From an optimization exercise on the open Yosys and OpenROAD flow, aimed at small area; shortcuts taken in it are not production practice.
Only simulation tests tie the RTL to the original design; equivalence was not proved.
Not every run is shown, and edits may drop behaviour that the tests do not exercise.
Power and IR drop assume default switching activity.

## run.sh

```bash
#!/bin/bash
# synth_recipe.tcl (not shown) runs the flow's synth.tcl, then flattens the netlist and writes it again
# the make line also repeats each setting of config.mk as NAME=value (left out here)
make -C /OpenROAD-flow-scripts/flow DESIGN_CONFIG=/design/flow/config.mk WORK_HOME=/design/flow/orfs CLKGATE_MAP_FILE= SYNTH_SCRIPT=/design/flow/synth_recipe.tcl finish
```

## config.mk

```make
export PLATFORM = sky130hd
export DESIGN_NAME = Microprocessor
export DESIGN_NICKNAME = Microprocessor
export VERILOG_FILES = /design/flow/design.v
export SDC_FILE = /design/flow/constraint.sdc
export NUM_CORES = 4
export LEC_CHECK = 0
export CAP_MARGIN = 20
export CORE_MARGIN = 2
export CORE_UTILIZATION = 40
export SLEW_MARGIN = 20
```

## constraint.sdc

```tcl
create_clock -name core_clock -period 10.0 [get_ports {oscillator}]
set_input_delay 2.0000 -clock core_clock [delete_from_list [all_inputs] [get_ports {oscillator}]]
set_output_delay 2.0000 -clock core_clock [all_outputs]
set_load 0.01 [all_outputs]
```

## design.v

```verilog
`timescale 1ns / 1ps
module ALU(
    input [7:0] A,
    input [7:0] B,
    output [7:0] Y
    );    
    assign Y = A + B;
endmodule
`timescale 1ns / 1ps
module ControlUnit(
    input [1:0] op,
    output reg ALUControl,
    output reg RegWrite,
    output reg MemRead,
    output reg MemWrite,
    output reg Branch
    );
    always @(op) begin
        case (op)
            2'b00: begin  
                ALUControl <= 1;
                RegWrite <= 1;
                MemRead <= 0;
                MemWrite <= 0;
                Branch <= 0;
            end
            2'b01: begin  
                ALUControl <= 0;
                RegWrite <= 1;
                MemRead <= 1;
                MemWrite <= 0;
                Branch <= 0;
            end
            2'b10: begin  
                ALUControl <= 0;
                RegWrite <= 0;
                MemRead <= 0;
                MemWrite <= 1;
                Branch <= 0;
            end
            2'b11: begin  
                ALUControl <= 0;
                RegWrite <= 0;
                MemRead <= 0;
                MemWrite <= 0;
                Branch <= 1;
            end
        endcase
    end
endmodule
`timescale 1ns / 1ps
module DataMemory(
	 input reset, 
    input clk,
    input [7:0] address,
    input [7:0] writeData,
    input MemWrite,
    input MemRead,
    output [7:0] readData
    );
    wire [7:0] memory [31:0];
    wire [4:0] index = address[4:0];
    genvar g;
    generate
        for (g = 0; g < 32; g = g + 1) begin : word
            reg [7:0] q;
            always @(posedge clk or posedge reset) begin
                if (reset)
                    q <= (g < 16) ? g : (8'd0 - (g - 16));
                else if (MemWrite && index == g)
                    q <= writeData;
            end
            assign memory[g] = q;
        end
    endgenerate
    assign readData = (MemRead) ? memory[index] : writeData;
endmodule
`timescale 1ns / 1ps
module Hex_to_7seg(
    input [3:0] hex,
    output reg [6:0] seg
    );
    always @ (hex) begin
        case (hex)
            4'd0: seg = 7'b0111111;  
            4'd1: seg = 7'b0000110;  
            4'd2: seg = 7'b1011011;  
            4'd3: seg = 7'b1001111;  
            4'd4: seg = 7'b1100110;  
            4'd5: seg = 7'b1101101;  
            4'd6: seg = 7'b1111101;  
            4'd7: seg = 7'b0000111;  
            4'd8: seg = 7'b1111111;  
            4'd9: seg = 7'b1101111;  
            4'd10: seg = 7'b1110111;  
            4'd11: seg = 7'b1111100;  
            4'd12: seg = 7'b0111001;  
            4'd13: seg = 7'b1011110;  
            4'd14: seg = 7'b1111001;  
            4'd15: seg = 7'b1110001;  
            default: seg = 7'b0000000;  
        endcase
    end
endmodule
`timescale 1ns / 1ps
module ProgramCounter(
    input clk,
    input reset,
    input [7:0] nextPC,
    output reg [7:0] PC
    );
    always @(posedge clk or posedge reset) begin
        if (reset)
            PC <= 8'b0;
        else
            PC <= nextPC;
    end
endmodule
`timescale 1ns / 1ps
module RegisterFile(
	 input reset,
    input [1:0] rs, rt, rd,
    input [7:0] writeData,
    input RegWrite,
    input clk,
    output [7:0] rsData, rtData
    );
    reg [7:0] registers [3:0];
always @(posedge clk or posedge reset) begin
    if (reset) begin
        registers[0] <= 8'b00000000;
        registers[1] <= 8'b00000000;
        registers[2] <= 8'b00000000;
        registers[3] <= 8'b00000000;
    end else if (RegWrite) begin
        registers[rd] <= writeData;
    end
end
    assign rsData = registers[rs];
    assign rtData = registers[rt];
endmodule
`timescale 1ns / 1ps
module Microprocessor(
    input oscillator,
    input reset,
    input [7:0] instruction,
    output [6:0] seg1,
    output [6:0] seg2,
    output [6:0] seg3,
    output [6:0] seg4,
    output [7:0] PC
);
    wire clk;
    wire [7:0] nextPC;
    wire [1:0] rs, rt, rd, RegisterDestination, operation;
    wire [7:0] rsData, rtData, writeData, ALUResult, MemoryResult, MemoryAddress;
    wire RegWrite, MemRead, MemWrite, Branch;
    assign clk = oscillator;
    assign rs = instruction[5:4];
    assign rt = instruction[3:2];
    assign rd = instruction[1:0];
    assign operation = instruction[7:6];
    ControlUnit cu(
        .op(instruction[7:6]),
        .ALUControl(ALUControl),
        .RegWrite(RegWrite),
        .MemRead(MemRead),
        .MemWrite(MemWrite),
        .Branch(Branch)
    );
	 assign writeData = (operation==2'b00) ? ALUResult 
	 			: (operation == 2'b11) ? {6'b000000, rd}
	 			: MemoryResult;
	 assign RegisterDestination = ALUControl ? rd : rt;
    RegisterFile rf(
        .reset(reset),
        .rs(rs),
        .rt(rt),
        .rd(RegisterDestination),
        .writeData(writeData),
        .RegWrite(RegWrite),
        .clk(clk),
        .rsData(rsData),
        .rtData(rtData)
    );
    ALU alu(
        .A(rsData),
        .B(rtData),
        .Y(ALUResult)
    );
	 assign MemoryAddress = (rd == 2'b00) ? rsData :
									(rd ==2'b01) ? rsData + 8'b00000001:
									(rd ==2'b10) ? rsData - 8'b00000010:
									(rd ==2'b11) ? rsData - 8'b00000001 :
									rsData;
    DataMemory dm(
        .reset(reset),
        .clk(clk),
        .address(MemoryAddress),
        .writeData(rtData),
        .MemWrite(MemWrite),
        .MemRead(MemRead),
        .readData(MemoryResult)
    );
    ProgramCounter pc(
        .clk(clk),
        .reset(reset),
        .nextPC(nextPC),
        .PC(PC)
    );
	 assign nextPC = (rd == 2'b00) ? PC + 1 :
                    (rd == 2'b01) ? (Branch ? PC + 2 : PC + 1) :
                    (rd == 2'b10) ? (Branch ? PC - 1 : PC + 1) :
                    (rd == 2'b11) ? (Branch ? PC : PC + 1) :
                    PC + 1;
    Hex_to_7seg display1(
        .hex(writeData[7:4]),
        .seg(seg1)
    );
    Hex_to_7seg display2(
        .hex(writeData[3:0]),
        .seg(seg2)
    );
	 Hex_to_7seg display3(
        .hex(PC[7:4]),
        .seg(seg3)
    );
    Hex_to_7seg display4(
        .hex(PC[3:0]),
        .seg(seg4)
    );
endmodule
```

Fig. 1: run 1, close-up of the layout
Region (94, 52) to (114, 72) um. Cells in gray, sequential cells in the stronger gray; small squares are vias.
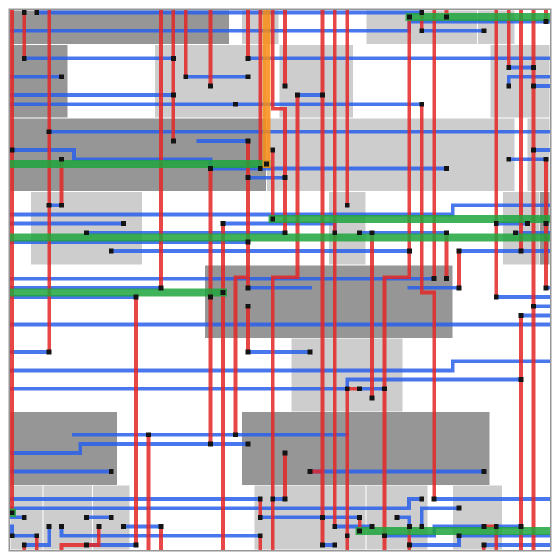
[red] M2
[blue] M1
[orange] M4
[green] M3
most frequent: mux2_2 (4), nand2_1 (2), dfrtp_1 (2)
sequential cells in the window: 3
netlist names of flops here include: `dm.word.q` (3)
cells with their middle in the window: 16

Fig. 2: run 1, sequential cells colored by netlist name
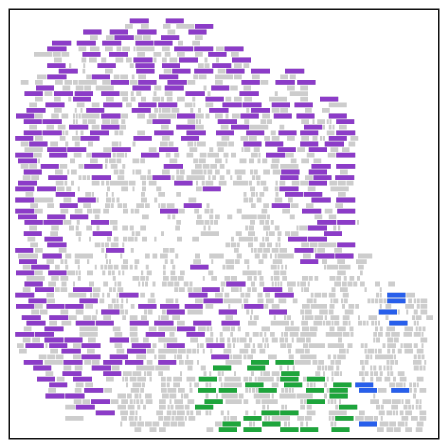
[green] `rf.registers` | sequential cells: 32
[blue] `pc.PC` | sequential cells: 8 | where: south-east
[purple] `dm.word.q` | sequential cells: 256 | where: widely spread

Fig. 3: run 1, ports around the boundary
The bar under the picture is 50 um long. Pins as bars across the die edge, other pins in gray.
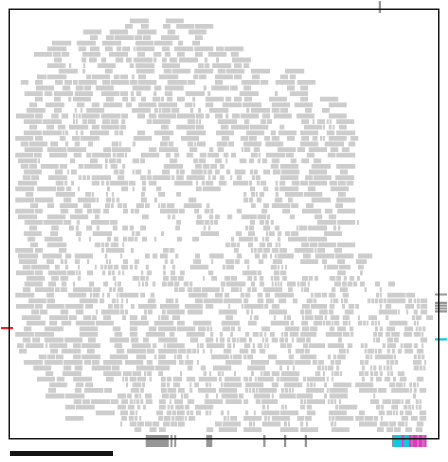
[cyan] `PC` | pins: 8 | direction: output | edge: 7 south, 1 east
[red] `reset` | pins: 1 | direction: input | edge: west
[magenta] `seg3` | pins: 7 | direction: output | edge: south
all pins by edge: 38 south, 6 east, 1 north, 1 west
horizontal die dimension: 208 um
count of input and output buffers: 45

==> impl_metrics.env, run 1 <==
export IMPL_power_frac_seq=0.341
export IMPL_timing_hold_worst_class="reg -> reg"
export IMPL_p_comb_frac=0.428
export IMPL_post_route_drc_count=0
export IMPL_finalNonFillerCells=2170
export IMPL_power_frac_clock=0.231
export IMPL_timing_critical_path_to_type="primary output"
export IMPL_leading_cell_type_by_number_of_instances_after_synthesis="sky130_fd_sc_hd__mux2_2"
export IMPL_clock_skew_ns=0.0167
export IMPL_grt_max_degree=145
export IMPL_core_area_um2=40900
export IMPL_final_core_utilization=0.479
export IMPL_first_global_vias=13473
export IMPL_multi_input_comb_area_um2=8690
export IMPL_critPathKind="in -> out"
export IMPL_worst_path_max_delay_cell="sky130_fd_sc_hd__nor3_1"
export IMPL_distinct_cell_type_count_after_synthesis=89
export IMPL_synthesized_area_fraction_occupied_by_ao_oa_aoi_and_oai_cells=0.128
export IMPL_worst_reg2reg_path_depth=17
export IMPL_overall_global_routing_usage=0.281
export IMPL_cts_repair_resized=3
export IMPL_cts_htree_levels=2
export IMPL_syn_cell_area_um2=16600
export IMPL_drv_slew=0
export IMPL_tritoncts="built"
export IMPL_syn_num_nets=1560
export IMPL_post_dp_hpwl_um=43100
export IMPL_synth_async_reset_ratio=1.00
export IMPL_crit_path_max_cell_delay_ns=0.80
export IMPL_area_growth_synth_to_final_pct=17.9
export IMPL_run_status="no timing/DRC/antenna violations"
export IMPL_cp_cell_sequence="dlymetal6s2s_1 -> mux4_2 -> buf_4 -> ha_1 -> nor3_1 -> a211o_1 -> nand3_1 -> buf_4 -> nor3_1 -> a221oi_1 -> nand4_1 -> a211o_1 -> a21oi_2 -> buf_4 -> ha_1 -> a21oi_1 -> o21ai_0 -> o21ai_0 -> clkdlybuf4s50_1"
export IMPL_dieArea_um2=43200
export IMPL_xor_xnor_fraction_of_synth_area=0.00843
export IMPL_clock_insertion_delay_worst_skew_ns=0.55
[run 1: cell type report]
type,count,share of cell area
Tap cell,532,0.0340
Sequential cell,296,0.386
Timing Repair Buffer,173,0.0760
Antenna cell,1,0.000128
Clock inverter,11,0.00383
Multi-Input combinational cell,1073,0.443
Clock buffer,50,0.0501
Inverter,34,0.00689
[run 1: routing by layer]
layer | track usage | share of wire | up-vias
met4 | 0.134 | 0.050 | 2
met5 | 0 | 0.00021 | -
met2 | 0.438 | 0.46 | 635
met3 | 0.0483 | 0.072 | 163
met1 | 0.379 | 0.42 | 6813
li1 | - | - | 5816
[run 1: registers in the layout (all words and copies together), names as in the netlist]
| signal | count |
|---|---|
| pc.PC | 8 |
| dm.word.q | 256 |
| rf.registers | 32 |
[run 1: cell usage in the layout, fill, tap and decap left out, drive strengths merged, types with 12 or more instances in the layout]
cell	synthesis	layout
a21oi	48	48
a22o	13	13
a22oi	40	40
a31oi	25	25
a32oi	12	12
buf	34	128
clkbuf	65	50
clkdlybuf4s50	0	43
dfrtp	172	172
dfstp	124	124
ha	47	47
inv	32	35
mux2	267	267
mux2i	38	38
mux4	16	16
nand2	140	140
nand3	51	51
nand4	20	20
nor2	56	56
nor3	58	58
o21ai	79	79
xnor2	13	13
[run 1: path summary, 6_finish.rpt]
kind	startpoint	end	slack (ns)
max in group asynchronous	reset	rf.registers[0][6]	6.28
worst max-delay path	instruction[5]	seg1[3]	0.35
min in group asynchronous	reset	dm.word[31].q[3]	1.85
worst min-delay path	rf.registers[3][6]	rf.registers[3][6]	0.50
worst min register to register	rf.registers[3][6]	rf.registers[3][6]	0.50
worst max register to register	rf.registers[1][1]	rf.registers[1][7]	4.86
[run 1: stage by stage]
stage	worst slack [ns]	TNS (ns)	area, um2	power (uW)
detailed placement	-0.159	-0.739	18400	3940
finish	0.354	0	19600	5200
floorplan	0.0294	0	16600	2930
global route	0.124	0	19600	5430
global placement	-0.0305	-0.0305	18400	3910
CTS	-0.00530	-0.00530	19500	5170
[run 1: power groups by stage]
stage                     registers, uW  logic (uW)  clock network [uW]
after floorplan                    1670        1260                   0
after global routing               1800        2350                1270
after CTS                          1770        2180                1230
after detailed placement           1780        2160                   0
final                              1770        2220                1200
after global placement             1770        2140                   0
==> run 1 -> run 2 <==
==> design.v (replaced) <==
`timescale 1ns / 1ps
module ALU(
    input [7:0] A,
    input [7:0] B,
    output [7:0] Y
    );    
    assign Y = A + B;
endmodule
module ControlUnit(
    input  [1:0] op,
    output       isAdd,
    output       isLoad,
    output       isStore,
    output       isJump
    );
    assign isAdd   = (op == 2'b00);
    assign isLoad  = (op == 2'b01);
    assign isStore = (op == 2'b10);
    assign isJump  = (op == 2'b11);
endmodule
module DataMemory(
    input        clk,
    input        reset,
    input  [4:0] index,
    input  [7:0] writeData,
    input        MemWrite,
    output [7:0] readData
    );
    wire [7:0] wd0 = writeData & {8{~reset}};
    wire [7:0] wd1 = writeData | {8{reset}};
    wire [3:0] lo  = 4'b0001 << index[1:0];
    wire [7:0] hi  = 8'b00000001 << index[4:2];
    wire [7:0] hiw = hi & {8{MemWrite}};
    wire [7:0] rd_terms [0:31];
    genvar g, b;
    generate
        for (g = 0; g < 32; g = g + 1) begin : word
            localparam [7:0] INIT = (g < 16) ? g : (8'd0 - (g - 16));
            reg  [7:0] q;
            wire       hit  = lo[g % 4] & hi[g / 4];
            wire       hitw = lo[g % 4] & hiw[g / 4];
            wire       hold = ~(hitw | reset);
            wire       wr1  = hitw | reset;
            for (b = 0; b < 8; b = b + 1) begin : bit_
                always @(posedge clk) begin
                    if (INIT[b])
                        q[b] <= (wr1 & wd1[b]) | (hold & q[b]);
                    else
                        q[b] <= (hitw & wd0[b]) | (hold & q[b]);
                end
            end
            assign rd_terms[g] = {8{hit}} & q;
        end
    endgenerate
    reg [7:0] acc;
    integer k;
    always @(*) begin
        acc = 8'd0;
        for (k = 0; k < 32; k = k + 1)
            acc = acc | rd_terms[k];
    end
    assign readData = acc;
endmodule
module Hex_to_7seg(
    input  [3:0] hex,
    output [6:0] seg
    );
    localparam [111:0] TABLE = {
        7'h71, 7'h79, 7'h5E, 7'h39, 7'h7C, 7'h77, 7'h6F, 7'h7F,
        7'h07, 7'h7D, 7'h6D, 7'h66, 7'h4F, 7'h5B, 7'h06, 7'h3F };
    assign seg = TABLE[hex * 7 +: 7];
endmodule
module ProgramCounter(
    input            clk,
    input            reset,
    input            isJump,
    input      [1:0] rd,
    output reg [7:0] PC
    );
    wire [7:0] step = isJump ? ({{6{rd[1]}}, rd} + 8'd1) : 8'd1;
    always @(posedge clk) begin
        if (reset)
            PC <= 8'd0;
        else
            PC <= PC + step;
    end
endmodule
module RegisterFile(
    input        clk,
    input        reset,
    input  [1:0] rs, rt, rd,
    input  [7:0] writeData,
    input        RegWrite,
    output [7:0] rsData, rtData
    );
    wire [7:0] r [0:3];
    wire       wen = RegWrite & ~reset;
    genvar g;
    generate
        for (g = 0; g < 4; g = g + 1) begin : reg_
            reg  [7:0] q;
            wire       wr   = wen & (rd == g);
            wire       hold = ~reset & ~(RegWrite & (rd == g));
            always @(posedge clk)
                q <= ({8{wr}} & writeData) | ({8{hold}} & q);
            assign r[g] = q;
        end
    endgenerate
    assign rsData = r[rs];
    assign rtData = r[rt];
endmodule
module Microprocessor(
    input oscillator,
    input reset,
    input [7:0] instruction,
    output [6:0] seg1,
    output [6:0] seg2,
    output [6:0] seg3,
    output [6:0] seg4,
    output [7:0] PC
);
    wire [1:0] op = instruction[7:6];
    wire [1:0] rs = instruction[5:4];
    wire [1:0] rt = instruction[3:2];
    wire [1:0] rd = instruction[1:0];
    wire isAdd, isLoad, isStore, isJump;
    wire [7:0] rsData, rtData, sum, memData, writeData;
    ControlUnit cu(.op(op), .isAdd(isAdd), .isLoad(isLoad),
                   .isStore(isStore), .isJump(isJump));
    RegisterFile rf(.clk(oscillator), .reset(reset), .rs(rs), .rt(rt),
                    .rd(isAdd ? rd : rt), .writeData(writeData),
                    .RegWrite(isAdd | isLoad),
                    .rsData(rsData), .rtData(rtData));
    ALU alu(.A(rsData), .B(rtData), .Y(sum));
    wire [4:0] index = rsData[4:0] + {{3{rd[1]}}, rd};
    DataMemory dm(.clk(oscillator), .reset(reset), .index(index),
                  .writeData(rtData), .MemWrite(isStore), .readData(memData));
    assign writeData = isAdd   ? sum :
                       isLoad  ? memData :
                       isStore ? rtData : {6'b000000, rd};
    ProgramCounter pc(.clk(oscillator), .reset(reset), .isJump(isJump),
                      .rd(rd), .PC(PC));
    Hex_to_7seg display1(.hex(writeData[7:4]), .seg(seg1));
    Hex_to_7seg display2(.hex(writeData[3:0]), .seg(seg2));
    Hex_to_7seg display3(.hex(PC[7:4]), .seg(seg3));
    Hex_to_7seg display4(.hex(PC[3:0]), .seg(seg4));
endmodule
--- a/config.mk
+++ b/config.mk
@@ -5,6 +5,7 @@
 export SDC_FILE = /design/flow/constraint.sdc
 export NUM_CORES = 4
 export LEC_CHECK = 0
+export ABC_AREA = 1
 export CAP_MARGIN = 20
 export CORE_MARGIN = 2
 export CORE_UTILIZATION = 40
Fig. 4: run 2, ports around the boundary
The bar under the picture is 50 um long. Pins as bars across the die edge, other pins in gray.
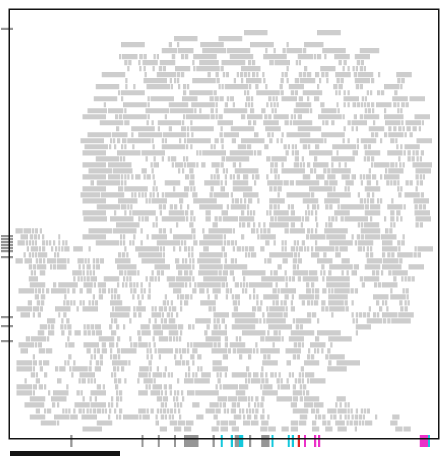
[magenta] `seg3` | pins: 7 | direction: output | edge: south
[red] `reset` | pins: 1 | direction: input | edge: south
[cyan] `PC` | pins: 8 | direction: output | edge: south
all pins by edge: 35 south, 11 west
die extent in y: 194 um
horizontal die dimension: 194 um

==> run 2 against run 1 <==
Effect of this change:
- still clean on timing, DRC and antenna
- via count decreased by 4.1%
- sequential cell count is the same
- global-route usage down 3.0 points
- area after synthesis decreased by 13%
- sequential share of layout area grew 5.0 points
- final cell count rose by 6.2%
- hold slack worse by 0.033 ns
- clock power about the same
- synthesized cell count up 18%
- critical path type unchanged
- critical endpoint is now seg2[3]
- largest cell class is now sequential cells
- largest power group is now registers
- highest routed layer unchanged
==> impl_metrics.env, run 2 <==
export IMPL_fmaxAchievable_ghz=0.103
export IMPL_area_growth_synth_to_final_pct=14.0
export IMPL_grt_util_met1=0.334
export IMPL_timing_hold_worst_class="reg -> reg"
export IMPL_crit_path_max_fanout=14
export IMPL_distinct_cell_type_count_after_synthesis=42
export IMPL_post_dp_hpwl_um=33800
export IMPL_critPathKind="in -> out"
export IMPL_gr_usage_met3=0.0612
export IMPL_min_period_ns=9.69
export IMPL_syn_cell_area_um2=14400
export IMPL_dieArea_um2=37600
export IMPL_tritoncts="built"
export IMPL_clock_skew_ns=0.0265
export IMPL_dpl_cell_area_um2=15300
export IMPL_first_global_vias=12022
export IMPL_final_common_cell="sky130_fd_sc_hd__nand2_1"
export IMPL_overall_global_routing_usage=0.250
export IMPL_top_layer_used="met5"
export IMPL_layer_carrying_the_most_global_route_usage="met2"
export IMPL_clock_insertion_delay_worst_skew_ns=0.55
export IMPL_timing_critical_path_to_type="primary output"
export IMPL_grt_max_degree=58
export IMPL_via_per_inst=5.59
export IMPL_run_status="no timing/DRC/antenna violations"
export IMPL_tns_ns=0
export IMPL_reg2reg_slack_ns=5.49
export IMPL_io_buffers=45
export IMPL_holdCritStartpoint="rf.reg_[3].q[0]"
export IMPL_post_route_cell_area_um2=16400
export IMPL_crit_path_max_cell_delay_ns=0.64
export IMPL_floorplan_initialDensity=0.405
export IMPL_rsz0062_at_grt="no"
export IMPL_worstHoldEndpoint="rf.reg_[3].q[0]"
export IMPL_area_share_of_the_largest_cell_type_after_synthesis=0.258
export IMPL_power_static_leakage_uw=0.00669
export IMPL_met3_length_um=4420
export IMPL_layout_common_cells="482 x sky130_fd_sc_hd__nand2_1, 172 x sky130_fd_sc_hd__dfxtp_1, 163 x sky130_fd_sc_hd__o21ai_0, 161 x sky130_fd_sc_hd__nand3_1, 148 x sky130_fd_sc_hd__inv_1"
export IMPL_synth_async_reset_ratio=0
export IMPL_cts_made_buffers=34
export IMPL_worstSetupStartpoint="instruction[4]"
export IMPL_drt_initial_drc_count=1326
export IMPL_leading_cell_type_by_number_of_instances_after_synthesis="sky130_fd_sc_hd__nand2_1"
export IMPL_worst_path_max_delay_cell="sky130_fd_sc_hd__clkdlybuf4s50_1"
export IMPL_met2_length_um=21600
export IMPL_drv_slew=0
export IMPL_cts_htree_levels=2
export IMPL_grt_met2_usage=0.391
export IMPL_cts_path_max_buffers=3
export IMPL_syn_num_nets=1836
export IMPL_post_route_drc_count=0
export IMPL_wl_met1_um=20300
export IMPL_endpoint="seg2[3]"
export IMPL_finalNonFillerCells=2305
export IMPL_r2r_end="rf.reg_[1].q[6]"
export IMPL_regToRegStartpoint="rf.reg_[3].q[0]"
export IMPL_cts_hold_buffers_added=0
export IMPL_core_area_um2=35600
export IMPL_worst_reg2reg_path_depth=20
Fig. 5: run 2, sequential cells colored by netlist name
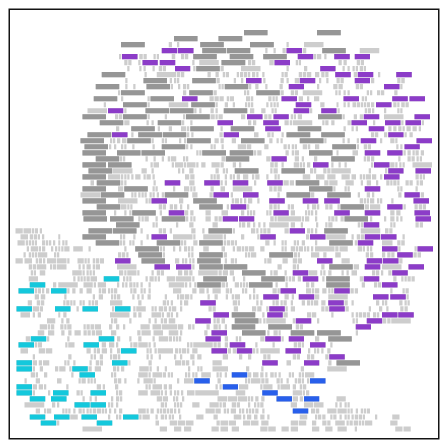
Seq/total area: 0.436
sequential cell area: 7170 um2
post-route core utilization: 0.462
P_seq: 1340 uW

run 2: report_power, final:
group          switching, uW  leakage (uW)  internal (uW)
logic                    393       0.00360            171
registers               20.4       0.00256           1310
clock network            516      0.000532            712
run 2: final cells by class:
| type | count | area (um2) | area share |
|---|---|---|---|
| Antenna cell | 1 | 2.50 | 0.000152 |
| Clock buffer | 45 | 933 | 0.0568 |
| Clock inverter | 17 | 149 | 0.00906 |
| Inverter | 165 | 622 | 0.0378 |
| Multi-Input combinational cell | 1250 | 6350 | 0.386 |
| Sequential cell | 296 | 7170 | 0.436 |
| Tap cell | 461 | 577 | 0.0351 |
| Timing Repair Buffer | 70 | 641 | 0.0390 |
run 2: repair_timing:
item / in CTS / in global routing
gates resized for setup: 0 / 6
endpoints found under the setup margin: 0 / 14
setup buffers: 0 / 0
run 2: cell families after synthesis:
family          Yosys count  share of synthesized area
buf+inv                 231                     0.0648
flops                   296                      0.497
simple gates            912                      0.282
compound gates          283                      0.109
xor+xnor                  4                    0.00243
fa+ha+maj                50                     0.0449
run 2: stage by stage:
step / power [uW] / setup WS, ns / hold WS [ns]
2_1_floorplan: 1690 / 2.58 / 0.426
3_3_place_gp: 1910 / 0.357 / 0.442
3_5_place_dp: 1910 / 0.302 / 0.453
4_1_cts: 3120 / 0.272 / 0.463
5_1_grt: 3230 / 0.0204 / 0.487
6_report: 3130 / 0.311 / 0.466
run 2: worst reg2reg max path: stages, from the launching register on:
cell	delay (ns)
sky130_fd_sc_hd__dfxtp_1	0.34
sky130_fd_sc_hd__inv_1	0.08
sky130_fd_sc_hd__o21ai_0	0.18
sky130_fd_sc_hd__a21oi_1	0.06
sky130_fd_sc_hd__a21oi_1	0.25
sky130_fd_sc_hd__ha_1	0.25
sky130_fd_sc_hd__fa_1	0.50
sky130_fd_sc_hd__nand2_1	0.39
sky130_fd_sc_hd__inv_1	0.39
sky130_fd_sc_hd__nand3_2	0.28
sky130_fd_sc_hd__inv_1	0.12
sky130_fd_sc_hd__nand2_1	0.07
sky130_fd_sc_hd__nand2_1	0.04
sky130_fd_sc_hd__nor2_1	0.18
sky130_fd_sc_hd__nand2_1	0.07
sky130_fd_sc_hd__nor2_1	0.29
sky130_fd_sc_hd__nand2_1	0.15
sky130_fd_sc_hd__nand2_1	0.10
sky130_fd_sc_hd__nand2_2	0.13
sky130_fd_sc_hd__nand2_1	0.36
sky130_fd_sc_hd__o22ai_1	0.13
==> run 2 -> run 3 <==
--- a/config.mk
+++ b/config.mk
@@ -6,7 +6,8 @@
 export NUM_CORES = 4
 export LEC_CHECK = 0
 export ABC_AREA = 1
-export CAP_MARGIN = 20
+export CAP_MARGIN = 5
 export CORE_MARGIN = 2
 export CORE_UTILIZATION = 40
-export SLEW_MARGIN = 20
+export CTS_BUF_LIST = sky130_fd_sc_hd__clkbuf_4 sky130_fd_sc_hd__clkbuf_8
+export SLEW_MARGIN = 5
Fig. 6: run 3, congestion heat map
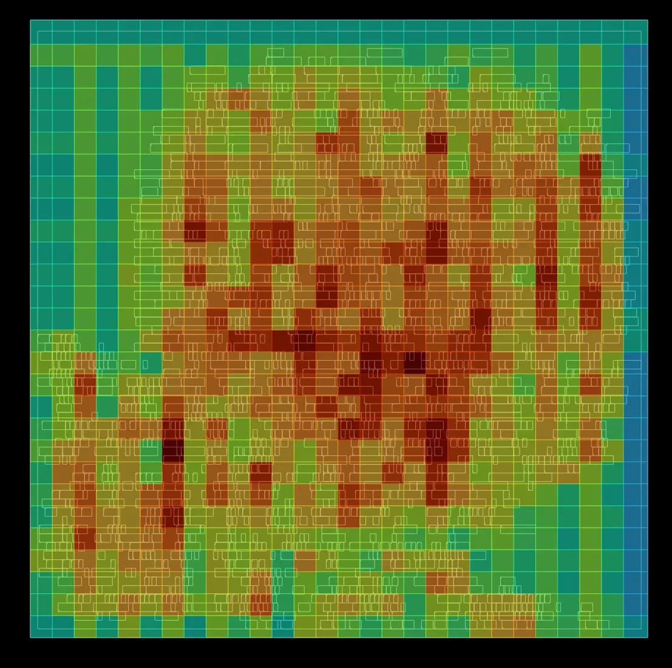
met3 demand-to-capacity share in global routing: 0.0743
global routing usage on met2: 0.387
Overall Global Routing Usage: 0.250
post-route core utilization: 0.461

==> run 3 against run 2 <==
Effect of this change:
- final cell count grew 1.3%
- sequential share of layout area grew 0.15 points
- global-route usage is essentially flat
- first-iteration DRC count grew 0.75%
- worst setup slack lost 0.0094 ns
- power shrank 3.1%
- largest cell class unchanged
- largest power group unchanged
==> impl_metrics.env, run 3 <==
export IMPL_run_status="no timing/DRC/antenna violations"
export IMPL_postCtsSetupRepairBufs=0
export IMPL_worst_path_top_cell_family_by_delay="simple AND/OR/NAND/NOR gates"
export IMPL_clock_insertion_delay_worst_skew_ns=0.62
export IMPL_area_share_of_the_largest_cell_type_after_synthesis=0.258
export IMPL_via_per_inst=5.52
export IMPL_holdCritStartpoint="rf.reg_[3].q[0]"
export IMPL_power_static_leakage_uw=0.00672
export IMPL_final_common_cell="sky130_fd_sc_hd__nand2_1"
export IMPL_io_buffers=45
export IMPL_crit_path_max_cell_delay_ns=0.64
export IMPL_drt_initial_drc_count=1336
export IMPL_tritoncts="built"
export IMPL_timing_critical_path_to_type="primary output"
export IMPL_crit_path_max_fanout=13
export IMPL_tns_ns=0
export IMPL_cts_repair_resized=0
export IMPL_first_global_vias=12136
export IMPL_clock_tree_root_cell="sky130_fd_sc_hd__clkbuf_8"
export IMPL_dieArea_um2=37600
export IMPL_regToRegStartpoint="rf.reg_[3].q[0]"
export IMPL_cts_path_max_buffers=3
export IMPL_pre_cts_slack_ns=0.302
export IMPL_setup_violations_final=0
export IMPL_critPathKind="in -> out"
export IMPL_synth_async_reset_ratio=0
export IMPL_fp_dieH_um=194
export IMPL_timing_hold_violations_final=0
export IMPL_area_growth_synth_to_final_pct=13.6
export IMPL_clock_skew_ns=0.0206
export IMPL_post_route_drc_count=0
export IMPL_finalNonFillerCells=2336
export IMPL_leading_cell_type_by_number_of_instances_after_synthesis="sky130_fd_sc_hd__nand2_1"
export IMPL_layout_common_cells="482 x sky130_fd_sc_hd__nand2_1, 172 x sky130_fd_sc_hd__dfxtp_1, 163 x sky130_fd_sc_hd__o21ai_0, 161 x sky130_fd_sc_hd__nand3_1, 148 x sky130_fd_sc_hd__inv_1"
export IMPL_min_period_ns=9.70
export IMPL_floorplan_initialDensity=0.405
export IMPL_worstSetupStartpoint="instruction[4]"
export IMPL_final_fill_count=3500
export IMPL_dpl_cell_area_um2=15300
export IMPL_critPathRequiredTime_ns=8.00
export IMPL_rsz0062_at_grt="no"
export IMPL_die_x_um=194
export IMPL_core_area_um2=35600
export IMPL_grt_max_degree=58
export IMPL_syn_cell_area_um2=14400
export IMPL_reg2reg_slack_ns=5.48
export IMPL_post_route_cell_area_um2=16400
export IMPL_drv_slew=0
export IMPL_post_dp_hpwl_um=33800
export IMPL_distinct_cell_type_count_after_synthesis=42
export IMPL_cts_hold_buffers_added=0
export IMPL_fmaxAchievable_ghz=0.103
export IMPL_cpMostUsedCell="sky130_fd_sc_hd__nand2_1"
export IMPL_syn_num_nets=1836
export IMPL_cts_made_buffers=50
export IMPL_cts_htree_levels=2
export IMPL_worst_path_max_delay_cell="sky130_fd_sc_hd__clkdlybuf4s50_1"
Fig. 7: run 3, sequential cells colored by netlist name
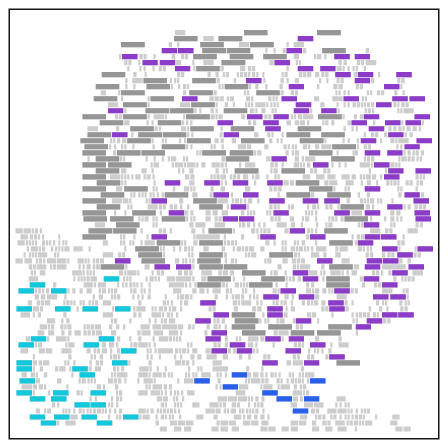
Seq/total area: 0.437

[run 3: metal layers]
| metal | vias to the layer above | wire [um] | GRT usage |
|---|---|---|---|
| li1 | 6136 | - | - |
| met1 | 6092 | 20600 | 0.331 |
| met2 | 555 | 21500 | 0.387 |
| met3 | 111 | 4450 | 0.0743 |
| met4 | 4 | 1660 | 0.0954 |
| met5 | - | 58 | 0.00894 |
[run 3: cell families after synthesis]
family,synth area share
buffers and inverters,0.0648
adders and majority gates,0.0449
xor gates and xnor gates,0.00243
DFF,0.497
AOI/OAI and AO/OA,0.109
and+or+nand+nor,0.282
[run 3: layout make-up]
| class | instances | area [um2] | area share |
|---|---|---|---|
| clock buffers | 71 | 865 | 0.0528 |
| diodes | 1 | 2.50 | 0.000153 |
| multi-input cells | 1250 | 6350 | 0.387 |
| clock inverters | 22 | 163 | 0.00993 |
| inverters | 165 | 622 | 0.0380 |
| flip-flops and latches | 296 | 7170 | 0.437 |
| well taps | 461 | 577 | 0.0352 |
| repair buffers | 70 | 641 | 0.0391 |
[run 3: stage by stage]
stage / hold WS (ns) / total power, uW
CTS: 0.463 / 3030
detailed placement: 0.453 / 1910
floorplan: 0.426 / 1690
finish: 0.465 / 3030
global route: 0.488 / 3150
global placement: 0.442 / 1910
[run 3: power by group]
group	leakage [uW]	switching, uW	internal [uW]	total [uW]
logic	0.00360	394	170	565
registers	0.00256	20.5	1320	1340
clock network	0.000559	516	614	1130
[run 3: worst paths after layout]
path | end | cells after the start
worst max-delay path | seg2[3] | 25
worst min-delay path | rf.reg_[3].q[0] | 2
worst max register to register | rf.reg_[3].q[6] | 20
worst min register to register | rf.reg_[3].q[0] | 2
--- run 4 (changed files replaced; the others as in run 3) ---
removed: run.sh
==> design.v <==
`timescale 1ns / 1ps
module ALU(
    input [7:0] A,
    input [7:0] B,
    output [7:0] Y
    );    
    assign Y = A + B;
endmodule
module ControlUnit(
    input  [1:0] op,
    input        reset,
    output       isAdd,
    output       isLoad,
    output       isStore,
    output       isJump
    );
    assign isAdd   = ~reset & (op == 2'b00);
    assign isLoad  = ~reset & (op == 2'b01);
    assign isStore = ~reset & (op == 2'b10);
    assign isJump  = ~reset & (op == 2'b11);
endmodule
module DataMemory(
    input        clk,
    input        reset,
    input  [4:0] index,
    input  [7:0] writeData,
    input        MemWrite,
    input        MemRead,
    output [7:0] readData
    );
    wire [7:0] rd_terms [0:31];
    genvar g, b;
    generate
        for (g = 0; g < 32; g = g + 1) begin : word
            localparam [7:0] INIT = (g < 16) ? g : (8'd0 - (g - 16));
            reg  [7:0] q;
            wire       hit  = (index == g);
            wire       wr   = MemWrite & hit;
            wire       hold = ~(wr | reset);
            always @(posedge clk)
                q <= ({8{wr}} & writeData) | ({8{hold}} & q) | ({8{reset}} & INIT);
            assign rd_terms[g] = {8{hit & MemRead}} & q;
        end
    endgenerate
    reg [7:0] acc;
    integer k;
    always @(*) begin
        acc = 8'd0;
        for (k = 0; k < 32; k = k + 1)
            acc = acc | rd_terms[k];
    end
    assign readData = acc;
endmodule
module Hex_to_7seg(
    input  [3:0] hex,
    output [6:0] seg
    );
    wire [15:0] d = 16'd1 << hex;    
    assign seg[0] = |(d & 16'b1101_0111_1110_1101);  
    assign seg[1] = |(d & 16'b0010_0111_1001_1111);  
    assign seg[2] = |(d & 16'b0010_1111_1111_1011);  
    assign seg[3] = |(d & 16'b0111_1011_0110_1101);  
    assign seg[4] = |(d & 16'b1111_1101_0100_0101);  
    assign seg[5] = |(d & 16'b1101_1111_0111_0001);  
    assign seg[6] = |(d & 16'b1110_1111_0111_1100);  
endmodule
module ProgramCounter(
    input            clk,
    input            reset,
    input            isJump,
    input      [1:0] rd,
    output reg [7:0] PC
    );
    wire [7:0] step = isJump ? ({{6{rd[1]}}, rd} + 8'd1) : 8'd1;
    wire [7:0] next = PC + step;
    always @(posedge clk)
        PC <= next & {8{~reset}};
endmodule
module RegisterFile(
    input        clk,
    input        reset,
    input  [1:0] rs, rt, rd,
    input  [7:0] writeData,
    input        RegWrite,
    output [7:0] rsData, rtData
    );
    wire [7:0] r [0:3];
    genvar g;
    generate
        for (g = 0; g < 4; g = g + 1) begin : reg_
            reg  [7:0] q;
            wire       wr   = RegWrite & (rd == g);
            wire       hold = ~(wr | reset);
            always @(posedge clk)
                q <= ({8{wr}} & writeData) | ({8{hold}} & q);
            assign r[g] = q;
        end
    endgenerate
    assign rsData = r[rs];
    assign rtData = r[rt];
endmodule
module Microprocessor(
    input oscillator,
    input reset,
    input [7:0] instruction,
    output [6:0] seg1,
    output [6:0] seg2,
    output [6:0] seg3,
    output [6:0] seg4,
    output [7:0] PC
);
    wire [1:0] op = instruction[7:6];
    wire [1:0] rs = instruction[5:4];
    wire [1:0] rt = instruction[3:2];
    wire [1:0] rd = instruction[1:0];
    wire isAdd, isLoad, isStore, isJump;
    wire [7:0] rsData, rtData, sum, memData, wd;
    ControlUnit cu(.op(op), .reset(reset), .isAdd(isAdd), .isLoad(isLoad),
                   .isStore(isStore), .isJump(isJump));
    RegisterFile rf(.clk(oscillator), .reset(reset), .rs(rs), .rt(rt),
                    .rd(isAdd ? rd : rt), .writeData(wd),
                    .RegWrite(isAdd | isLoad),
                    .rsData(rsData), .rtData(rtData));
    ALU alu(.A(rsData), .B(rtData), .Y(sum));
    wire [4:0] index = rsData[4:0] + {{3{rd[1]}}, rd};
    DataMemory dm(.clk(oscillator), .reset(reset), .index(index),
                  .writeData(wd), .MemWrite(isStore), .MemRead(isLoad),
                  .readData(memData));
    assign wd = ({8{isAdd}} & sum) | memData | ({8{isStore}} & rtData) |
                ({8{isJump}} & {6'b000000, rd});
    ProgramCounter pc(.clk(oscillator), .reset(reset), .isJump(isJump),
                      .rd(rd), .PC(PC));
    Hex_to_7seg display1(.hex(wd[7:4]), .seg(seg1));
    Hex_to_7seg display2(.hex(wd[3:0]), .seg(seg2));
    Hex_to_7seg display3(.hex(PC[7:4]), .seg(seg3));
    Hex_to_7seg display4(.hex(PC[3:0]), .seg(seg4));
endmodule
==> flow/run.sh <==
#!/bin/bash
# Own layout flow: the standard synthesis, then the combinational logic
# is rebuilt from a structural netlist (gen.py: memory, register file, read
# multiplexers and adders as hand-placed sky130hd cells; the small decoders
# mapped by Yosys/ABC with an area script). The registers keep the standard
# synthesis's names and cell types. The rest is the standard layout,
# with port buffers of buf_1 and a clock tree without dummy loads.
set -euo pipefail
cd "$(dirname "$0")/.."
W=$PWD
R=$W/orfs/results/${FLOW_PLATFORM:-sky130hd}/Microprocessor/base

bash standard.sh synth > $W/std_synth.log 2>&1
cp $R/1_2_yosys.v $W/std_1_2_yosys.v
python3 flow/gen.py $W/std_1_2_yosys.v $W/hand.v > $W/gen.log 2>&1
bash flow/map.sh $W/hand.v $W/mapped.v $W/map.log
cp $W/mapped.v $R/1_2_yosys.v
rm -f $R/1_synth.odb

bash standard.sh \
  "BUFFER_PORTS_ARGS=-buffer_cell sky130_fd_sc_hd__buf_1" \
  "CTS_ARGS=-sink_clustering_enable -repair_clock_nets -dont_use_dummy_load -buf_list sky130_fd_sc_hd__clkbuf_8" \
  finish > $W/layout.log 2>&1
==> flow/area.abc <==
strash; &get -n; &fraig -x; &put; scorr; dc2; dch -f; amap; topo
==> flow/gen.py <==
#!/usr/bin/env python3
"""Write a structural netlist of Microprocessor: the memory, register file,
read multiplexers and adders as sky130hd cells, the small decoders as
assign statements for Yosys/ABC to map. Register instance names and cell
types are taken from the standard synthesis netlist given as argv[1].
usage: gen.py STD_NETLIST OUT.v"""
import re
import sys

std = open(sys.argv[1]).read()
flops = re.findall(r'(sky130_fd_sc_hd__\w*df\w*)\s+(\\\S+)\s*\(', std)
names = {}
for typ, name in flops:
    assert typ == 'sky130_fd_sc_hd__dfxtp_1', (typ, name)
    m = re.match(r'\\dm\.word\[(\d+)\]\.q\[(\d)\]\$_DFF_P_$', name)
    if m:
        names[('m', int(m.group(1)), int(m.group(2)))] = name
        continue
    m = re.match(r'\\rf\.reg_\[(\d)\]\.q\[(\d)\]\$_DFF_P_$', name)
    if m:
        names[('r', int(m.group(1)), int(m.group(2)))] = name
        continue
    m = re.match(r'\\pc\.PC\[(\d)\]\$_DFF_P_$', name)
    if m:
        names[('p', 0, int(m.group(1)))] = name
        continue
    raise SystemExit('unknown register ' + name)
assert len(names) == 296 and len(flops) == 296, len(names)

P = 'sky130_fd_sc_hd__'
out = []
cnt = [0]


def cell(typ, **pins):
    cnt[0] += 1
    conn = ', '.join('.%s(%s)' % (k, v) for k, v in pins.items())
    out.append('  %s%s u%d (%s);' % (P, typ, cnt[0], conn))


def init(g):
    return g if g < 16 else (-(g - 16)) & 0xFF


w = out.append
w('module Microprocessor(oscillator, reset, instruction, seg1, seg2, seg3, seg4, PC);')
w('  input oscillator; input reset; input [7:0] instruction;')
w('  output [6:0] seg1; output [6:0] seg2; output [6:0] seg3; output [6:0] seg4;')
w('  output [7:0] PC;')
# state
for g in range(32):
    w('  wire [7:0] m%d, md%d;' % (g, g))
for k in range(4):
    w('  wire [7:0] r%d, rd%d;' % (k, k))
w('  wire [7:0] pcd, pcs;')
w('  assign PC = pcq;')
w('  wire [7:0] pcq;')
w('  wire [1:0] op = instruction[7:6];')
w('  wire [1:0] rs = instruction[5:4];')
w('  wire [1:0] rt = instruction[3:2];')
w('  wire [1:0] rdf = instruction[1:0];')
# control (ABC)
w('  wire isAdd = ~reset & (op == 2\'b00);')
w('  wire isLoad = ~reset & (op == 2\'b01);')
w('  wire isStore = ~reset & (op == 2\'b10);')
w('  wire isJump = ~reset & (op == 2\'b11);')
w('  wire [3:0] rso = 4\'b0001 << rs;')
w('  wire [3:0] rto = 4\'b0001 << rt;')
# register read ports (cells)
w('  wire [7:0] a, b, a0n, a1n, b0n, b1n;')
for bit in range(8):
    cell('a22oi_1', A1='rso[0]', A2='r0[%d]' % bit, B1='rso[1]', B2='r1[%d]' % bit, Y='a0n[%d]' % bit)
    cell('a22oi_1', A1='rso[2]', A2='r2[%d]' % bit, B1='rso[3]', B2='r3[%d]' % bit, Y='a1n[%d]' % bit)
    cell('nand2_1', A='a0n[%d]' % bit, B='a1n[%d]' % bit, Y='a[%d]' % bit)
    cell('a22oi_1', A1='rto[0]', A2='r0[%d]' % bit, B1='rto[1]', B2='r1[%d]' % bit, Y='b0n[%d]' % bit)
    cell('a22oi_1', A1='rto[2]', A2='r2[%d]' % bit, B1='rto[3]', B2='r3[%d]' % bit, Y='b1n[%d]' % bit)
    cell('nand2_1', A='b0n[%d]' % bit, B='b1n[%d]' % bit, Y='b[%d]' % bit)
# ALU: ripple carry a + b
w('  wire [7:0] sum; wire [8:0] ac;')
cell('ha_1', A='a[0]', B='b[0]', COUT='ac[1]', SUM='sum[0]')
for bit in range(1, 8):
    cell('fa_1', A='a[%d]' % bit, B='b[%d]' % bit, CIN='ac[%d]' % bit, COUT='ac[%d]' % (bit + 1), SUM='sum[%d]' % bit)
# memory index: a[4:0] + sext(rd)
w('  wire [4:0] idx; wire [5:0] ic;')
cell('ha_1', A='a[0]', B='rdf[0]', COUT='ic[1]', SUM='idx[0]')
for bit in range(1, 5):
    cell('fa_1', A='a[%d]' % bit, B='rdf[1]', CIN='ic[%d]' % bit, COUT='ic[%d]' % (bit + 1), SUM='idx[%d]' % bit)
# predecode (ABC)
w('  wire [3:0] loL_n = ~({4{isLoad}} & (4\'b0001 << idx[1:0]));')
w('  wire [7:0] hi_n = ~(8\'b00000001 << idx[4:2]);')
w('  wire [3:0] loW = ({4{isStore}} & (4\'b0001 << idx[1:0])) | {4{reset}};')
w('  wire [7:0] hiW = (8\'b00000001 << idx[4:2]) | {8{reset}};')
w('  wire [3:0] loW_n = ~loW;')
w('  wire [7:0] hiW_n = ~hiW;')
w('  wire [31:0] hit, W1, H;')
for g in range(32):
    cell('nor2_1', A='loL_n[%d]' % (g % 4), B='hi_n[%d]' % (g // 4), Y='hit[%d]' % g)
    cell('nor2_1', A='loW_n[%d]' % (g % 4), B='hiW_n[%d]' % (g // 4), Y='W1[%d]' % g)
    cell('nand2_1', A='loW[%d]' % (g % 4), B='hiW[%d]' % (g // 4), Y='H[%d]' % g)
# value bus wd: NAND of inverted terms
w('  wire [7:0] wd, wd1;')
w('  assign wd1 = wd | {8{reset}};')
for bit in range(8):
    terms = []
    for j in range(11):
        t = 'mt%d_%d' % (bit, j)
        w('  wire %s;' % t)
        terms.append(t)
        gs = list(range(3 * j, min(3 * j + 3, 32)))
        pins = {}
        for letter, g in zip('ABC', gs):
            pins[letter + '1'] = 'hit[%d]' % g
            pins[letter + '2'] = 'm%d[%d]' % (g, bit)
        if len(gs) == 3:
            cell('a222oi_1', Y=t, **pins)
        else:
            cell('a22oi_1', Y=t, **pins)
    t = 'ot%d' % bit
    w('  wire %s;' % t)
    terms.append(t)
    if bit < 2:
        cell('a222oi_1', A1='isAdd', A2='sum[%d]' % bit, B1='isStore', B2='b[%d]' % bit,
             C1='isJump', C2='rdf[%d]' % bit, Y=t)
    else:
        cell('a22oi_1', A1='isAdd', A2='sum[%d]' % bit, B1='isStore', B2='b[%d]' % bit, Y=t)
    w('  wire [2:0] wp%d;' % bit)
    for q in range(3):
        cell('nand4_1', A=terms[4 * q], B=terms[4 * q + 1], C=terms[4 * q + 2], D=terms[4 * q + 3],
             Y='wp%d[%d]' % (bit, q))
    cell('or3_1', A='wp%d[0]' % bit, B='wp%d[1]' % bit, C='wp%d[2]' % bit, X='wd[%d]' % bit)
# memory cells
for g in range(32):
    for bit in range(8):
        data = 'wd1[%d]' % bit if (init(g) >> bit) & 1 else 'wd[%d]' % bit
        cell('a22o_1', A1='W1[%d]' % g, A2=data, B1='H[%d]' % g, B2='m%d[%d]' % (g, bit), X='md%d[%d]' % (g, bit))
# register file write strobes (ABC) and cells
w('  wire RegWrite = isAdd | isLoad;')
w('  wire [1:0] dest = isAdd ? rdf : rt;')
w('  wire [3:0] rW1 = ({4{RegWrite}} & (4\'b0001 << dest)) | {4{reset}};')
w('  wire [3:0] rH = ~rW1;')
for k in range(4):
    for bit in range(8):
        cell('a22o_1', A1='rW1[%d]' % k, A2='wd[%d]' % bit, B1='rH[%d]' % k, B2='r%d[%d]' % (k, bit), X='rd%d[%d]' % (k, bit))
# program counter: PC + K, K = 1, or for JUMP 1 + sext(rd)
w('  wire k0 = ~isJump | ~rdf[0];')                  # rd = 0, 2 -> bit0 of 1+s is 1
w('  wire k1 = isJump & (rdf[0] ^ rdf[1]);')          # rd = 1 (2), rd = 2 (-1 = ff)
w('  wire kd = isJump & rdf[1] & ~rdf[0];')           # rd = 2 -> -1
w('  wire [8:0] pc_c;')
cell('ha_1', A='pcq[0]', B='k0', COUT='pc_c[1]', SUM='pcs[0]')
cell('fa_1', A='pcq[1]', B='k1', CIN='pc_c[1]', COUT='pc_c[2]', SUM='pcs[1]')
for bit in range(2, 8):
    cell('fa_1', A='pcq[%d]' % bit, B='kd', CIN='pc_c[%d]' % bit, COUT='pc_c[%d]' % (bit + 1), SUM='pcs[%d]' % bit)
w('  assign pcd = pcs & {8{~reset}};')
# seven-segment decoders (ABC)
w('  function [6:0] seg7(input [3:0] h);')
w('    reg [15:0] d;')
w('    begin')
w('      d = 16\'d1 << h;')
for s, mask in enumerate([0xD7ED, 0x279F, 0x2FFB, 0x7B6D, 0xFD45, 0xDF71, 0xEF7C]):
    w('      seg7[%d] = |(d & 16\'h%04X);' % (s, mask))
w('    end')
w('  endfunction')
w('  assign seg1 = seg7(wd[7:4]);')
w('  assign seg2 = seg7(wd[3:0]);')
w('  assign seg3 = seg7(pcq[7:4]);')
w('  assign seg4 = seg7(pcq[3:0]);')
# flip-flops
for (kind, i, bit), name in sorted(names.items()):
    if kind == 'm':
        d, q = 'md%d[%d]' % (i, bit), 'm%d[%d]' % (i, bit)
    elif kind == 'r':
        d, q = 'rd%d[%d]' % (i, bit), 'r%d[%d]' % (i, bit)
    else:
        d, q = 'pcd[%d]' % bit, 'pcq[%d]' % bit
    out.append('  %sdfxtp_1 %s (.CLK(oscillator), .D(%s), .Q(%s));' % (P, name, d, q))
w('endmodule')
open(sys.argv[2], 'w').write('\n'.join(out) + '\n')
==> flow/map.sh <==
#!/bin/bash
# usage: map.sh HAND.v OUT.v LOG  (run from anywhere)
set -euo pipefail
D=$(cd "$(dirname "$0")" && pwd)
LIB=${FLOW_HOME:-/OpenROAD-flow-scripts/flow}/platforms/sky130hd/lib/sky130_fd_sc_hd__tt_025C_1v80.lib
DU=""
for c in $(sed -n '/^export DONT_USE_CELLS/,/^$/p' ${FLOW_HOME:-/OpenROAD-flow-scripts/flow}/platforms/sky130hd/config.mk | grep -o 'sky130_fd_sc_hd__[a-z0-9_]*'); do DU="$DU -dont_use $c"; done
sed -e "s#LIBFILE#$LIB#g" -e "s#HANDV#$1#" -e "s#OUTV#$2#" -e "s#DONTUSE#$DU#" -e "s#ABCSCRIPT#$D/area.abc#" $D/map.ys > $3.ys
yosys -s $3.ys > $3 2>&1
==> flow/map.ys <==
# Map the assign statements of the structural netlist to sky130hd cells.
# The netlist's own cell instances are library blackboxes and stay as they are.
read_liberty -lib -ignore_miss_dir -setattr blackbox LIBFILE
read_verilog -defer HANDV
hierarchy -check -top Microprocessor
proc
flatten
opt -purge
techmap
opt -fast -purge
abc -liberty LIBFILE DONTUSE -script ABCSCRIPT
opt_clean -purge
setundef -zero
splitnets
opt_clean -purge
hilomap -singleton -hicell sky130_fd_sc_hd__conb_1 HI -locell sky130_fd_sc_hd__conb_1 LO
insbuf -buf sky130_fd_sc_hd__buf_1 A X
check -assert
stat -liberty LIBFILE
write_verilog -noexpr -nohex -nodec -noattr OUTV
==> standard.sh <==
#!/bin/bash
# synth_recipe.tcl (not shown) runs the flow's synth.tcl, then flattens the netlist and writes it again
# the make line also repeats each setting of config.mk as NAME=value (left out here)
make -C /OpenROAD-flow-scripts/flow DESIGN_CONFIG=/design/flow/config.mk WORK_HOME=/design/flow/orfs CLKGATE_MAP_FILE= SYNTH_SCRIPT=/design/flow/synth_recipe.tcl "${@:-finish}"
==> config.mk <==
export PLATFORM = sky130hd
export DESIGN_NAME = Microprocessor
export DESIGN_NICKNAME = Microprocessor
export VERILOG_FILES = /design/flow/design.v
export SDC_FILE = /design/flow/constraint.sdc
export NUM_CORES = 4
export LEC_CHECK = 0
export ABC_AREA = 1
export CAP_MARGIN = 20
export CORE_MARGIN = 2
export CORE_UTILIZATION = 40
export SLEW_MARGIN = 20
Fig. 8: run 4, close-up of the layout
Region (77, 42) to (97, 62) um. Cells in gray, sequential cells in the stronger gray; small squares are vias.
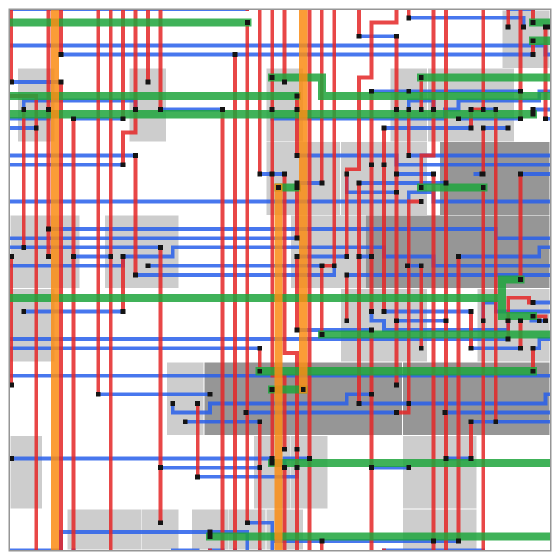
[red] M2
[green] M3
[orange] M4
[blue] M1
most frequent: buf_4 (8), nand2_1 (7)
netlist names of flops here include: `dm.word.q` (4)
sequential cells in the window: 4
cells with their middle in the window: 27

==> run 4 against run 3 <==
Effect of this change:
- non-clock buffer count is 12 higher
- critical endpoint unchanged
- clock power is 25% lower
- count of clock-buffer cells in the layout down 23
- first-iteration DRC count up 18%
- register-to-register slack worse by 1.4 ns
- die area is 19% lower
- combinational power up 120%
- sequential cell count stayed put
- still clean
==> impl_metrics.env, run 4 <==
export IMPL_run_status="no timing/DRC/antenna violations"
export IMPL_post_route_drc_count=0
export IMPL_net_switching_power_uw=1460
export IMPL_layout_common_cells="296 x sky130_fd_sc_hd__dfxtp_1, 288 x sky130_fd_sc_hd__a22o_1, 129 x sky130_fd_sc_hd__nor2_1, 82 x sky130_fd_sc_hd__a222oi_1, 67 x sky130_fd_sc_hd__nand2_1"
export IMPL_tritoncts="built"
export IMPL_crit_path_max_cell_delay_ns=0.62
export IMPL_final_common_cell="sky130_fd_sc_hd__dfxtp_1"
export IMPL_power_frac_seq=0.489
export IMPL_diodes=0
export IMPL_clock_insertion_delay_worst_skew_ns=0.58
export IMPL_clock_tree_root_cell="sky130_fd_sc_hd__clkbuf_8"
export IMPL_pre_cts_slack_ns=0.459
export IMPL_crit_path_max_fanout=24
export IMPL_worst_path_max_delay_cell="sky130_fd_sc_hd__fa_1"
export IMPL_via_per_inst=6.47
export IMPL_p_comb_frac=0.303
export IMPL_post_dp_hpwl_um=25200
export IMPL_grt_max_degree=27
export IMPL_timing_hold_worst_class="reg -> reg"
export IMPL_core_area_um2=28700
export IMPL_overall_global_routing_usage=0.240
export IMPL_largest_register_ffs=256
export IMPL_power_frac_clock=0.208
export IMPL_worst_path_top_cell_family_by_delay="adder cells"
export IMPL_cts_path_max_buffers=3
export IMPL_sequential_cell_area_um2=5930
export IMPL_syn_cell_area_um2=11700
Fig. 9: run 4, ports around the boundary
The bar under the picture is 50 um long. Pins as bars across the die edge, other pins in gray.
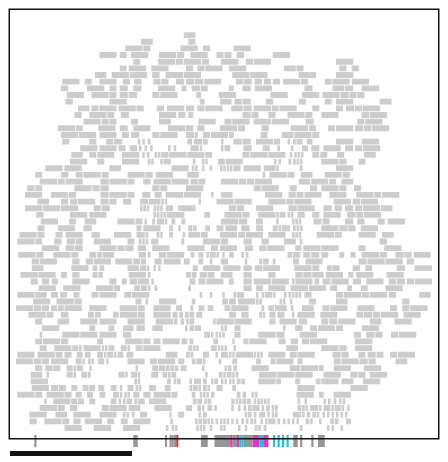
die extent in y: 175 um
horizontal die dimension: 175 um

run 4: power groups by stage:
stage | Combinational (uW) | Clock (uW) | Sequential, uW
finish | 1230 | 848 | 1990
global route | 1340 | 921 | 2040
floorplan | 858 | 0 | 1890
CTS | 1210 | 865 | 1970
detailed placement | 1210 | 0 | 1980
global placement | 1180 | 0 | 2010
run 4: routing by layer:
layer	GRT usage	up-vias	part of all wire
met5	0	-	0
li1	-	4728	-
met4	0.0872	0	0.029
met3	0.0440	95	0.089
met1	0.345	5105	0.45
met2	0.360	546	0.43
run 4: area by class of cell:
cell class | instances | area share
inverters | 57 | 0.0161
flip-flops and latches | 296 | 0.447
multi-input cells | 752 | 0.417
clock buffers | 48 | 0.0498
repair buffers | 82 | 0.0337
well taps | 384 | 0.0362
run 4: worst reg2reg max path, stage by stage, from the launching register on:
cell,delay (ns)
sky130_fd_sc_hd__dfxtp_1,0.32
sky130_fd_sc_hd__a22oi_1,0.20
sky130_fd_sc_hd__nand2_1,0.14
sky130_fd_sc_hd__ha_1,0.23
sky130_fd_sc_hd__fa_1,0.38
sky130_fd_sc_hd__fa_1,0.39
sky130_fd_sc_hd__fa_1,0.40
sky130_fd_sc_hd__fa_1,0.62
sky130_fd_sc_hd__nor3_1,0.14
sky130_fd_sc_hd__clkinv_1,0.11
sky130_fd_sc_hd__nor2_1,0.06
sky130_fd_sc_hd__buf_4,0.20
sky130_fd_sc_hd__a222oi_1,0.57
sky130_fd_sc_hd__nand4_1,0.29
sky130_fd_sc_hd__or3_1,0.62
sky130_fd_sc_hd__clkinv_1,0.21
sky130_fd_sc_hd__nand2_1,0.49
sky130_fd_sc_hd__a22o_1,0.42
run 4: path summary, 6_finish.rpt:
check                       start                to  slack, ns  cells after the start
setup / recovery   instruction[4]           seg2[3]       0.34                     24
hold / removal    dm.word[2].q[4]   dm.word[2].q[4]       0.47                      1
hold reg to reg   dm.word[2].q[4]   dm.word[2].q[4]       0.47                      1
setup reg to reg  rf.reg_[0].q[0]  dm.word[17].q[7]       4.05                     17
run 4: through the flow:
stage / power (uW) / cell area, um2 / utilization
after floorplan: 2750 / 11700 / -
after global placement: 3190 / 12600 / 0.439
after detailed placement: 3190 / 12600 / 0.439
after CTS: 4050 / 13300 / 0.462
after global routing: 4290 / 13300 / 0.462
final: 4070 / 13300 / 0.462
==> run 4 -> run 5 <==
--- a/flow/run.sh
+++ b/flow/run.sh
@@ -19,5 +19,5 @@
 
 bash standard.sh \
   "BUFFER_PORTS_ARGS=-buffer_cell sky130_fd_sc_hd__buf_1" \
-  "CTS_ARGS=-sink_clustering_enable -repair_clock_nets -dont_use_dummy_load -buf_list sky130_fd_sc_hd__clkbuf_8" \
+  "CTS_ARGS=-sink_clustering_enable -repair_clock_nets -dont_use_dummy_load -buf_list sky130_fd_sc_hd__clkbuf_16 -sink_clustering_size 24 -sink_clustering_max_diameter 80" \
   finish > $W/layout.log 2>&1
--- a/flow/gen.py
+++ b/flow/gen.py
@@ -85,20 +85,33 @@
 cell('ha_1', A='a[0]', B='rdf[0]', COUT='ic[1]', SUM='idx[0]')
 for bit in range(1, 5):
     cell('fa_1', A='a[%d]' % bit, B='rdf[1]', CIN='ic[%d]' % bit, COUT='ic[%d]' % (bit + 1), SUM='idx[%d]' % bit)
-# predecode (ABC)
-w('  wire [3:0] loL_n = ~({4{isLoad}} & (4\'b0001 << idx[1:0]));')
-w('  wire [7:0] hi_n = ~(8\'b00000001 << idx[4:2]);')
-w('  wire [3:0] loW = ({4{isStore}} & (4\'b0001 << idx[1:0])) | {4{reset}};')
-w('  wire [7:0] hiW = (8\'b00000001 << idx[4:2]) | {8{reset}};')
-w('  wire [3:0] loW_n = ~loW;')
-w('  wire [7:0] hiW_n = ~hiW;')
+# predecode of the memory index (cells)
+w('  wire [4:0] idx_n;')
+w('  wire [3:0] loL_n, loW, loW_n;')
+w('  wire [7:0] hi_n, hiW, hiW_n;')
+for k in range(5):
+    cell('inv_1', A='idx[%d]' % k, Y='idx_n[%d]' % k)
+
+
+def lit(k, v):
+    return ('idx[%d]' if v else 'idx_n[%d]') % k
+
+
+for j in range(4):
+    cell('nand3_1', A='isLoad', B=lit(1, j >> 1), C=lit(0, j & 1), Y='loL_n[%d]' % j)
+    cell('a31oi_1', A1='isStore', A2=lit(1, j >> 1), A3=lit(0, j & 1), B1='reset', Y='loW_n[%d]' % j)
+    cell('inv_1', A='loW_n[%d]' % j, Y='loW[%d]' % j)
+for i in range(8):
+    cell('nand3_1', A=lit(4, i >> 2), B=lit(3, (i >> 1) & 1), C=lit(2, i & 1), Y='hi_n[%d]' % i)
+    cell('a31oi_1', A1=lit(4, i >> 2), A2=lit(3, (i >> 1) & 1), A3=lit(2, i & 1), B1='reset', Y='hiW_n[%d]' % i)
+    cell('inv_1', A='hiW_n[%d]' % i, Y='hiW[%d]' % i)
 w('  wire [31:0] hit, W1, H;')
 for g in range(32):
     cell('nor2_1', A='loL_n[%d]' % (g % 4), B='hi_n[%d]' % (g // 4), Y='hit[%d]' % g)
     cell('nor2_1', A='loW_n[%d]' % (g % 4), B='hiW_n[%d]' % (g // 4), Y='W1[%d]' % g)
     cell('nand2_1', A='loW[%d]' % (g % 4), B='hiW[%d]' % (g // 4), Y='H[%d]' % g)
 # value bus wd: NAND of inverted terms
-w('  wire [7:0] wd, wd1;')
+w('  wire [7:0] wd, wdd, wd1;')
 w('  assign wd1 = wd | {8{reset}};')
 for bit in range(8):
     terms = []
@@ -128,6 +141,8 @@
         cell('nand4_1', A=terms[4 * q], B=terms[4 * q + 1], C=terms[4 * q + 2], D=terms[4 * q + 3],
              Y='wp%d[%d]' % (bit, q))
     cell('or3_1', A='wp%d[0]' % bit, B='wp%d[1]' % bit, C='wp%d[2]' % bit, X='wd[%d]' % bit)
+    # a second driver of the same value for the displays, off the memory's write-data net
+    cell('or3_1', A='wp%d[0]' % bit, B='wp%d[1]' % bit, C='wp%d[2]' % bit, X='wdd[%d]' % bit)
 # memory cells
 for g in range(32):
     for bit in range(8):
@@ -151,19 +166,11 @@
 for bit in range(2, 8):
     cell('fa_1', A='pcq[%d]' % bit, B='kd', CIN='pc_c[%d]' % bit, COUT='pc_c[%d]' % (bit + 1), SUM='pcs[%d]' % bit)
 w('  assign pcd = pcs & {8{~reset}};')
-# seven-segment decoders (ABC)
-w('  function [6:0] seg7(input [3:0] h);')
-w('    reg [15:0] d;')
-w('    begin')
-w('      d = 16\'d1 << h;')
-for s, mask in enumerate([0xD7ED, 0x279F, 0x2FFB, 0x7B6D, 0xFD45, 0xDF71, 0xEF7C]):
-    w('      seg7[%d] = |(d & 16\'h%04X);' % (s, mask))
-w('    end')
-w('  endfunction')
-w('  assign seg1 = seg7(wd[7:4]);')
-w('  assign seg2 = seg7(wd[3:0]);')
-w('  assign seg3 = seg7(pcq[7:4]);')
-w('  assign seg4 = seg7(pcq[3:0]);')
+# seven-segment decoders: a fixed cell netlist (seg7.v, module seg7_cells)
+w('  seg7_cells d1 (.hex(wdd[7:4]), .seg(seg1));')
+w('  seg7_cells d2 (.hex(wdd[3:0]), .seg(seg2));')
+w('  seg7_cells d3 (.hex(pcq[7:4]), .seg(seg3));')
+w('  seg7_cells d4 (.hex(pcq[3:0]), .seg(seg4));')
 # flip-flops
 for (kind, i, bit), name in sorted(names.items()):
     if kind == 'm':
@@ -174,4 +181,5 @@
         d, q = 'pcd[%d]' % bit, 'pcq[%d]' % bit
     out.append('  %sdfxtp_1 %s (.CLK(oscillator), .D(%s), .Q(%s));' % (P, name, d, q))
 w('endmodule')
-open(sys.argv[2], 'w').write('\n'.join(out) + '\n')
+seg7 = open(__file__.rsplit('/', 1)[0] + '/seg7.v' if '/' in __file__ else 'seg7.v').read()
+open(sys.argv[2], 'w').write('\n'.join(out) + '\n' + seg7)
==> flow/seg7.v (new file) <==

module seg7_cells(hex, seg);
  input [3:0] hex;
  wire [3:0] hex;
  output [6:0] seg;
  wire [6:0] seg;
  wire _00_;
  wire _01_;
  wire _02_;
  wire _03_;
  wire _04_;
  wire _05_;
  wire _06_;
  wire _07_;
  wire _08_;
  wire _09_;
  wire _10_;
  wire _11_;
  wire _12_;
  wire _13_;
  wire _14_;
  wire _15_;
  wire _16_;
  sky130_fd_sc_hd__clkinv_1 _17_ (
    .A(hex[3]),
    .Y(_00_)
  );
  sky130_fd_sc_hd__nand2_1 _18_ (
    .A(_00_),
    .B(hex[0]),
    .Y(_01_)
  );
  sky130_fd_sc_hd__clkinv_1 _19_ (
    .A(hex[0]),
    .Y(_02_)
  );
  sky130_fd_sc_hd__nor2_1 _20_ (
    .A(hex[2]),
    .B(_02_),
    .Y(_03_)
  );
  sky130_fd_sc_hd__a21oi_1 _21_ (
    .A1(_00_),
    .A2(hex[2]),
    .B1(_03_),
    .Y(_04_)
  );
  sky130_fd_sc_hd__a21o_2 _22_ (
    .A1(hex[1]),
    .A2(_01_),
    .B1(_04_),
    .X(seg[4])
  );
  sky130_fd_sc_hd__clkinv_1 _23_ (
    .A(hex[1]),
    .Y(_05_)
  );
  sky130_fd_sc_hd__clkinv_1 _24_ (
    .A(hex[2]),
    .Y(_06_)
  );
  sky130_fd_sc_hd__nor2_1 _25_ (
    .A(hex[0]),
    .B(_06_),
    .Y(_07_)
  );
  sky130_fd_sc_hd__nor2_1 _26_ (
    .A(_03_),
    .B(_07_),
    .Y(_08_)
  );
  sky130_fd_sc_hd__clkinv_1 _27_ (
    .A(_08_),
    .Y(_09_)
  );
  sky130_fd_sc_hd__a211oi_1 _28_ (
    .A1(_00_),
    .A2(_06_),
    .B1(_05_),
    .C1(_09_),
    .Y(_10_)
  );
  sky130_fd_sc_hd__a31oi_1 _29_ (
    .A1(_00_),
    .A2(_05_),
    .A3(_09_),
    .B1(_10_),
    .Y(seg[3])
  );
  sky130_fd_sc_hd__a21oi_1 _30_ (
    .A1(hex[3]),
    .A2(hex[0]),
    .B1(_06_),
    .Y(_11_)
  );
  sky130_fd_sc_hd__nor3_1 _31_ (
    .A(_00_),
    .B(_02_),
    .C(_05_),
    .Y(_12_)
  );
  sky130_fd_sc_hd__a21oi_1 _32_ (
    .A1(seg[3]),
    .A2(_11_),
    .B1(_12_),
    .Y(seg[1])
  );
  sky130_fd_sc_hd__o21ai_0 _33_ (
    .A1(hex[3]),
    .A2(_05_),
    .B1(seg[1]),
    .Y(_13_)
  );
  sky130_fd_sc_hd__nand2_1 _34_ (
    .A(_13_),
    .B(_04_),
    .Y(seg[2])
  );
  sky130_fd_sc_hd__nor2_1 _35_ (
    .A(hex[3]),
    .B(_05_),
    .Y(_14_)
  );
  sky130_fd_sc_hd__a21oi_1 _36_ (
    .A1(_06_),
    .A2(_01_),
    .B1(_13_),
    .Y(_15_)
  );
  sky130_fd_sc_hd__o22ai_1 _37_ (
    .A1(hex[0]),
    .A2(_06_),
    .B1(_14_),
    .B2(_15_),
    .Y(seg[5])
  );
  sky130_fd_sc_hd__a21oi_1 _38_ (
    .A1(_06_),
    .A2(_12_),
    .B1(_15_),
    .Y(seg[0])
  );
  sky130_fd_sc_hd__a21oi_1 _39_ (
    .A1(_00_),
    .A2(hex[2]),
    .B1(hex[1]),
    .Y(_16_)
  );
  sky130_fd_sc_hd__o22ai_1 _40_ (
    .A1(_00_),
    .A2(_07_),
    .B1(_16_),
    .B2(_10_),
    .Y(seg[6])
  );
endmodule
--- a/config.mk
+++ b/config.mk
@@ -8,5 +8,6 @@
 export ABC_AREA = 1
 export CAP_MARGIN = 20
 export CORE_MARGIN = 2
-export CORE_UTILIZATION = 40
+export CORE_UTILIZATION = 55
+export GPL_TIMING_DRIVEN = 0
 export SLEW_MARGIN = 20
Fig. 10: run 5, placement density heat map
The bar under the picture is 50 um long. 15 x 15 tiles, from dark blue (low) to red (high), 0 to 100% covered.
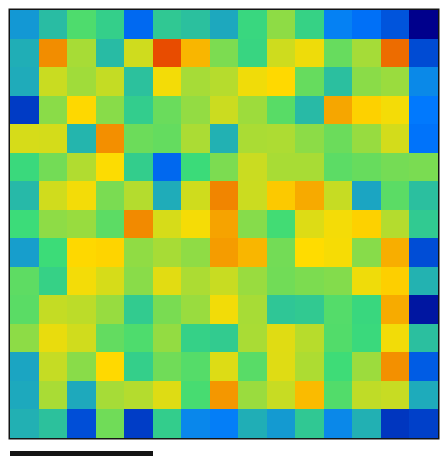
mean over tiles: 56%
nearly empty tiles: 0.40%
fullest tile: 91%

==> run 5 against run 4 <==
Effect of this change:
- critical path type unchanged
- final area decreased by 2.6%
- still clean on timing, DRC and antenna
- count of clock-buffer cells in the layout is 32 lower
- combinational power grew 7%
==> impl_metrics.env, run 5 <==
export IMPL_run_status="no timing/DRC/antenna violations"
export IMPL_first_global_vias=9400
export IMPL_met3_length_um=3770
export IMPL_layout_top_registers="dm.word.q: 256 flops, rf.reg_.q: 32 flops, pc.PC: 8 flops"
export IMPL_power_static_leakage_uw=0.00510
export IMPL_cpMostUsedCell="sky130_fd_sc_hd__nor2_1"
export IMPL_timing_hold_violations_final=0
export IMPL_post_route_cell_area_um2=12900
export IMPL_clock_tree_root_cell="sky130_fd_sc_hd__clkbuf_16"
export IMPL_post_route_drc_count=0
export IMPL_whs_ns=0.477
export IMPL_cts_path_max_buffers=3
export IMPL_post_dp_hpwl_um=23800
export IMPL_fmaxAchievable_ghz=0.101
export IMPL_dieArea_um2=22300
export IMPL_crit_path_max_cell_delay_ns=0.69
export IMPL_final_common_cell="sky130_fd_sc_hd__dfxtp_1"
export IMPL_critPathKind="in -> out"
export IMPL_antenna_found_initial=0
export IMPL_setup_violations_final=0
export IMPL_timing_critical_path_to_type="primary output"
export IMPL_floorplan_initialDensity=0.556
export IMPL_cts_htree_levels=1
export IMPL_io_buffers=45
export IMPL_worst_path_top_cell_family_by_delay="adder cells"
export IMPL_die_x_um=149
export IMPL_regToRegStartpoint="rf.reg_[0].q[0]"
export IMPL_core_area_um2=20900
export IMPL_reg2reg_slack_ns=3.56
export IMPL_peakVddDrop_uv=161
export IMPL_top_layer_used="met4"
export IMPL_clock_insertion_delay_worst_skew_ns=0.51
export IMPL_area_growth_synth_to_final_pct=11.2
export IMPL_tritoncts="built"
export IMPL_pre_cts_slack_ns=-0.538
export IMPL_fp_dieH_um=149
export IMPL_largest_register_ffs=256
export IMPL_holdPathStages=1
export IMPL_timing_hold_worst_class="reg -> reg"
export IMPL_dpl_cell_area_um2=12200
export IMPL_diodes=0
export IMPL_final_fill_count=1768
export IMPL_worstHoldEndpoint="dm.word[31].q[4]"
export IMPL_syn_cell_area_um2=11600
export IMPL_wirelength_per_cell_um=25.6
export IMPL_cts_made_buffers=16
export IMPL_clock_skew_ns=0.0367
export IMPL_crit_path_max_fanout=8
export IMPL_r2r_end="dm.word[25].q[7]"
export IMPL_syn_num_nets=1106
export IMPL_worst_path_max_delay_cell="sky130_fd_sc_hd__a222oi_1"
export IMPL_overall_global_routing_usage=0.322
export IMPL_worst_reg2reg_path_depth=17
export IMPL_met2_length_um=15800
export IMPL_drv_slew=0
export IMPL_wl_met1_um=15700
Fig. 11: run 5, worst path highlighted
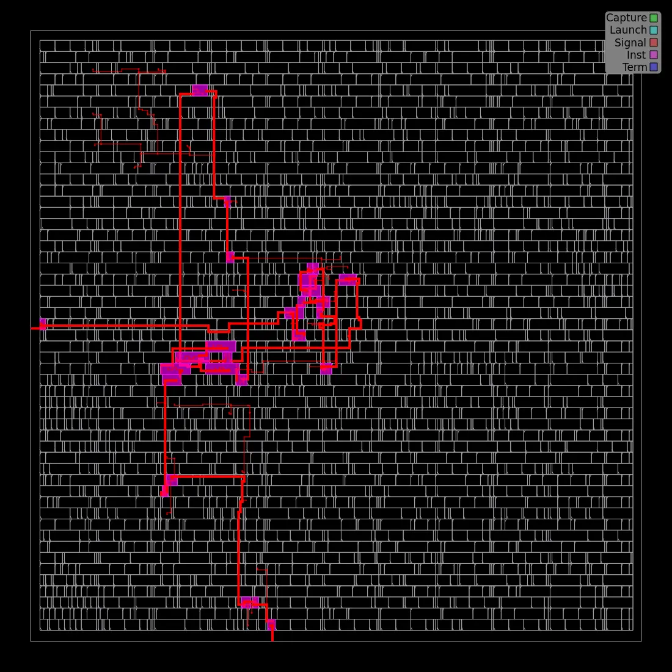
post-route core utilization: 0.618
accumulated negative setup slack: 0 ns
number of non-filler instances in the completed layout: 1429
PnR worst setup slack: 0.140 ns
crit path time final: 9.86 ns

## run 5: per-layer routing
| layer | vias up | GRT usage |
|---|---|---|
| li1 | 4562 | - |
| met1 | 4883 | 0.468 |
| met2 | 544 | 0.481 |
| met4 | 0 | 0.101 |
| met5 | - | 0 |
| met3 | 100 | 0.0685 |
## run 5: where the power goes
group	switching (uW)	leakage [uW]	internal [uW]
clock	374	0.000197	288
sequential	289	0.00244	1670
combinational	775	0.00246	547
## run 5: repair_timing
action,in CTS,in global routing
pin swaps,8,24
setup endpoints to repair,7,7
resized for setup,9,39
setup buffers,3,13
hold buffers,0,0
hold endpoints to repair,0,0
## run 5: how the worst max path moves through the flow
stage                              start  endpoint  depth (start not counted)
after floorplan           instruction[5]   seg1[0]                         22
after global placement    instruction[5]   seg2[5]                         26
after detailed placement  instruction[5]   seg2[5]                         26
after CTS                 instruction[5]   seg1[5]                         28
after global routing      instruction[5]   seg1[5]                         29
final                     instruction[5]   seg2[5]                         27
## run 5: through the flow
step / cells / total power, uW
2_1_floorplan: 1075 / 2740
3_3_place_gp: 1395 / 3110
3_5_place_dp: 1397 / 3150
4_1_cts: 1416 / 3820
5_1_grt: 1429 / 4140
6_report: 1429 / 3950
## run 5: layout make-up
cell class                 count  area [um2]  share of cell area
inverter                      50         195              0.0151
tap                          275         344              0.0267
multi-input combinational    729        5690               0.441
clock buffer                  16         400              0.0310
timing repair buffer          63         349              0.0270
sequential                   296        5930               0.459
==> run 5 -> run 6 <==
--- a/flow/run.sh
+++ b/flow/run.sh
@@ -19,5 +19,5 @@
 
 bash standard.sh \
   "BUFFER_PORTS_ARGS=-buffer_cell sky130_fd_sc_hd__buf_1" \
-  "CTS_ARGS=-sink_clustering_enable -repair_clock_nets -dont_use_dummy_load -buf_list sky130_fd_sc_hd__clkbuf_16 -sink_clustering_size 24 -sink_clustering_max_diameter 80" \
+  "CTS_ARGS=-sink_clustering_enable -repair_clock_nets -dont_use_dummy_load -buf_list sky130_fd_sc_hd__clkbuf_8 -sink_clustering_size 16 -sink_clustering_max_diameter 60" \
   finish > $W/layout.log 2>&1
Fig. 12: run 6, ports around the boundary
The bar under the picture is 50 um long. Pins as bars across the die edge, other pins in gray.
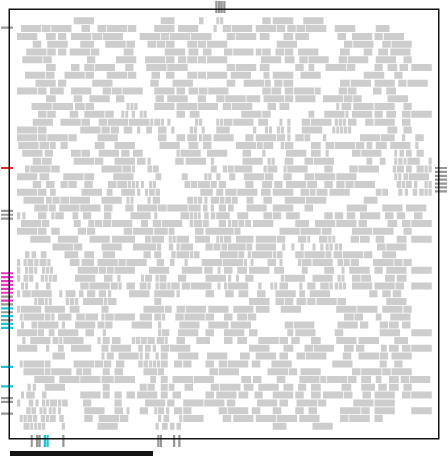
[magenta] `seg3` | pins: 7 | direction: output | edge: west
[red] `reset` | pins: 1 | direction: input | edge: west
[cyan] `PC` | pins: 8 | direction: output | edge: 6 west, 2 south
all pins by edge: 25 west, 10 south, 7 east, 4 north

==> run 6 against run 5 <==
Effect of this change:
- sequential share of layout area grew 0.31 points
- sequential cell count did not move
- global-route usage increased by 0.19 points
- maximum frequency barely moved
- critical endpoint unchanged
==> impl_metrics.env, run 6 <==
export IMPL_run_status="no timing/DRC/antenna violations"
export IMPL_drv_slew=0
export IMPL_critPathRequiredTime_ns=8.00
export IMPL_timing_hold_worst_class="reg -> reg"
export IMPL_power_switching_share=0.371
export IMPL_internal_power_uw=2430
export IMPL_post_dp_hpwl_um=23800
export IMPL_largest_register_ffs=256
export IMPL_layout_top_registers="dm.word.q: 256 flops, rf.reg_.q: 32 flops, pc.PC: 8 flops"
export IMPL_timing_hold_violations_final=0
export IMPL_worstHoldEndpoint="dm.word[31].q[4]"
export IMPL_cts_made_buffers=24
export IMPL_post_route_drc_count=0
export IMPL_final_common_cell="sky130_fd_sc_hd__dfxtp_1"
export IMPL_power_static_leakage_uw=0.00507
export IMPL_crit_path_max_fanout=8
export IMPL_power_frac_seq=0.507
export IMPL_worst_path_max_delay_cell="sky130_fd_sc_hd__fa_2"
export IMPL_post_route_cell_area_um2=12800
export IMPL_cpMostUsedCell="sky130_fd_sc_hd__nor2_1"
export IMPL_fp_dieH_um=149
export IMPL_syn_cell_area_um2=11600
export IMPL_cts_path_max_buffers=3
export IMPL_die_x_um=149
export IMPL_clock_tree_root_cell="sky130_fd_sc_hd__clkbuf_8"
export IMPL_power_frac_clock=0.152
export IMPL_largest_register="dm.word.q"
export IMPL_min_period_ns=9.87
export IMPL_layout_common_cells="296 x sky130_fd_sc_hd__dfxtp_1, 288 x sky130_fd_sc_hd__a22o_1, 82 x sky130_fd_sc_hd__a222oi_1, 77 x sky130_fd_sc_hd__nor2_1, 58 x sky130_fd_sc_hd__nand2_1"
export IMPL_holdCritStartpoint="dm.word[31].q[4]"
export IMPL_area_growth_synth_to_final_pct=10.4
export IMPL_diodes=0
export IMPL_whs_ns=0.475
Fig. 13: run 6, placement density heat map
The bar under the picture is 50 um long. 15 x 15 tiles, from dark blue (low) to red (high), 0 to 100% covered.
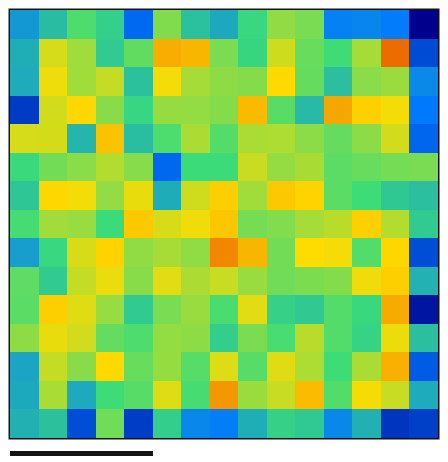
tiles over 75% full: 12%
nearly empty tiles: 0.40%
mean over tiles: 56%
starting utilization of the core area: 0.556
core outline area: 20900 um2
post-route core utilization: 0.614

[run 6: per-stage QoR]
step | total power [uW] | setup slack, ns | TNS [ns] | cells
after floorplan | 2740 | 0.966 | 0 | 1075
after global placement | 3110 | -0.428 | -1.10 | 1395
after detailed placement | 3150 | -0.538 | -1.87 | 1397
after CTS | 3750 | 0.000568 | 0 | 1424
after global routing | 4080 | -0.0860 | -0.162 | 1435
final | 3870 | 0.134 | 0 | 1435
[run 6: layer usage]
layer	GRT usage	vias to the layer above	routed length (um)
met3	0.0667	100	3990
met5	0	-	12
met4	0.116	2	1410
met1	0.472	4849	15500
li1	-	4574	-
met2	0.478	586	15800
[run 6: worst max-delay path by stage]
stage          slack, ns  depth (start not counted)       to            from
2_1_floorplan       0.97                         22  seg1[0]  instruction[5]
3_3_place_gp       -0.43                         26  seg2[5]  instruction[5]
3_5_place_dp       -0.54                         26  seg2[5]  instruction[5]
4_1_cts           0.0006                         27  seg2[5]  instruction[5]
5_1_grt            -0.09                         28  seg2[5]  instruction[5]
6_report            0.13                         28  seg2[5]  instruction[5]
[run 6: layout make-up]
| type | count | area [um2] | area share |
|---|---|---|---|
| inverters | 50 | 195 | 0.0152 |
| clock buffers | 24 | 330 | 0.0258 |
| multi-input cells | 729 | 5690 | 0.444 |
| well taps | 275 | 344 | 0.0268 |
| flip-flops and latches | 296 | 5930 | 0.462 |
| repair buffers | 61 | 334 | 0.0261 |
[run 6: power by group through the flow]
stage	logic (uW)	registers [uW]	clock network, uW
5_1_grt	1410	2020	646
3_5_place_dp	1190	1960	0
2_1_floorplan	850	1890	0
4_1_cts	1200	1950	600
3_3_place_gp	1140	1970	0
6_report	1320	1960	589
[run 6: timing repair]
action / CTS / global route
hold endpoints to repair: 0 / 0
resized for setup: 9 / 38
pin swaps: 10 / 23
gates cloned: 0 / 0
setup buffers: 3 / 11
endpoints found under the setup margin: 7 / 7
[run 6: worst max-delay path, delay by kind of cell]
kind | cells | cell delay [ns]
AOI/OAI and AO/OA | 8 | 1.61
adders and majority gates | 5 | 1.97
buffers and inverters | 7 | 0.92
and+or+nand+nor | 8 | 1.38
==> run 6 -> run 7 <==
--- a/flow/gen.py
+++ b/flow/gen.py
@@ -80,31 +80,46 @@
 cell('ha_1', A='a[0]', B='b[0]', COUT='ac[1]', SUM='sum[0]')
 for bit in range(1, 8):
     cell('fa_1', A='a[%d]' % bit, B='b[%d]' % bit, CIN='ac[%d]' % bit, COUT='ac[%d]' % (bit + 1), SUM='sum[%d]' % bit)
-# memory index: a[4:0] + sext(rd)
-w('  wire [4:0] idx; wire [5:0] ic;')
+# memory index idx = a[4:0] + sext(rd). The low two bits come from a half
+# and a full adder; the high three bits are a[4:2] + delta with
+# delta = c2 - rd[1] in {-1, 0, +1}, so their one-hot decode is the
+# one-hot decode of a[4:2] rotated by delta (no carry chain).
+w('  wire [1:0] idx; wire [2:1] ic;')
 cell('ha_1', A='a[0]', B='rdf[0]', COUT='ic[1]', SUM='idx[0]')
-for bit in range(1, 5):
-    cell('fa_1', A='a[%d]' % bit, B='rdf[1]', CIN='ic[%d]' % bit, COUT='ic[%d]' % (bit + 1), SUM='idx[%d]' % bit)
-# predecode of the memory index (cells)
-w('  wire [4:0] idx_n;')
+cell('fa_1', A='a[1]', B='rdf[1]', CIN='ic[1]', COUT='ic[2]', SUM='idx[1]')
+w('  wire [1:0] idx_n; wire [4:2] a_n;')
 w('  wire [3:0] loL_n, loW, loW_n;')
-w('  wire [7:0] hi_n, hiW, hiW_n;')
-for k in range(5):
+w('  wire [7:0] oh, hi_n, hiW, hiW_n;')
+w('  wire d0, dp, dm;')
+for k in range(2):
     cell('inv_1', A='idx[%d]' % k, Y='idx_n[%d]' % k)
+for k in range(2, 5):
+    cell('inv_1', A='a[%d]' % k, Y='a_n[%d]' % k)
 
 
 def lit(k, v):
     return ('idx[%d]' if v else 'idx_n[%d]') % k
+
+
+def nlit(k, v):
+    # the literal that is 0 when a[k] == v
+    return ('a_n[%d]' if v else 'a[%d]') % k
 
 
 for j in range(4):
     cell('nand3_1', A='isLoad', B=lit(1, j >> 1), C=lit(0, j & 1), Y='loL_n[%d]' % j)
     cell('a31oi_1', A1='isStore', A2=lit(1, j >> 1), A3=lit(0, j & 1), B1='reset', Y='loW_n[%d]' % j)
     cell('inv_1', A='loW_n[%d]' % j, Y='loW[%d]' % j)
+cell('xnor2_1', A='ic[2]', B='rdf[1]', Y='d0')
+cell('nor2b_1', A='rdf[1]', B_N='ic[2]', Y='dp')
+cell('nor2b_1', A='ic[2]', B_N='rdf[1]', Y='dm')
 for i in range(8):
-    cell('nand3_1', A=lit(4, i >> 2), B=lit(3, (i >> 1) & 1), C=lit(2, i & 1), Y='hi_n[%d]' % i)
-    cell('a31oi_1', A1=lit(4, i >> 2), A2=lit(3, (i >> 1) & 1), A3=lit(2, i & 1), B1='reset', Y='hiW_n[%d]' % i)
-    cell('inv_1', A='hiW_n[%d]' % i, Y='hiW[%d]' % i)
+    cell('nor3_1', A=nlit(4, i >> 2), B=nlit(3, (i >> 1) & 1), C=nlit(2, i & 1), Y='oh[%d]' % i)
+for i in range(8):
+    cell('a222oi_1', A1='d0', A2='oh[%d]' % i, B1='dp', B2='oh[%d]' % ((i - 1) % 8),
+         C1='dm', C2='oh[%d]' % ((i + 1) % 8), Y='hi_n[%d]' % i)
+    cell('nor2b_1', A='reset', B_N='hi_n[%d]' % i, Y='hiW_n[%d]' % i)
+    cell('nand2b_1', A_N='reset', B='hi_n[%d]' % i, Y='hiW[%d]' % i)
 w('  wire [31:0] hit, W1, H;')
 for g in range(32):
     cell('nor2_1', A='loL_n[%d]' % (g % 4), B='hi_n[%d]' % (g // 4), Y='hit[%d]' % g)
Fig. 14: run 7, close-up of the layout
Region (65, 35) to (85, 55) um. Cells in gray, sequential cells in the stronger gray; small squares are vias.
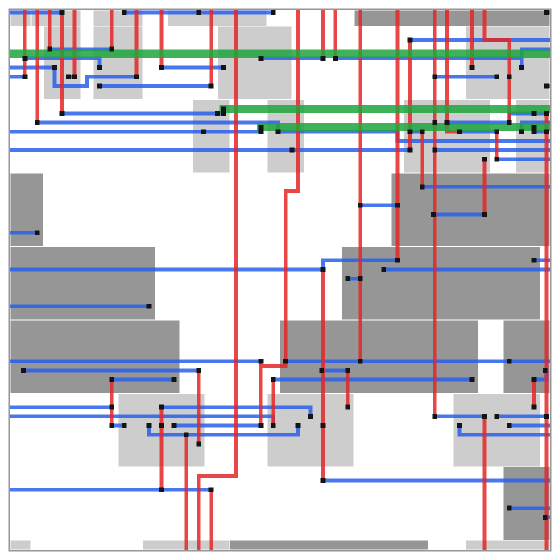
[green] M3
[red] M2
[blue] M1
netlist names of flops here include: `rf.reg_.q` (3), `dm.word.q` (2)
cells with their middle in the window: 16
most frequent: dfxtp_1 (5), a22o_1 (5), inv_1 (3)
sequential cells in the window: 5

==> run 7 against run 6 <==
Effect of this change:
- still clean on timing, DRC and antenna
- non-clock buffer count decreased by 4
- worst setup slack improved by 0.17 ns
- first-iteration DRC count decreased by 7.7%
- via count increased by 0.55%
- clock power increased by 0.8%
- sequential power decreased by 22%
- critical endpoint is now seg1[0]
==> impl_metrics.env, run 7 <==
export IMPL_clkSlewWorstSetupHoldPaths_ns=0.09
export IMPL_clock_skew_ns=0.0446
export IMPL_routed_via_count=10167
export IMPL_fmaxAchievable_ghz=0.103
export IMPL_wl_met1_um=16000
export IMPL_postCtsSetupRepairBufs=0
export IMPL_peakVddDrop_uv=148
export IMPL_overall_global_routing_usage=0.323
export IMPL_cts_repair_resized=0
export IMPL_cts_made_buffers=25
export IMPL_clock_tree_root_cell="sky130_fd_sc_hd__clkbuf_8"
export IMPL_cts_htree_levels=1
export IMPL_drv_max_cap_violation_count=0
export IMPL_floorplan_initialDensity=0.557
export IMPL_critPathKind="in -> out"
export IMPL_multi_input_comb_area_um2=5650
export IMPL_timing_critical_path_to_type="primary output"
export IMPL_timing_hold_worst_class="reg -> reg"
export IMPL_tns_ns=0
export IMPL_layout_top_registers="dm.word.q: 256 flops, rf.reg_.q: 32 flops, pc.PC: 8 flops"
export IMPL_final_common_cell="sky130_fd_sc_hd__dfxtp_1"
export IMPL_core_area_um2=21000
export IMPL_met3_length_um=3700
export IMPL_power_static_leakage_uw=0.00500
export IMPL_post_route_drc_count=0
export IMPL_via_per_inst=7.06
export IMPL_die_x_um=150
export IMPL_run_status="no timing/DRC/antenna violations"
export IMPL_rsz0062_at_grt="no"
export IMPL_whs_ns=0.481
export IMPL_crit_path_max_fanout=8
export IMPL_largest_register="dm.word.q"
export IMPL_syn_num_nets=1111
export IMPL_critPathRequiredTime_ns=8.00
export IMPL_antenna_found_initial=1
export IMPL_pre_cts_slack_ns=0.140
export IMPL_tritoncts="built"
export IMPL_wirelength_per_cell_um=25.7
export IMPL_grt_max_degree=42
export IMPL_syn_cell_area_um2=11700
export IMPL_area_growth_synth_to_final_pct=8.86
export IMPL_drv_slew=0
export IMPL_largest_register_ffs=256
export IMPL_fp_dieH_um=150
Fig. 15: run 7, worst path highlighted
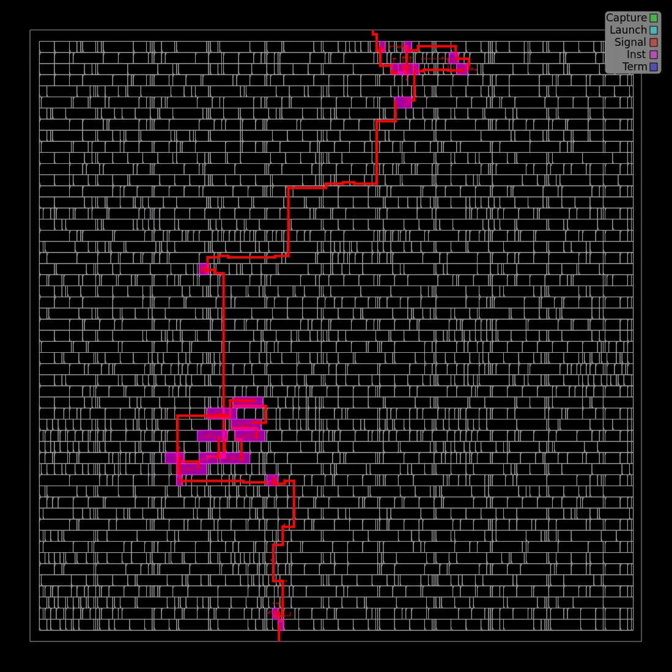
number of non-filler instances in the completed layout: 1441
PnR worst setup slack: 0.303 ns
post-route core utilization: 0.606
crit path time final: 9.70 ns

[run 7: layout make-up]
type	count	share of cell area
Sequential cell	296	0.466
Antenna cell	1	0.000197
Inverter	42	0.0124
Clock buffer	25	0.0271
Tap cell	275	0.0271
Multi-Input combinational cell	745	0.445
Timing Repair Buffer	57	0.0218
[run 7: path summary, 6_finish.rpt]
kind / end / start / cells after the start / slack [ns]
worst max register to register: dm.word[29].q[7] / rf.reg_[0].q[0] / 15 / 3.88
worst min-delay path: dm.word[12].q[5] / dm.word[12].q[5] / 1 / 0.48
worst max-delay path: seg1[0] / instruction[5] / 23 / 0.30
worst min register to register: dm.word[12].q[5] / dm.word[12].q[5] / 1 / 0.48
[run 7: stage by stage]
step                area, um2  cells  total power [uW]
floorplan               11700   1083              1880
global placement        12200   1403              2050
detailed placement      12300   1405              2060
CTS                     12600   1430              2640
global route            12700   1440              2780
finish                  12700   1441              2660
[run 7: metal layers]
metal  vias up  track usage
met2       520        0.478
met4         0        0.116
met1      4924        0.471
met5         -            0
li1       4626            -
met3        97       0.0625
[run 7: worst max-delay path, stage by stage]
cell	delay, ns
sky130_fd_sc_hd__buf_1	0.12
sky130_fd_sc_hd__nor2_1	0.15
sky130_fd_sc_hd__a22oi_1	0.23
sky130_fd_sc_hd__nand2_1	0.11
sky130_fd_sc_hd__ha_1	0.22
sky130_fd_sc_hd__fa_1	0.40
sky130_fd_sc_hd__fa_1	0.41
sky130_fd_sc_hd__fa_1	0.41
sky130_fd_sc_hd__fa_1	0.40
sky130_fd_sc_hd__fa_1	0.39
sky130_fd_sc_hd__fa_1	0.39
sky130_fd_sc_hd__fa_1	0.45
sky130_fd_sc_hd__a22oi_2	0.27
sky130_fd_sc_hd__nand4_1	0.25
sky130_fd_sc_hd__or3_4	0.44
sky130_fd_sc_hd__clkinv_1	0.13
sky130_fd_sc_hd__a211oi_1	0.10
sky130_fd_sc_hd__a31oi_1	0.21
sky130_fd_sc_hd__a21oi_1	0.12
sky130_fd_sc_hd__o21ai_0	0.11
sky130_fd_sc_hd__a21oi_1	0.08
sky130_fd_sc_hd__a21oi_1	0.12
sky130_fd_sc_hd__buf_1	0.16
[run 7: report_power, final]
group / internal (uW) / switching [uW]
Clock: 223 / 371
Sequential: 1390 / 127
Combinational: 221 / 332
Total: 1830 / 830
==> run 7 -> run 8 <==
--- a/config.mk
+++ b/config.mk
@@ -8,6 +8,6 @@
 export ABC_AREA = 1
 export CAP_MARGIN = 20
 export CORE_MARGIN = 2
-export CORE_UTILIZATION = 55
+export CORE_UTILIZATION = 45
 export GPL_TIMING_DRIVEN = 0
 export SLEW_MARGIN = 20
Fig. 16: run 8, placement density heat map
The bar under the picture is 50 um long. 17 x 17 tiles, from dark blue (low) to red (high), 0 to 100% covered.
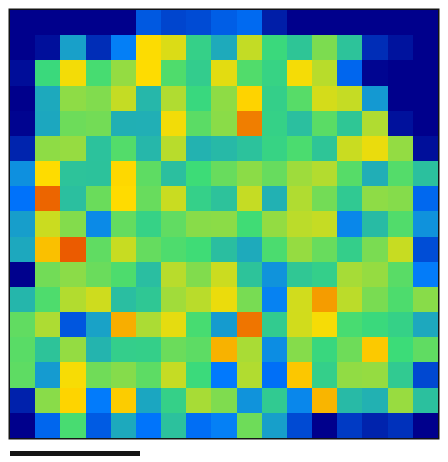
post-route core utilization: 0.505
starting utilization of the core area: 0.461
core outline area: 25300 um2

==> run 8 against run 7 <==
Effect of this change:
- critical path depth is the same
- critical endpoint is now seg1[5]
- via count shrank 0.50%
- routed wire length grew 1.2%
- still clean
- die area grew 22%
==> impl_metrics.env, run 8 <==
export IMPL_p_comb_frac=0.210
export IMPL_post_route_drc_count=0
export IMPL_fp_dieH_um=165
export IMPL_grt_max_degree=34
export IMPL_finalNonFillerCells=1496
export IMPL_drt_initial_drc_count=1531
export IMPL_syn_cell_area_um2=11700
export IMPL_routed_via_count=10116
export IMPL_tritoncts="built"
export IMPL_cts_hold_buffers_added=0
export IMPL_drv_slew=0
export IMPL_fmaxAchievable_ghz=0.102
export IMPL_wirelength_per_cell_um=25.1
export IMPL_whs_ns=0.476
export IMPL_worstSetupStartpoint="instruction[3]"
export IMPL_dp_cells=1461
export IMPL_timing_critical_path_to_type="primary output"
export IMPL_crit_path_max_cell_delay_ns=0.45
export IMPL_timing_hold_violations_final=0
export IMPL_dpl_cell_area_um2=12300
export IMPL_run_status="no timing/DRC/antenna violations"
export IMPL_critPathRequiredTime_ns=8.00
export IMPL_cts_htree_levels=1
export IMPL_syn_num_nets=1111
export IMPL_overall_global_routing_usage=0.273
export IMPL_regToRegStartpoint="rf.reg_[0].q[0]"
export IMPL_clock_skew_ns=0.0452
export IMPL_post_dp_hpwl_um=24400
export IMPL_diodes=0
export IMPL_critPathKind="in -> out"
export IMPL_dieArea_um2=27200
export IMPL_worst_path_top_cell_family_by_delay="adder cells"
export IMPL_path_buf_inv=3
export IMPL_io_buffers=45
export IMPL_final_common_cell="sky130_fd_sc_hd__dfxtp_1"
export IMPL_area_growth_synth_to_final_pct=9.58
export IMPL_power_switching_share=0.310
export IMPL_layout_top_registers="dm.word.q: 256 flops, rf.reg_.q: 32 flops, pc.PC: 8 flops"
export IMPL_power_static_leakage_uw=0.00500
export IMPL_cts_path_max_buffers=3
export IMPL_final_fill_count=2299
export IMPL_layout_common_cells="296 x sky130_fd_sc_hd__dfxtp_1, 288 x sky130_fd_sc_hd__a22o_1, 90 x sky130_fd_sc_hd__a222oi_1, 87 x sky130_fd_sc_hd__nor2_1, 58 x sky130_fd_sc_hd__nand2_1"
export IMPL_clkSlewWorstSetupHoldPaths_ns=0.07
export IMPL_min_period_ns=9.78
export IMPL_first_global_vias=9389
Fig. 17: run 8, sequential cells colored by netlist name
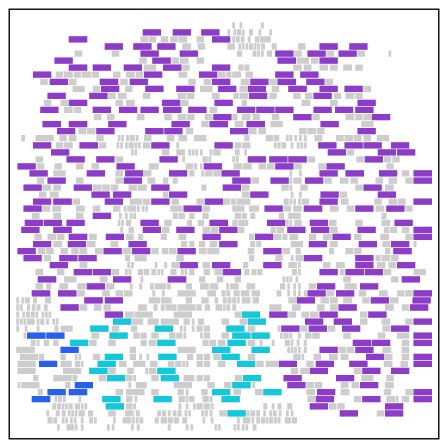
[cyan] `rf.reg_.q` | sequential cells: 32
[blue] `pc.PC` | sequential cells: 8 | where: south-west
[purple] `dm.word.q` | sequential cells: 256 | where: widely spread

-- run 8: cell type report --
type	instances	area [um2]	share of cell area
Sequential cell	296	5930	0.463
Timing Repair Buffer	58	292	0.0228
Inverter	42	158	0.0123
Clock buffer	25	344	0.0269
Tap cell	330	413	0.0323
Multi-Input combinational cell	745	5660	0.442
-- run 8: power by group through the flow --
stage          sequential, uW  combinational [uW]  clock [uW]
6_report                 1510                 558         593
5_1_grt                  1540                 604         645
4_1_cts                  1510                 538         607
3_5_place_dp             1530                 536           0
3_3_place_gp             1530                 517           0
2_1_floorplan            1500                 376           0
-- run 8: routing by layer --
layer,up-vias,part of all wire,track usage,routed length (um)
li1,4628,-,-,-
met1,4913,0.45,0.396,17100
met2,469,0.42,0.401,15900
met3,106,0.076,0.0460,2840
met4,0,0.045,0.110,1680
met5,-,0,0,0
-- run 8: worst register-to-register path: stages, from the launching register on --
cell and delay, ns:
sky130_fd_sc_hd__dfxtp_1 0.34, sky130_fd_sc_hd__a22oi_1 0.23, sky130_fd_sc_hd__nand2_1 0.13, sky130_fd_sc_hd__ha_1 0.23, sky130_fd_sc_hd__fa_1 0.41, sky130_fd_sc_hd__fa_1 0.40
sky130_fd_sc_hd__fa_1 0.39, sky130_fd_sc_hd__fa_1 0.41, sky130_fd_sc_hd__fa_1 0.41, sky130_fd_sc_hd__fa_1 0.41, sky130_fd_sc_hd__fa_1 0.45, sky130_fd_sc_hd__a22oi_2 0.26
sky130_fd_sc_hd__nand4_1 0.20, sky130_fd_sc_hd__or3_2 0.81, sky130_fd_sc_hd__or2_0 0.70, sky130_fd_sc_hd__a22o_1 0.39
-- run 8: metrics by stage --
step	setup slack [ns]	TNS [ns]
2_1_floorplan	0.966	0
3_5_place_dp	0.0982	0
3_3_place_gp	0.175	0
4_1_cts	0.0690	0
5_1_grt	-0.00106	-0.00106
6_report	0.216	0
-- run 8: what timing repair did --
action | CTS | global route
setup buffers | 0 | 10
gates resized for setup | 0 | 7
endpoints found under the setup margin | 0 | 7
-- run 8: final timing paths --
kind / endpoint / slack, ns / cells after the start
worst min register to register: dm.word[6].q[7] / 0.48 / 1
worst min-delay path: dm.word[6].q[7] / 0.48 / 1
worst max register to register: dm.word[30].q[7] / 3.70 / 15
worst max-delay path: seg1[5] / 0.22 / 23
==> run 8 -> run 9 <==
--- a/flow/run.sh
+++ b/flow/run.sh
@@ -19,5 +19,5 @@
 
 bash standard.sh \
   "BUFFER_PORTS_ARGS=-buffer_cell sky130_fd_sc_hd__buf_1" \
-  "CTS_ARGS=-sink_clustering_enable -repair_clock_nets -dont_use_dummy_load -buf_list sky130_fd_sc_hd__clkbuf_8 -sink_clustering_size 16 -sink_clustering_max_diameter 60" \
+  "CTS_ARGS=-sink_clustering_enable -repair_clock_nets -dont_use_dummy_load -buf_list sky130_fd_sc_hd__clkbuf_4 -sink_clustering_size 10 -sink_clustering_max_diameter 40" \
   finish > $W/layout.log 2>&1
Fig. 18: run 9, congestion heat map
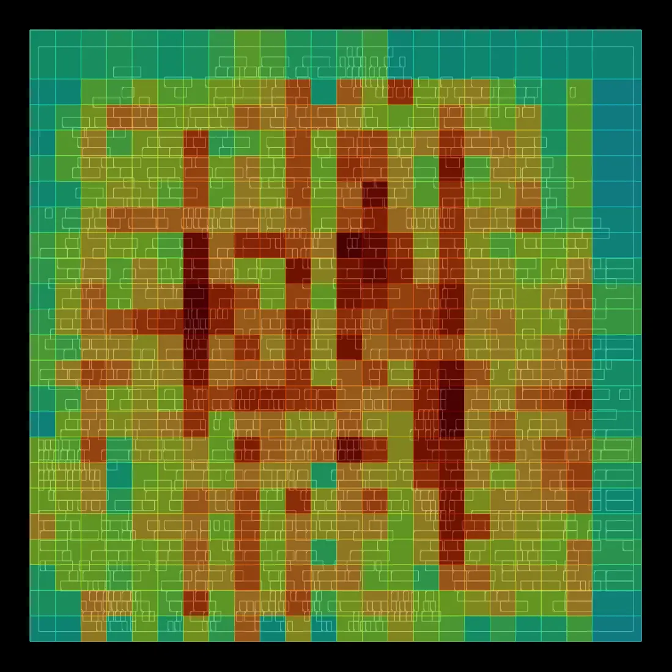
met3 demand-to-capacity share in global routing: 0.0573
layer carrying the most global-route usage: met2

==> run 9 against run 8 <==
Effect of this change:
- sequential share of layout area rose by 0.12 points
- clock skew rose by 0.022 ns
- core utilization fell by 0.13 points
- via count rose by 1.5%
- sequential power barely moved
- count of clock-buffer cells in the layout rose by 16
- area after synthesis did not move
- critical path depth did not move
- final area fell by 0.26%
==> impl_metrics.env, run 9 <==
export IMPL_p_comb_frac=0.211
export IMPL_crit_path_max_cell_delay_ns=0.45
export IMPL_cpMostUsedCell="sky130_fd_sc_hd__fa_1"
export IMPL_core_area_um2=25300
export IMPL_post_dp_hpwl_um=24400
export IMPL_r2r_end="dm.word[22].q[7]"
export IMPL_via_per_inst=6.78
export IMPL_wirelength_per_cell_um=25.0
export IMPL_layout_top_registers="dm.word.q: 256 flops, rf.reg_.q: 32 flops, pc.PC: 8 flops"
export IMPL_area_growth_synth_to_final_pct=9.30
export IMPL_power_static_leakage_uw=0.00501
export IMPL_internal_power_uw=1800
export IMPL_drv_max_cap_violation_count=0
export IMPL_drt_initial_drc_count=1316
export IMPL_first_global_vias=9522
export IMPL_net_switching_power_uw=841
export IMPL_timing_critical_path_to_type="primary output"
export IMPL_dpl_cell_area_um2=12300
export IMPL_grt_max_degree=34
export IMPL_worst_path_top_cell_family_by_delay="adder cells"
export IMPL_post_route_drc_count=0
export IMPL_run_status="no timing/DRC/antenna violations"
export IMPL_syn_num_nets=1111
export IMPL_logic_depth_of_the_worst_path_buffers_included=23
export IMPL_fp_dieH_um=165
export IMPL_largest_register_ffs=256
export IMPL_die_x_um=165
export IMPL_cp_cell_sequence="buf_1 -> nor2_1 -> a22oi_1 -> nand2_1 -> ha_1 -> fa_1 -> fa_1 -> fa_1 -> fa_1 -> fa_1 -> fa_1 -> fa_1 -> a22oi_2 -> nand4_1 -> or3_4 -> clkinv_1 -> a211oi_2 -> a31oi_1 -> a21oi_1 -> o21ai_0 -> a21oi_1 -> o22ai_1 -> buf_1"
export IMPL_clkSlewWorstSetupHoldPaths_ns=0.05
export IMPL_setup_violations_final=0
export IMPL_syn_cell_area_um2=11700
export IMPL_crit_path_max_fanout=8
export IMPL_regToRegStartpoint="rf.reg_[0].q[0]"
export IMPL_final_core_utilization=0.504
export IMPL_routed_via_count=10265
export IMPL_critPathRequiredTime_ns=8.00
export IMPL_largest_register="dm.word.q"
export IMPL_antenna_found_initial=1
export IMPL_floorplan_initialDensity=0.461
export IMPL_post_route_cell_area_um2=12800
export IMPL_clock_tree_root_cell="sky130_fd_sc_hd__clkbuf_4"
export IMPL_cts_made_buffers=41
export IMPL_clock_skew_ns=0.0675
export IMPL_endpoint="seg1[5]"
export IMPL_min_period_ns=9.81
export IMPL_overall_global_routing_usage=0.276
Fig. 19: run 9, close-up of the layout
Region (73, 40) to (93, 60) um. Cells in gray, sequential cells in the stronger gray; small squares are vias.
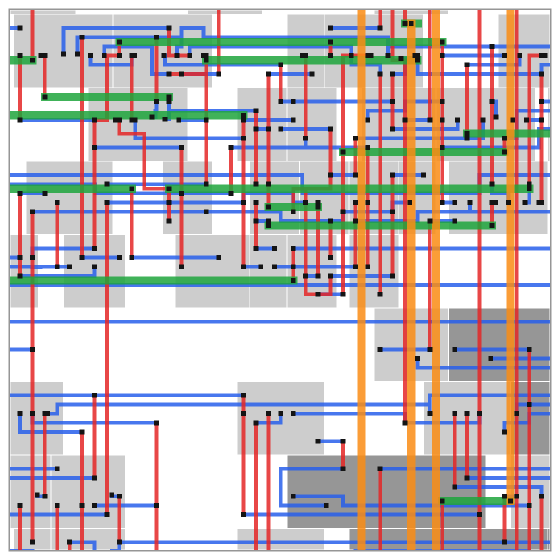
[green] M3
[blue] M1
[orange] M4
[red] M2
most frequent: nor3_1 (8), a222oi_1 (7)
sequential cells in the window: 2
cells with their middle in the window: 30
netlist names of flops here include: `rf.reg_.q` (2)

-- run 9: layer usage --
layer | track usage | wire (um) | part of all wire | up-vias
li1 | - | - | - | 4688
met5 | 0 | 0 | 0 | -
met1 | 0.392 | 17000 | 0.45 | 4952
met4 | 0.126 | 1560 | 0.041 | 0
met2 | 0.402 | 16000 | 0.42 | 519
met3 | 0.0573 | 3300 | 0.087 | 106
-- run 9: cell type report --
type,instances,area share
Inverter,42,0.0124
Clock buffer,41,0.0241
Timing Repair Buffer,58,0.0229
Antenna cell,1,0.000196
Sequential cell,296,0.465
Tap cell,330,0.0324
Multi-Input combinational cell,745,0.443
-- run 9: per-stage QoR --
stage	power [uW]	setup TNS, ns	std cells	setup slack (ns)
global route	2770	-0.00106	1513	-0.00106
finish	2640	0	1513	0.185
CTS	2630	0	1502	0.0690
global placement	2050	0	1458	0.175
detailed placement	2070	0	1461	0.0982
floorplan	1880	0	1083	0.966
-- run 9: how the worst min path moves through the flow --
stage	startpoint	to	depth (start not counted)
after floorplan	dm.word[0].q[0]	dm.word[0].q[0]	1
after CTS	dm.word[21].q[4]	dm.word[21].q[4]	1
after global placement	dm.word[21].q[0]	dm.word[21].q[0]	1
after detailed placement	dm.word[21].q[0]	dm.word[21].q[0]	1
final	dm.word[21].q[4]	dm.word[21].q[4]	1
after global routing	dm.word[8].q[5]	dm.word[8].q[5]	1
-- run 9: power by group through the flow --
stage,logic (uW),clock network [uW],registers [uW]
global route,603,634,1540
global placement,517,0,1530
CTS,538,587,1510
finish,557,574,1510
floorplan,376,0,1500
detailed placement,536,0,1530
-- run 9: timing repair --
item / 4_1_cts / 5_1_grt
gates resized for setup: 0 / 7
endpoints found under the setup margin: 0 / 7
buffers inserted: 0 / 10
==> run 9 -> run 10 <==
--- a/config.mk
+++ b/config.mk
@@ -6,8 +6,8 @@
 export NUM_CORES = 4
 export LEC_CHECK = 0
 export ABC_AREA = 1
-export CAP_MARGIN = 20
+export CAP_MARGIN = 5
 export CORE_MARGIN = 2
 export CORE_UTILIZATION = 45
 export GPL_TIMING_DRIVEN = 0
-export SLEW_MARGIN = 20
+export SLEW_MARGIN = 5
Fig. 20: run 10, sequential cells colored by netlist name
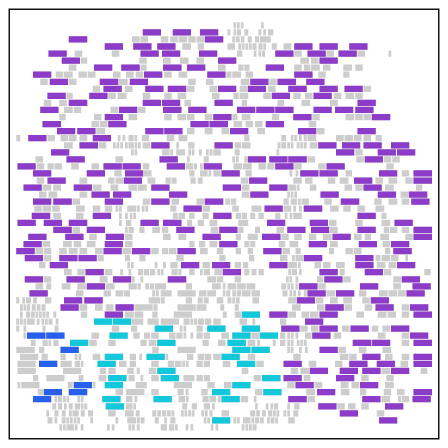
Seq/total area: 0.466
sequential cell area: 5930 um2
P_seq: 1510 uW
post-route core utilization: 0.502

==> run 10 against run 9 <==
Effect of this change:
- sequential power barely moved
- non-clock buffer count fell by 2
- core utilization fell by 0.17 points
- sequential cell count did not move
- still clean
- combinational power fell by 0.7%
- global-route usage fell by 0.22 points
- routed wire length fell by 0.57%
- via count fell by 0.37%
- sequential share of layout area rose by 0.16 points
- highest routed layer unchanged
- critical endpoint unchanged
==> impl_metrics.env, run 10 <==
export IMPL_power_switching_share=0.318
export IMPL_tns_ns=0
export IMPL_layer_carrying_the_most_global_route_usage="met2"
export IMPL_antenna_found_initial=1
export IMPL_dominant_power_group="registers"
export IMPL_run_status="no timing/DRC/antenna violations"
export IMPL_wl_met1_um=16800
export IMPL_grt_met2_usage=0.399
export IMPL_grt_max_degree=42
export IMPL_cts_htree_levels=2
export IMPL_overall_global_routing_usage=0.274
export IMPL_final_fill_count=2379
export IMPL_core_area_um2=25300
export IMPL_clock_insertion_delay_worst_skew_ns=0.68
export IMPL_met2_length_um=16100
export IMPL_rsz0062_at_grt="no"
export IMPL_grt_util_met1=0.394
export IMPL_layout_top_registers="dm.word.q: 256 flops, rf.reg_.q: 32 flops, pc.PC: 8 flops"
export IMPL_drv_max_cap_violation_count=0
export IMPL_routed_via_count=10227
export IMPL_top_layer_used="met4"
export IMPL_clock_skew_ns=0.0721
export IMPL_gr_usage_met3=0.0527
export IMPL_dpl_cell_area_um2=12300
export IMPL_crit_path_max_fanout=8
export IMPL_clkSlewWorstSetupHoldPaths_ns=0.08
export IMPL_pwr_group_combinational_uw=553
export IMPL_tritoncts="built"
export IMPL_power_frac_seq=0.574
export IMPL_power_static_leakage_uw=0.00499
export IMPL_clock_tree_root_cell="sky130_fd_sc_hd__clkbuf_4"
export IMPL_clockNetworkPower_uw=572
export IMPL_met3_length_um=3330
Fig. 21: run 10, ports around the boundary
The bar under the picture is 50 um long. Pins as bars across the die edge, other pins in gray.
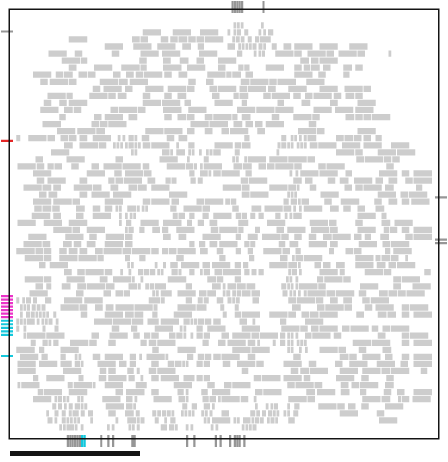
[cyan] `PC` | pins: 8 | direction: output | edge: 6 west, 2 south
[magenta] `seg3` | pins: 7 | direction: output | edge: west
[red] `reset` | pins: 1 | direction: input | edge: west

run 10: cell count changes in the layout (fill, tap and decap cells not counted), sizes merged:
| cell | before | now |
|---|---|---|
| buf | 58 | 56 |
run 10: worst max-delay path: stages:
cell and delay, ns:
sky130_fd_sc_hd__buf_1 0.18, sky130_fd_sc_hd__nor2_1 0.17, sky130_fd_sc_hd__a22oi_1 0.25, sky130_fd_sc_hd__nand2_1 0.14, sky130_fd_sc_hd__ha_1 0.22, sky130_fd_sc_hd__fa_1 0.40, sky130_fd_sc_hd__fa_1 0.40, sky130_fd_sc_hd__fa_1 0.39
sky130_fd_sc_hd__fa_1 0.40, sky130_fd_sc_hd__fa_1 0.41, sky130_fd_sc_hd__fa_1 0.41, sky130_fd_sc_hd__fa_1 0.45, sky130_fd_sc_hd__a22oi_2 0.26, sky130_fd_sc_hd__nand4_1 0.20, sky130_fd_sc_hd__or3_4 0.43, sky130_fd_sc_hd__clkinv_1 0.14
sky130_fd_sc_hd__a211oi_2 0.09, sky130_fd_sc_hd__a31oi_1 0.21, sky130_fd_sc_hd__a21oi_1 0.11, sky130_fd_sc_hd__o21ai_0 0.11, sky130_fd_sc_hd__a21oi_1 0.09, sky130_fd_sc_hd__o22ai_1 0.13, sky130_fd_sc_hd__buf_1 0.17
run 10: worst max-delay path by stage:
| stage | from | endpoint | slack (ns) | cells past startpoint |
|---|---|---|---|---|
| 2_1_floorplan | instruction[5] | seg1[0] | 0.97 | 22 |
| 3_3_place_gp | instruction[5] | seg2[5] | 0.18 | 24 |
| 3_5_place_dp | instruction[5] | seg2[5] | 0.12 | 24 |
| 4_1_cts | instruction[5] | seg2[5] | 0.09 | 24 |
| 5_1_grt | instruction[4] | seg2[5] | 0.02 | 24 |
| 6_report | instruction[3] | seg1[5] | 0.22 | 23 |
run 10: layout make-up:
type | count | area (um2) | share of cell area
Sequential cell | 296 | 5930 | 0.466
Multi-Input combinational cell | 745 | 5650 | 0.444
Tap cell | 330 | 413 | 0.0325
Timing Repair Buffer | 56 | 260 | 0.0205
Inverter | 42 | 158 | 0.0124
Clock buffer | 41 | 308 | 0.0242
Antenna cell | 1 | 2.50 | 0.000197
run 10: timing repair:
action	4_1_cts	5_1_grt
gates resized for setup	0	7
hold buffers	0	0
endpoints found under the setup margin	0	8
buffers inserted	0	9
==> run 10 -> run 11 <==
--- a/flow/gen.py
+++ b/flow/gen.py
@@ -181,9 +181,10 @@
 for bit in range(2, 8):
     cell('fa_1', A='pcq[%d]' % bit, B='kd', CIN='pc_c[%d]' % bit, COUT='pc_c[%d]' % (bit + 1), SUM='pcs[%d]' % bit)
 w('  assign pcd = pcs & {8{~reset}};')
-# seven-segment decoders: a fixed cell netlist (seg7.v, module seg7_cells)
-w('  seg7_cells d1 (.hex(wdd[7:4]), .seg(seg1));')
-w('  seg7_cells d2 (.hex(wdd[3:0]), .seg(seg2));')
+# seven-segment decoders: fixed cell netlists, a shallow one (seg7f.v) for the
+# value bus, which ends the longest paths, and a smaller one (seg7.v) for PC
+w('  seg7_fast d1 (.hex(wdd[7:4]), .seg(seg1));')
+w('  seg7_fast d2 (.hex(wdd[3:0]), .seg(seg2));')
 w('  seg7_cells d3 (.hex(pcq[7:4]), .seg(seg3));')
 w('  seg7_cells d4 (.hex(pcq[3:0]), .seg(seg4));')
 # flip-flops
@@ -196,5 +197,6 @@
         d, q = 'pcd[%d]' % bit, 'pcq[%d]' % bit
     out.append('  %sdfxtp_1 %s (.CLK(oscillator), .D(%s), .Q(%s));' % (P, name, d, q))
 w('endmodule')
-seg7 = open(__file__.rsplit('/', 1)[0] + '/seg7.v' if '/' in __file__ else 'seg7.v').read()
+here = __file__.rsplit('/', 1)[0] + '/' if '/' in __file__ else ''
+seg7 = open(here + 'seg7.v').read() + open(here + 'seg7f.v').read()
 open(sys.argv[2], 'w').write('\n'.join(out) + '\n' + seg7)
==> flow/seg7f.v (new file) <==

module seg7_fast(hex, seg);
  input [3:0] hex;
  wire [3:0] hex;
  output [6:0] seg;
  wire [6:0] seg;
  wire _00_;
  wire _01_;
  wire _02_;
  wire _03_;
  wire _04_;
  wire _05_;
  wire _06_;
  wire _07_;
  wire _08_;
  wire _09_;
  wire _10_;
  wire _11_;
  wire _12_;
  wire _13_;
  wire _14_;
  wire _15_;
  wire _16_;
  wire _17_;
  wire _18_;
  wire _19_;
  wire _20_;
  wire _21_;
  wire _22_;
  wire _23_;
  wire _24_;
  sky130_fd_sc_hd__o21ai_0 _25_ (
    .A1(hex[1]),
    .A2(hex[2]),
    .B1(hex[3]),
    .Y(_00_)
  );
  sky130_fd_sc_hd__clkinv_1 _26_ (
    .A(hex[2]),
    .Y(_01_)
  );
  sky130_fd_sc_hd__nor2_1 _27_ (
    .A(hex[3]),
    .B(_01_),
    .Y(_02_)
  );
  sky130_fd_sc_hd__clkinv_1 _28_ (
    .A(hex[1]),
    .Y(_03_)
  );
  sky130_fd_sc_hd__a22oi_1 _29_ (
    .A1(_00_),
    .A2(hex[0]),
    .B1(_02_),
    .B2(_03_),
    .Y(seg[4])
  );
  sky130_fd_sc_hd__nand2_1 _30_ (
    .A(hex[3]),
    .B(hex[2]),
    .Y(_04_)
  );
  sky130_fd_sc_hd__a21oi_1 _31_ (
    .A1(_03_),
    .A2(hex[0]),
    .B1(_04_),
    .Y(_05_)
  );
  sky130_fd_sc_hd__clkinv_1 _32_ (
    .A(hex[3]),
    .Y(_06_)
  );
  sky130_fd_sc_hd__nand2_1 _33_ (
    .A(_06_),
    .B(_01_),
    .Y(_07_)
  );
  sky130_fd_sc_hd__nor3_1 _34_ (
    .A(hex[0]),
    .B(_03_),
    .C(_07_),
    .Y(_08_)
  );
  sky130_fd_sc_hd__nor2_1 _35_ (
    .A(_05_),
    .B(_08_),
    .Y(seg[2])
  );
  sky130_fd_sc_hd__nand2_1 _36_ (
    .A(_01_),
    .B(hex[0]),
    .Y(_09_)
  );
  sky130_fd_sc_hd__nand2_1 _37_ (
    .A(_09_),
    .B(_03_),
    .Y(_10_)
  );
  sky130_fd_sc_hd__clkinv_1 _38_ (
    .A(hex[0]),
    .Y(_11_)
  );
  sky130_fd_sc_hd__nand2_1 _39_ (
    .A(_11_),
    .B(hex[2]),
    .Y(_12_)
  );
  sky130_fd_sc_hd__nand2_1 _40_ (
    .A(_03_),
    .B(hex[0]),
    .Y(_13_)
  );
  sky130_fd_sc_hd__nor2_1 _41_ (
    .A(_04_),
    .B(_13_),
    .Y(_14_)
  );
  sky130_fd_sc_hd__a31oi_1 _42_ (
    .A1(_10_),
    .A2(_06_),
    .A3(_12_),
    .B1(_14_),
    .Y(seg[5])
  );
  sky130_fd_sc_hd__o21ai_0 _43_ (
    .A1(hex[3]),
    .A2(_11_),
    .B1(_03_),
    .Y(_15_)
  );
  sky130_fd_sc_hd__nand2_1 _44_ (
    .A(hex[0]),
    .B(hex[1]),
    .Y(_16_)
  );
  sky130_fd_sc_hd__a21oi_1 _45_ (
    .A1(_12_),
    .A2(_16_),
    .B1(_06_),
    .Y(_17_)
  );
  sky130_fd_sc_hd__a31oi_1 _46_ (
    .A1(hex[2]),
    .A2(_15_),
    .A3(_16_),
    .B1(_17_),
    .Y(seg[1])
  );
  sky130_fd_sc_hd__nand2_1 _47_ (
    .A(_09_),
    .B(_12_),
    .Y(_18_)
  );
  sky130_fd_sc_hd__nor2_1 _48_ (
    .A(hex[3]),
    .B(hex[1]),
    .Y(_19_)
  );
  sky130_fd_sc_hd__nand3_1 _49_ (
    .A(_11_),
    .B(_01_),
    .C(hex[3]),
    .Y(_20_)
  );
  sky130_fd_sc_hd__o21ai_0 _50_ (
    .A1(_11_),
    .A2(_01_),
    .B1(_20_),
    .Y(_21_)
  );
  sky130_fd_sc_hd__a22oi_1 _51_ (
    .A1(_18_),
    .A2(_19_),
    .B1(_21_),
    .B2(hex[1]),
    .Y(seg[3])
  );
  sky130_fd_sc_hd__nand2_1 _52_ (
    .A(_07_),
    .B(_04_),
    .Y(_22_)
  );
  sky130_fd_sc_hd__o21ai_0 _53_ (
    .A1(hex[2]),
    .A2(_06_),
    .B1(hex[1]),
    .Y(_23_)
  );
  sky130_fd_sc_hd__o221ai_1 _54_ (
    .A1(hex[0]),
    .A2(_02_),
    .B1(_13_),
    .B2(_22_),
    .C1(_23_),
    .Y(seg[0])
  );
  sky130_fd_sc_hd__o211ai_1 _55_ (
    .A1(hex[0]),
    .A2(_04_),
    .B1(_16_),
    .C1(_07_),
    .Y(_24_)
  );
  sky130_fd_sc_hd__o21ai_0 _56_ (
    .A1(_03_),
    .A2(_02_),
    .B1(_24_),
    .Y(seg[6])
  );
endmodule
--- a/config.mk
+++ b/config.mk
@@ -6,8 +6,8 @@
 export NUM_CORES = 4
 export LEC_CHECK = 0
 export ABC_AREA = 1
-export CAP_MARGIN = 5
+export CAP_MARGIN = 20
 export CORE_MARGIN = 2
 export CORE_UTILIZATION = 45
 export GPL_TIMING_DRIVEN = 0
-export SLEW_MARGIN = 5
+export SLEW_MARGIN = 20
Fig. 22: run 11, congestion heat map
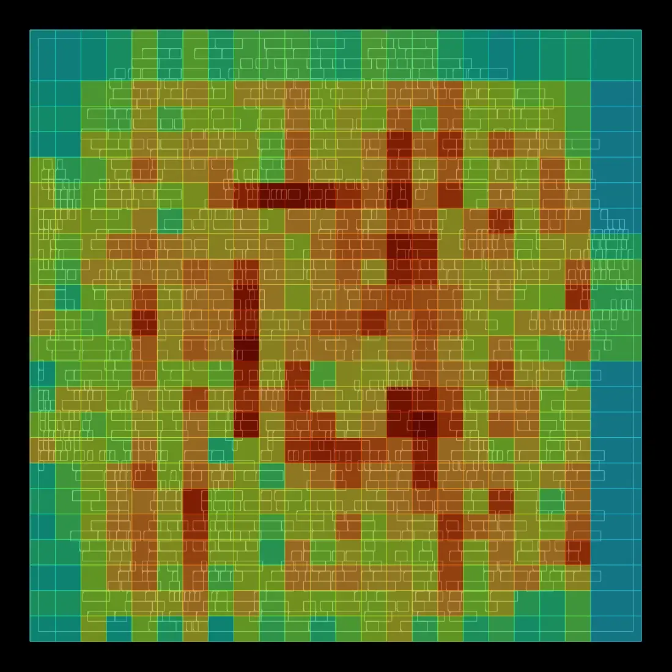
layer carrying the most global-route usage: met1
post-route core utilization: 0.494
Overall Global Routing Usage: 0.271

==> run 11 against run 10 <==
Effect of this change:
- still clean
- combinational power shrank 2%
- synthesized cell count grew 1.5%
- critical path depth is 4 lower
- global-route usage decreased by 0.27 points
- clock skew increased by 0.038 ns
- final area increased by 0.31%
- via count is 1.0% higher
- core utilization down 0.84 points
- maximum frequency increased by 5.7%
==> impl_metrics.env, run 11 <==
export IMPL_run_status="no timing/DRC/antenna violations"
export IMPL_tns_ns=0
export IMPL_worstHoldEndpoint="dm.word[30].q[3]"
export IMPL_post_route_drc_count=0
export IMPL_layout_common_cells="296 x sky130_fd_sc_hd__dfxtp_1, 288 x sky130_fd_sc_hd__a22o_1, 90 x sky130_fd_sc_hd__a222oi_1, 89 x sky130_fd_sc_hd__nor2_1, 72 x sky130_fd_sc_hd__nand2_1"
export IMPL_routed_via_count=10333
export IMPL_post_dp_hpwl_um=24400
export IMPL_power_frac_clock=0.222
export IMPL_power_static_leakage_uw=0.00500
export IMPL_clock_insertion_delay_worst_skew_ns=0.70
export IMPL_power_switching_share=0.319
export IMPL_drv_slew=0
export IMPL_internal_power_uw=1800
export IMPL_syn_num_nets=1127
export IMPL_antenna_found_initial=1
export IMPL_min_period_ns=9.25
export IMPL_cts_htree_levels=2
export IMPL_tritoncts="built"
export IMPL_setup_violations_final=0
export IMPL_crit_path_max_fanout=8
export IMPL_io_buffers=45
export IMPL_core_area_um2=25800
export IMPL_net_switching_power_uw=843
export IMPL_cts_made_buffers=43
export IMPL_peakVddDrop_uv=66.5
export IMPL_largest_register_ffs=256
export IMPL_worst_reg2reg_path_depth=15
export IMPL_timing_hold_violations_final=0
export IMPL_worst_path_max_delay_cell="sky130_fd_sc_hd__or3_1"
export IMPL_regToRegStartpoint="rf.reg_[2].q[0]"
export IMPL_pre_cts_slack_ns=0.767
export IMPL_timing_hold_worst_class="reg -> reg"
Fig. 23: run 11, sequential cells colored by netlist name
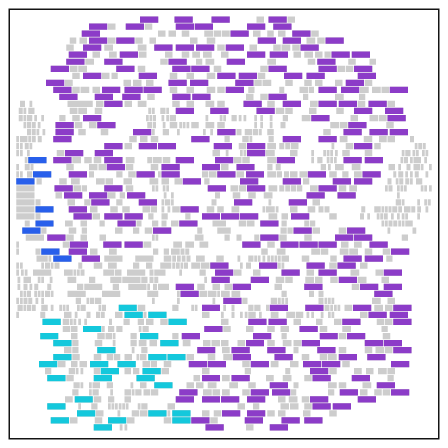
[purple] `dm.word.q` | sequential cells: 256 | where: widely spread
[blue] `pc.PC` | sequential cells: 8 | where: west
[cyan] `rf.reg_.q` | sequential cells: 32 | where: south-west
Seq/total area: 0.465

-- run 11: power groups by stage --
stage	Clock, uW	Sequential, uW	Combinational (uW)
final	588	1510	543
after global routing	649	1540	589
after CTS	598	1510	533
after detailed placement	0	1530	533
after global placement	0	1540	512
after floorplan	0	1500	376
-- run 11: layout make-up --
class                      count  area (um2)
timing repair buffer          48         228
multi-input combinational    763        5700
fill                        2419       13100
tap                          335         419
sequential                   296        5930
clock buffer                  43         323
inverter                      40         150
antenna                        1        2.50
-- run 11: per-layer routing --
metal / part of all wire / vias to the layer above / global-route usage
li1: - / 4704 / -
met1: 0.46 / 5044 / 0.407
met2: 0.43 / 508 / 0.396
met3: 0.085 / 77 / 0.0485
met4: 0.027 / 0 / 0.0827
met5: 0 / - / 0
-- run 11: worst register-to-register path, cell delays in order (launching register included) --
cell and delay (ns):
sky130_fd_sc_hd__dfxtp_1 0.33, sky130_fd_sc_hd__a22oi_1 0.22, sky130_fd_sc_hd__nand2_1 0.12, sky130_fd_sc_hd__ha_1 0.22
sky130_fd_sc_hd__fa_1 0.39, sky130_fd_sc_hd__fa_1 0.39, sky130_fd_sc_hd__fa_1 0.39, sky130_fd_sc_hd__fa_1 0.39
sky130_fd_sc_hd__fa_1 0.39, sky130_fd_sc_hd__fa_1 0.38, sky130_fd_sc_hd__fa_1 0.43, sky130_fd_sc_hd__a22oi_1 0.25
sky130_fd_sc_hd__nand4_1 0.26, sky130_fd_sc_hd__or3_1 0.82, sky130_fd_sc_hd__or2_1 0.68, sky130_fd_sc_hd__a22o_1 0.35
-- run 11: how the worst max path moves through the flow --
stage	to	startpoint	slack [ns]
3_5_place_dp	seg1[0]	instruction[2]	0.77
2_1_floorplan	seg1[0]	instruction[5]	1.60
3_3_place_gp	seg1[0]	instruction[5]	0.78
4_1_cts	seg1[0]	instruction[2]	0.75
6_report	seg1[0]	instruction[2]	0.75
5_1_grt	seg1[2]	instruction[2]	0.37
-- run 11: through the flow --
stage	power (uW)	hold slack, ns	utilization	cells	cell area, um2
2_1_floorplan	1880	0.442	-	1099	11700
3_3_place_gp	2050	0.457	0.477	1479	12300
3_5_place_dp	2060	0.454	0.481	1482	12400
4_1_cts	2640	0.477	0.493	1525	12700
5_1_grt	2770	0.490	0.494	1526	12800
6_report	2650	0.479	0.494	1526	12800

==> gallery <==
Congestion heat map.
(a)
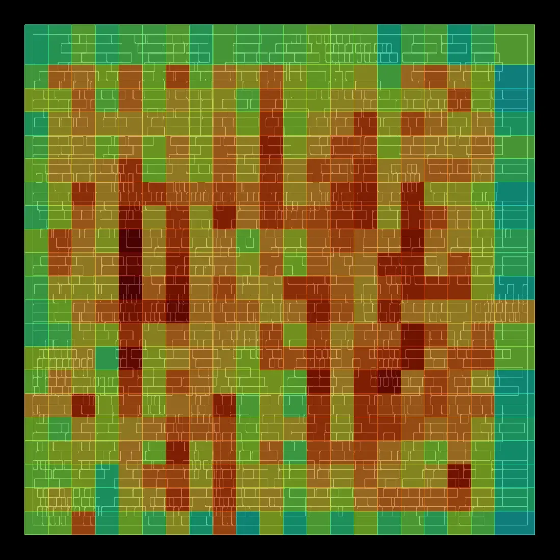
(b)
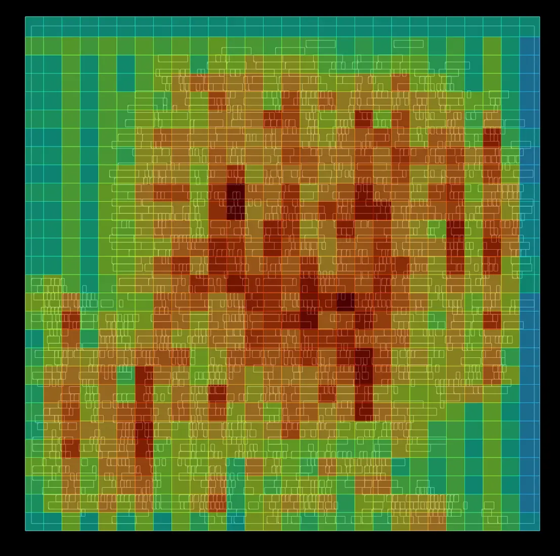
(c)
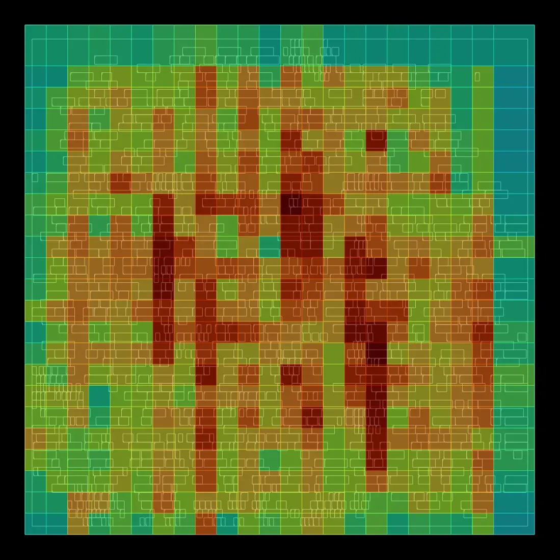
(d)
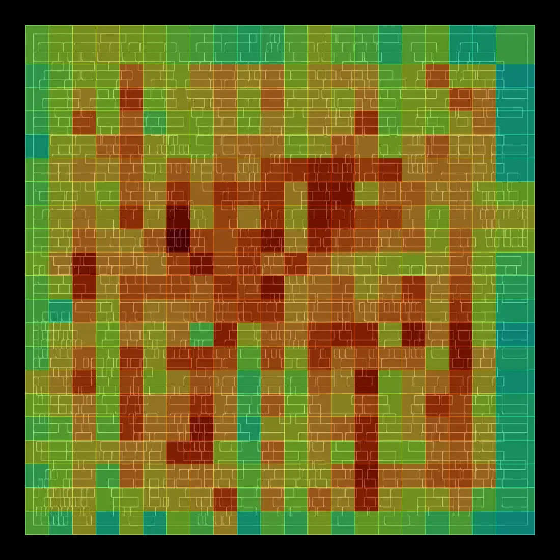
(e)
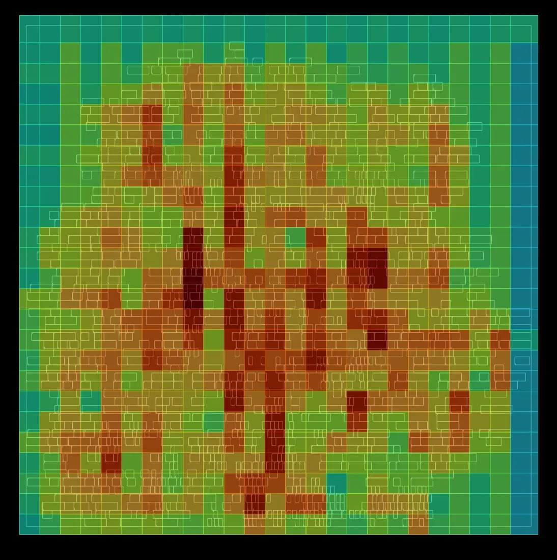
run 7 -> (a)
run 10 -> (c)
run 6 -> (d)
run 4 -> (e)
run 2 -> (b)


==> gallery <==
Ports around the boundary.
The bar under the picture is 50 um long. Pins as bars across the die edge, other pins in gray.
picture 1
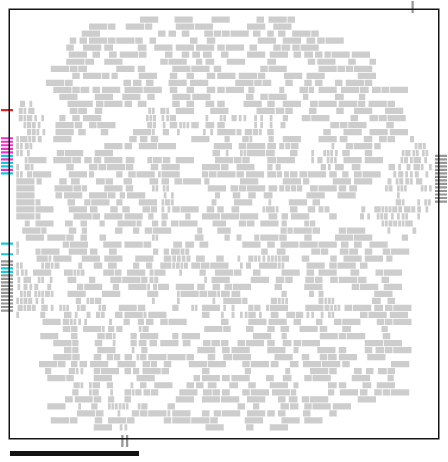
picture 2
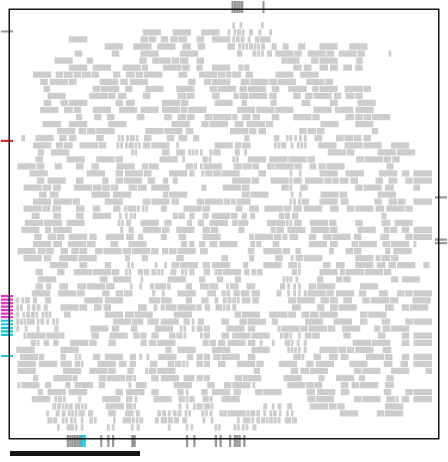
picture 3
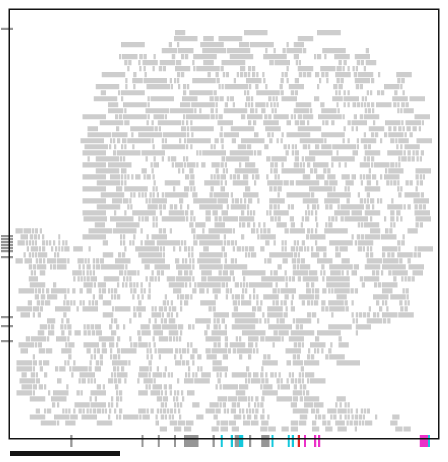
picture 4
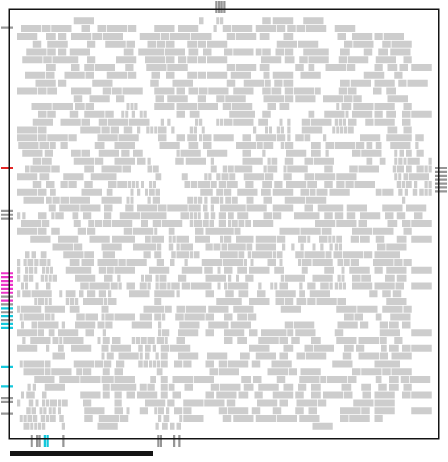
Of these, smallest die: picture 4
Picture 1 is run 11.
Picture 4 is run 5.
Picture 3 is run 3.
Picture 2 is run 9.

==> what the ideal ports hide <==
The results above use ideal ports. As a check the final layouts listed here were re-extracted and re-timed, cells and wires unchanged. Step 1 (the two cells are an assumption about what drives the block):
set clk [get_ports {oscillator}]
set_driving_cell -lib_cell sky130_fd_sc_hd__clkbuf_16 $clk
set_driving_cell -lib_cell sky130_fd_sc_hd__buf_2 [delete_from_list [all_inputs] $clk]
Step 2 adds t to the input delays and takes it off the output delays; t is the mean of the earliest and latest rising clock arrival at the registers after step 1. Input paths then give back, and output paths get back, about the clock's delay inside the block. Three values: ideal, step 1, step 2; two values: the first two.
| run | shift t [ns] | setup slack, ns | pins driven straight from the clock port |
|---|---|---|---|
| run 1 | 0.599 | 0.354 / 0.314 / 0.314 | 1 |
| run 2 | 0.582 | 0.311 / 0.283 / 0.283 | 1 |
| run 3 | 0.660 | 0.301 / 0.273 / 0.273 | 1 |
| run 4 | 0.590 | 0.340 / 0.309 / 0.309 | 1 |
| run 5 | 0.538 | 0.140 / 0.119 / 0.119 | 1 |
| run 6 | 0.599 | 0.134 / 0.114 / 0.114 | 1 |
| run 7 | 0.599 | 0.303 / 0.282 / 0.282 | 1 |
| run 8 | 0.587 | 0.216 / 0.194 / 0.194 | 1 |
| run 9 | 0.689 | 0.185 / 0.163 / 0.163 | 1 |
| run 10 | 0.683 | 0.217 / 0.195 / 0.195 | 1 |
| run 11 | 0.687 | 0.746 / 0.709 / 0.709 | 1 |
After both steps setup and hold are still met in every run listed. For run 1, which loses most, drivers alone change the setup slack by -0.040 ns; drivers and shift together by -0.040 ns.
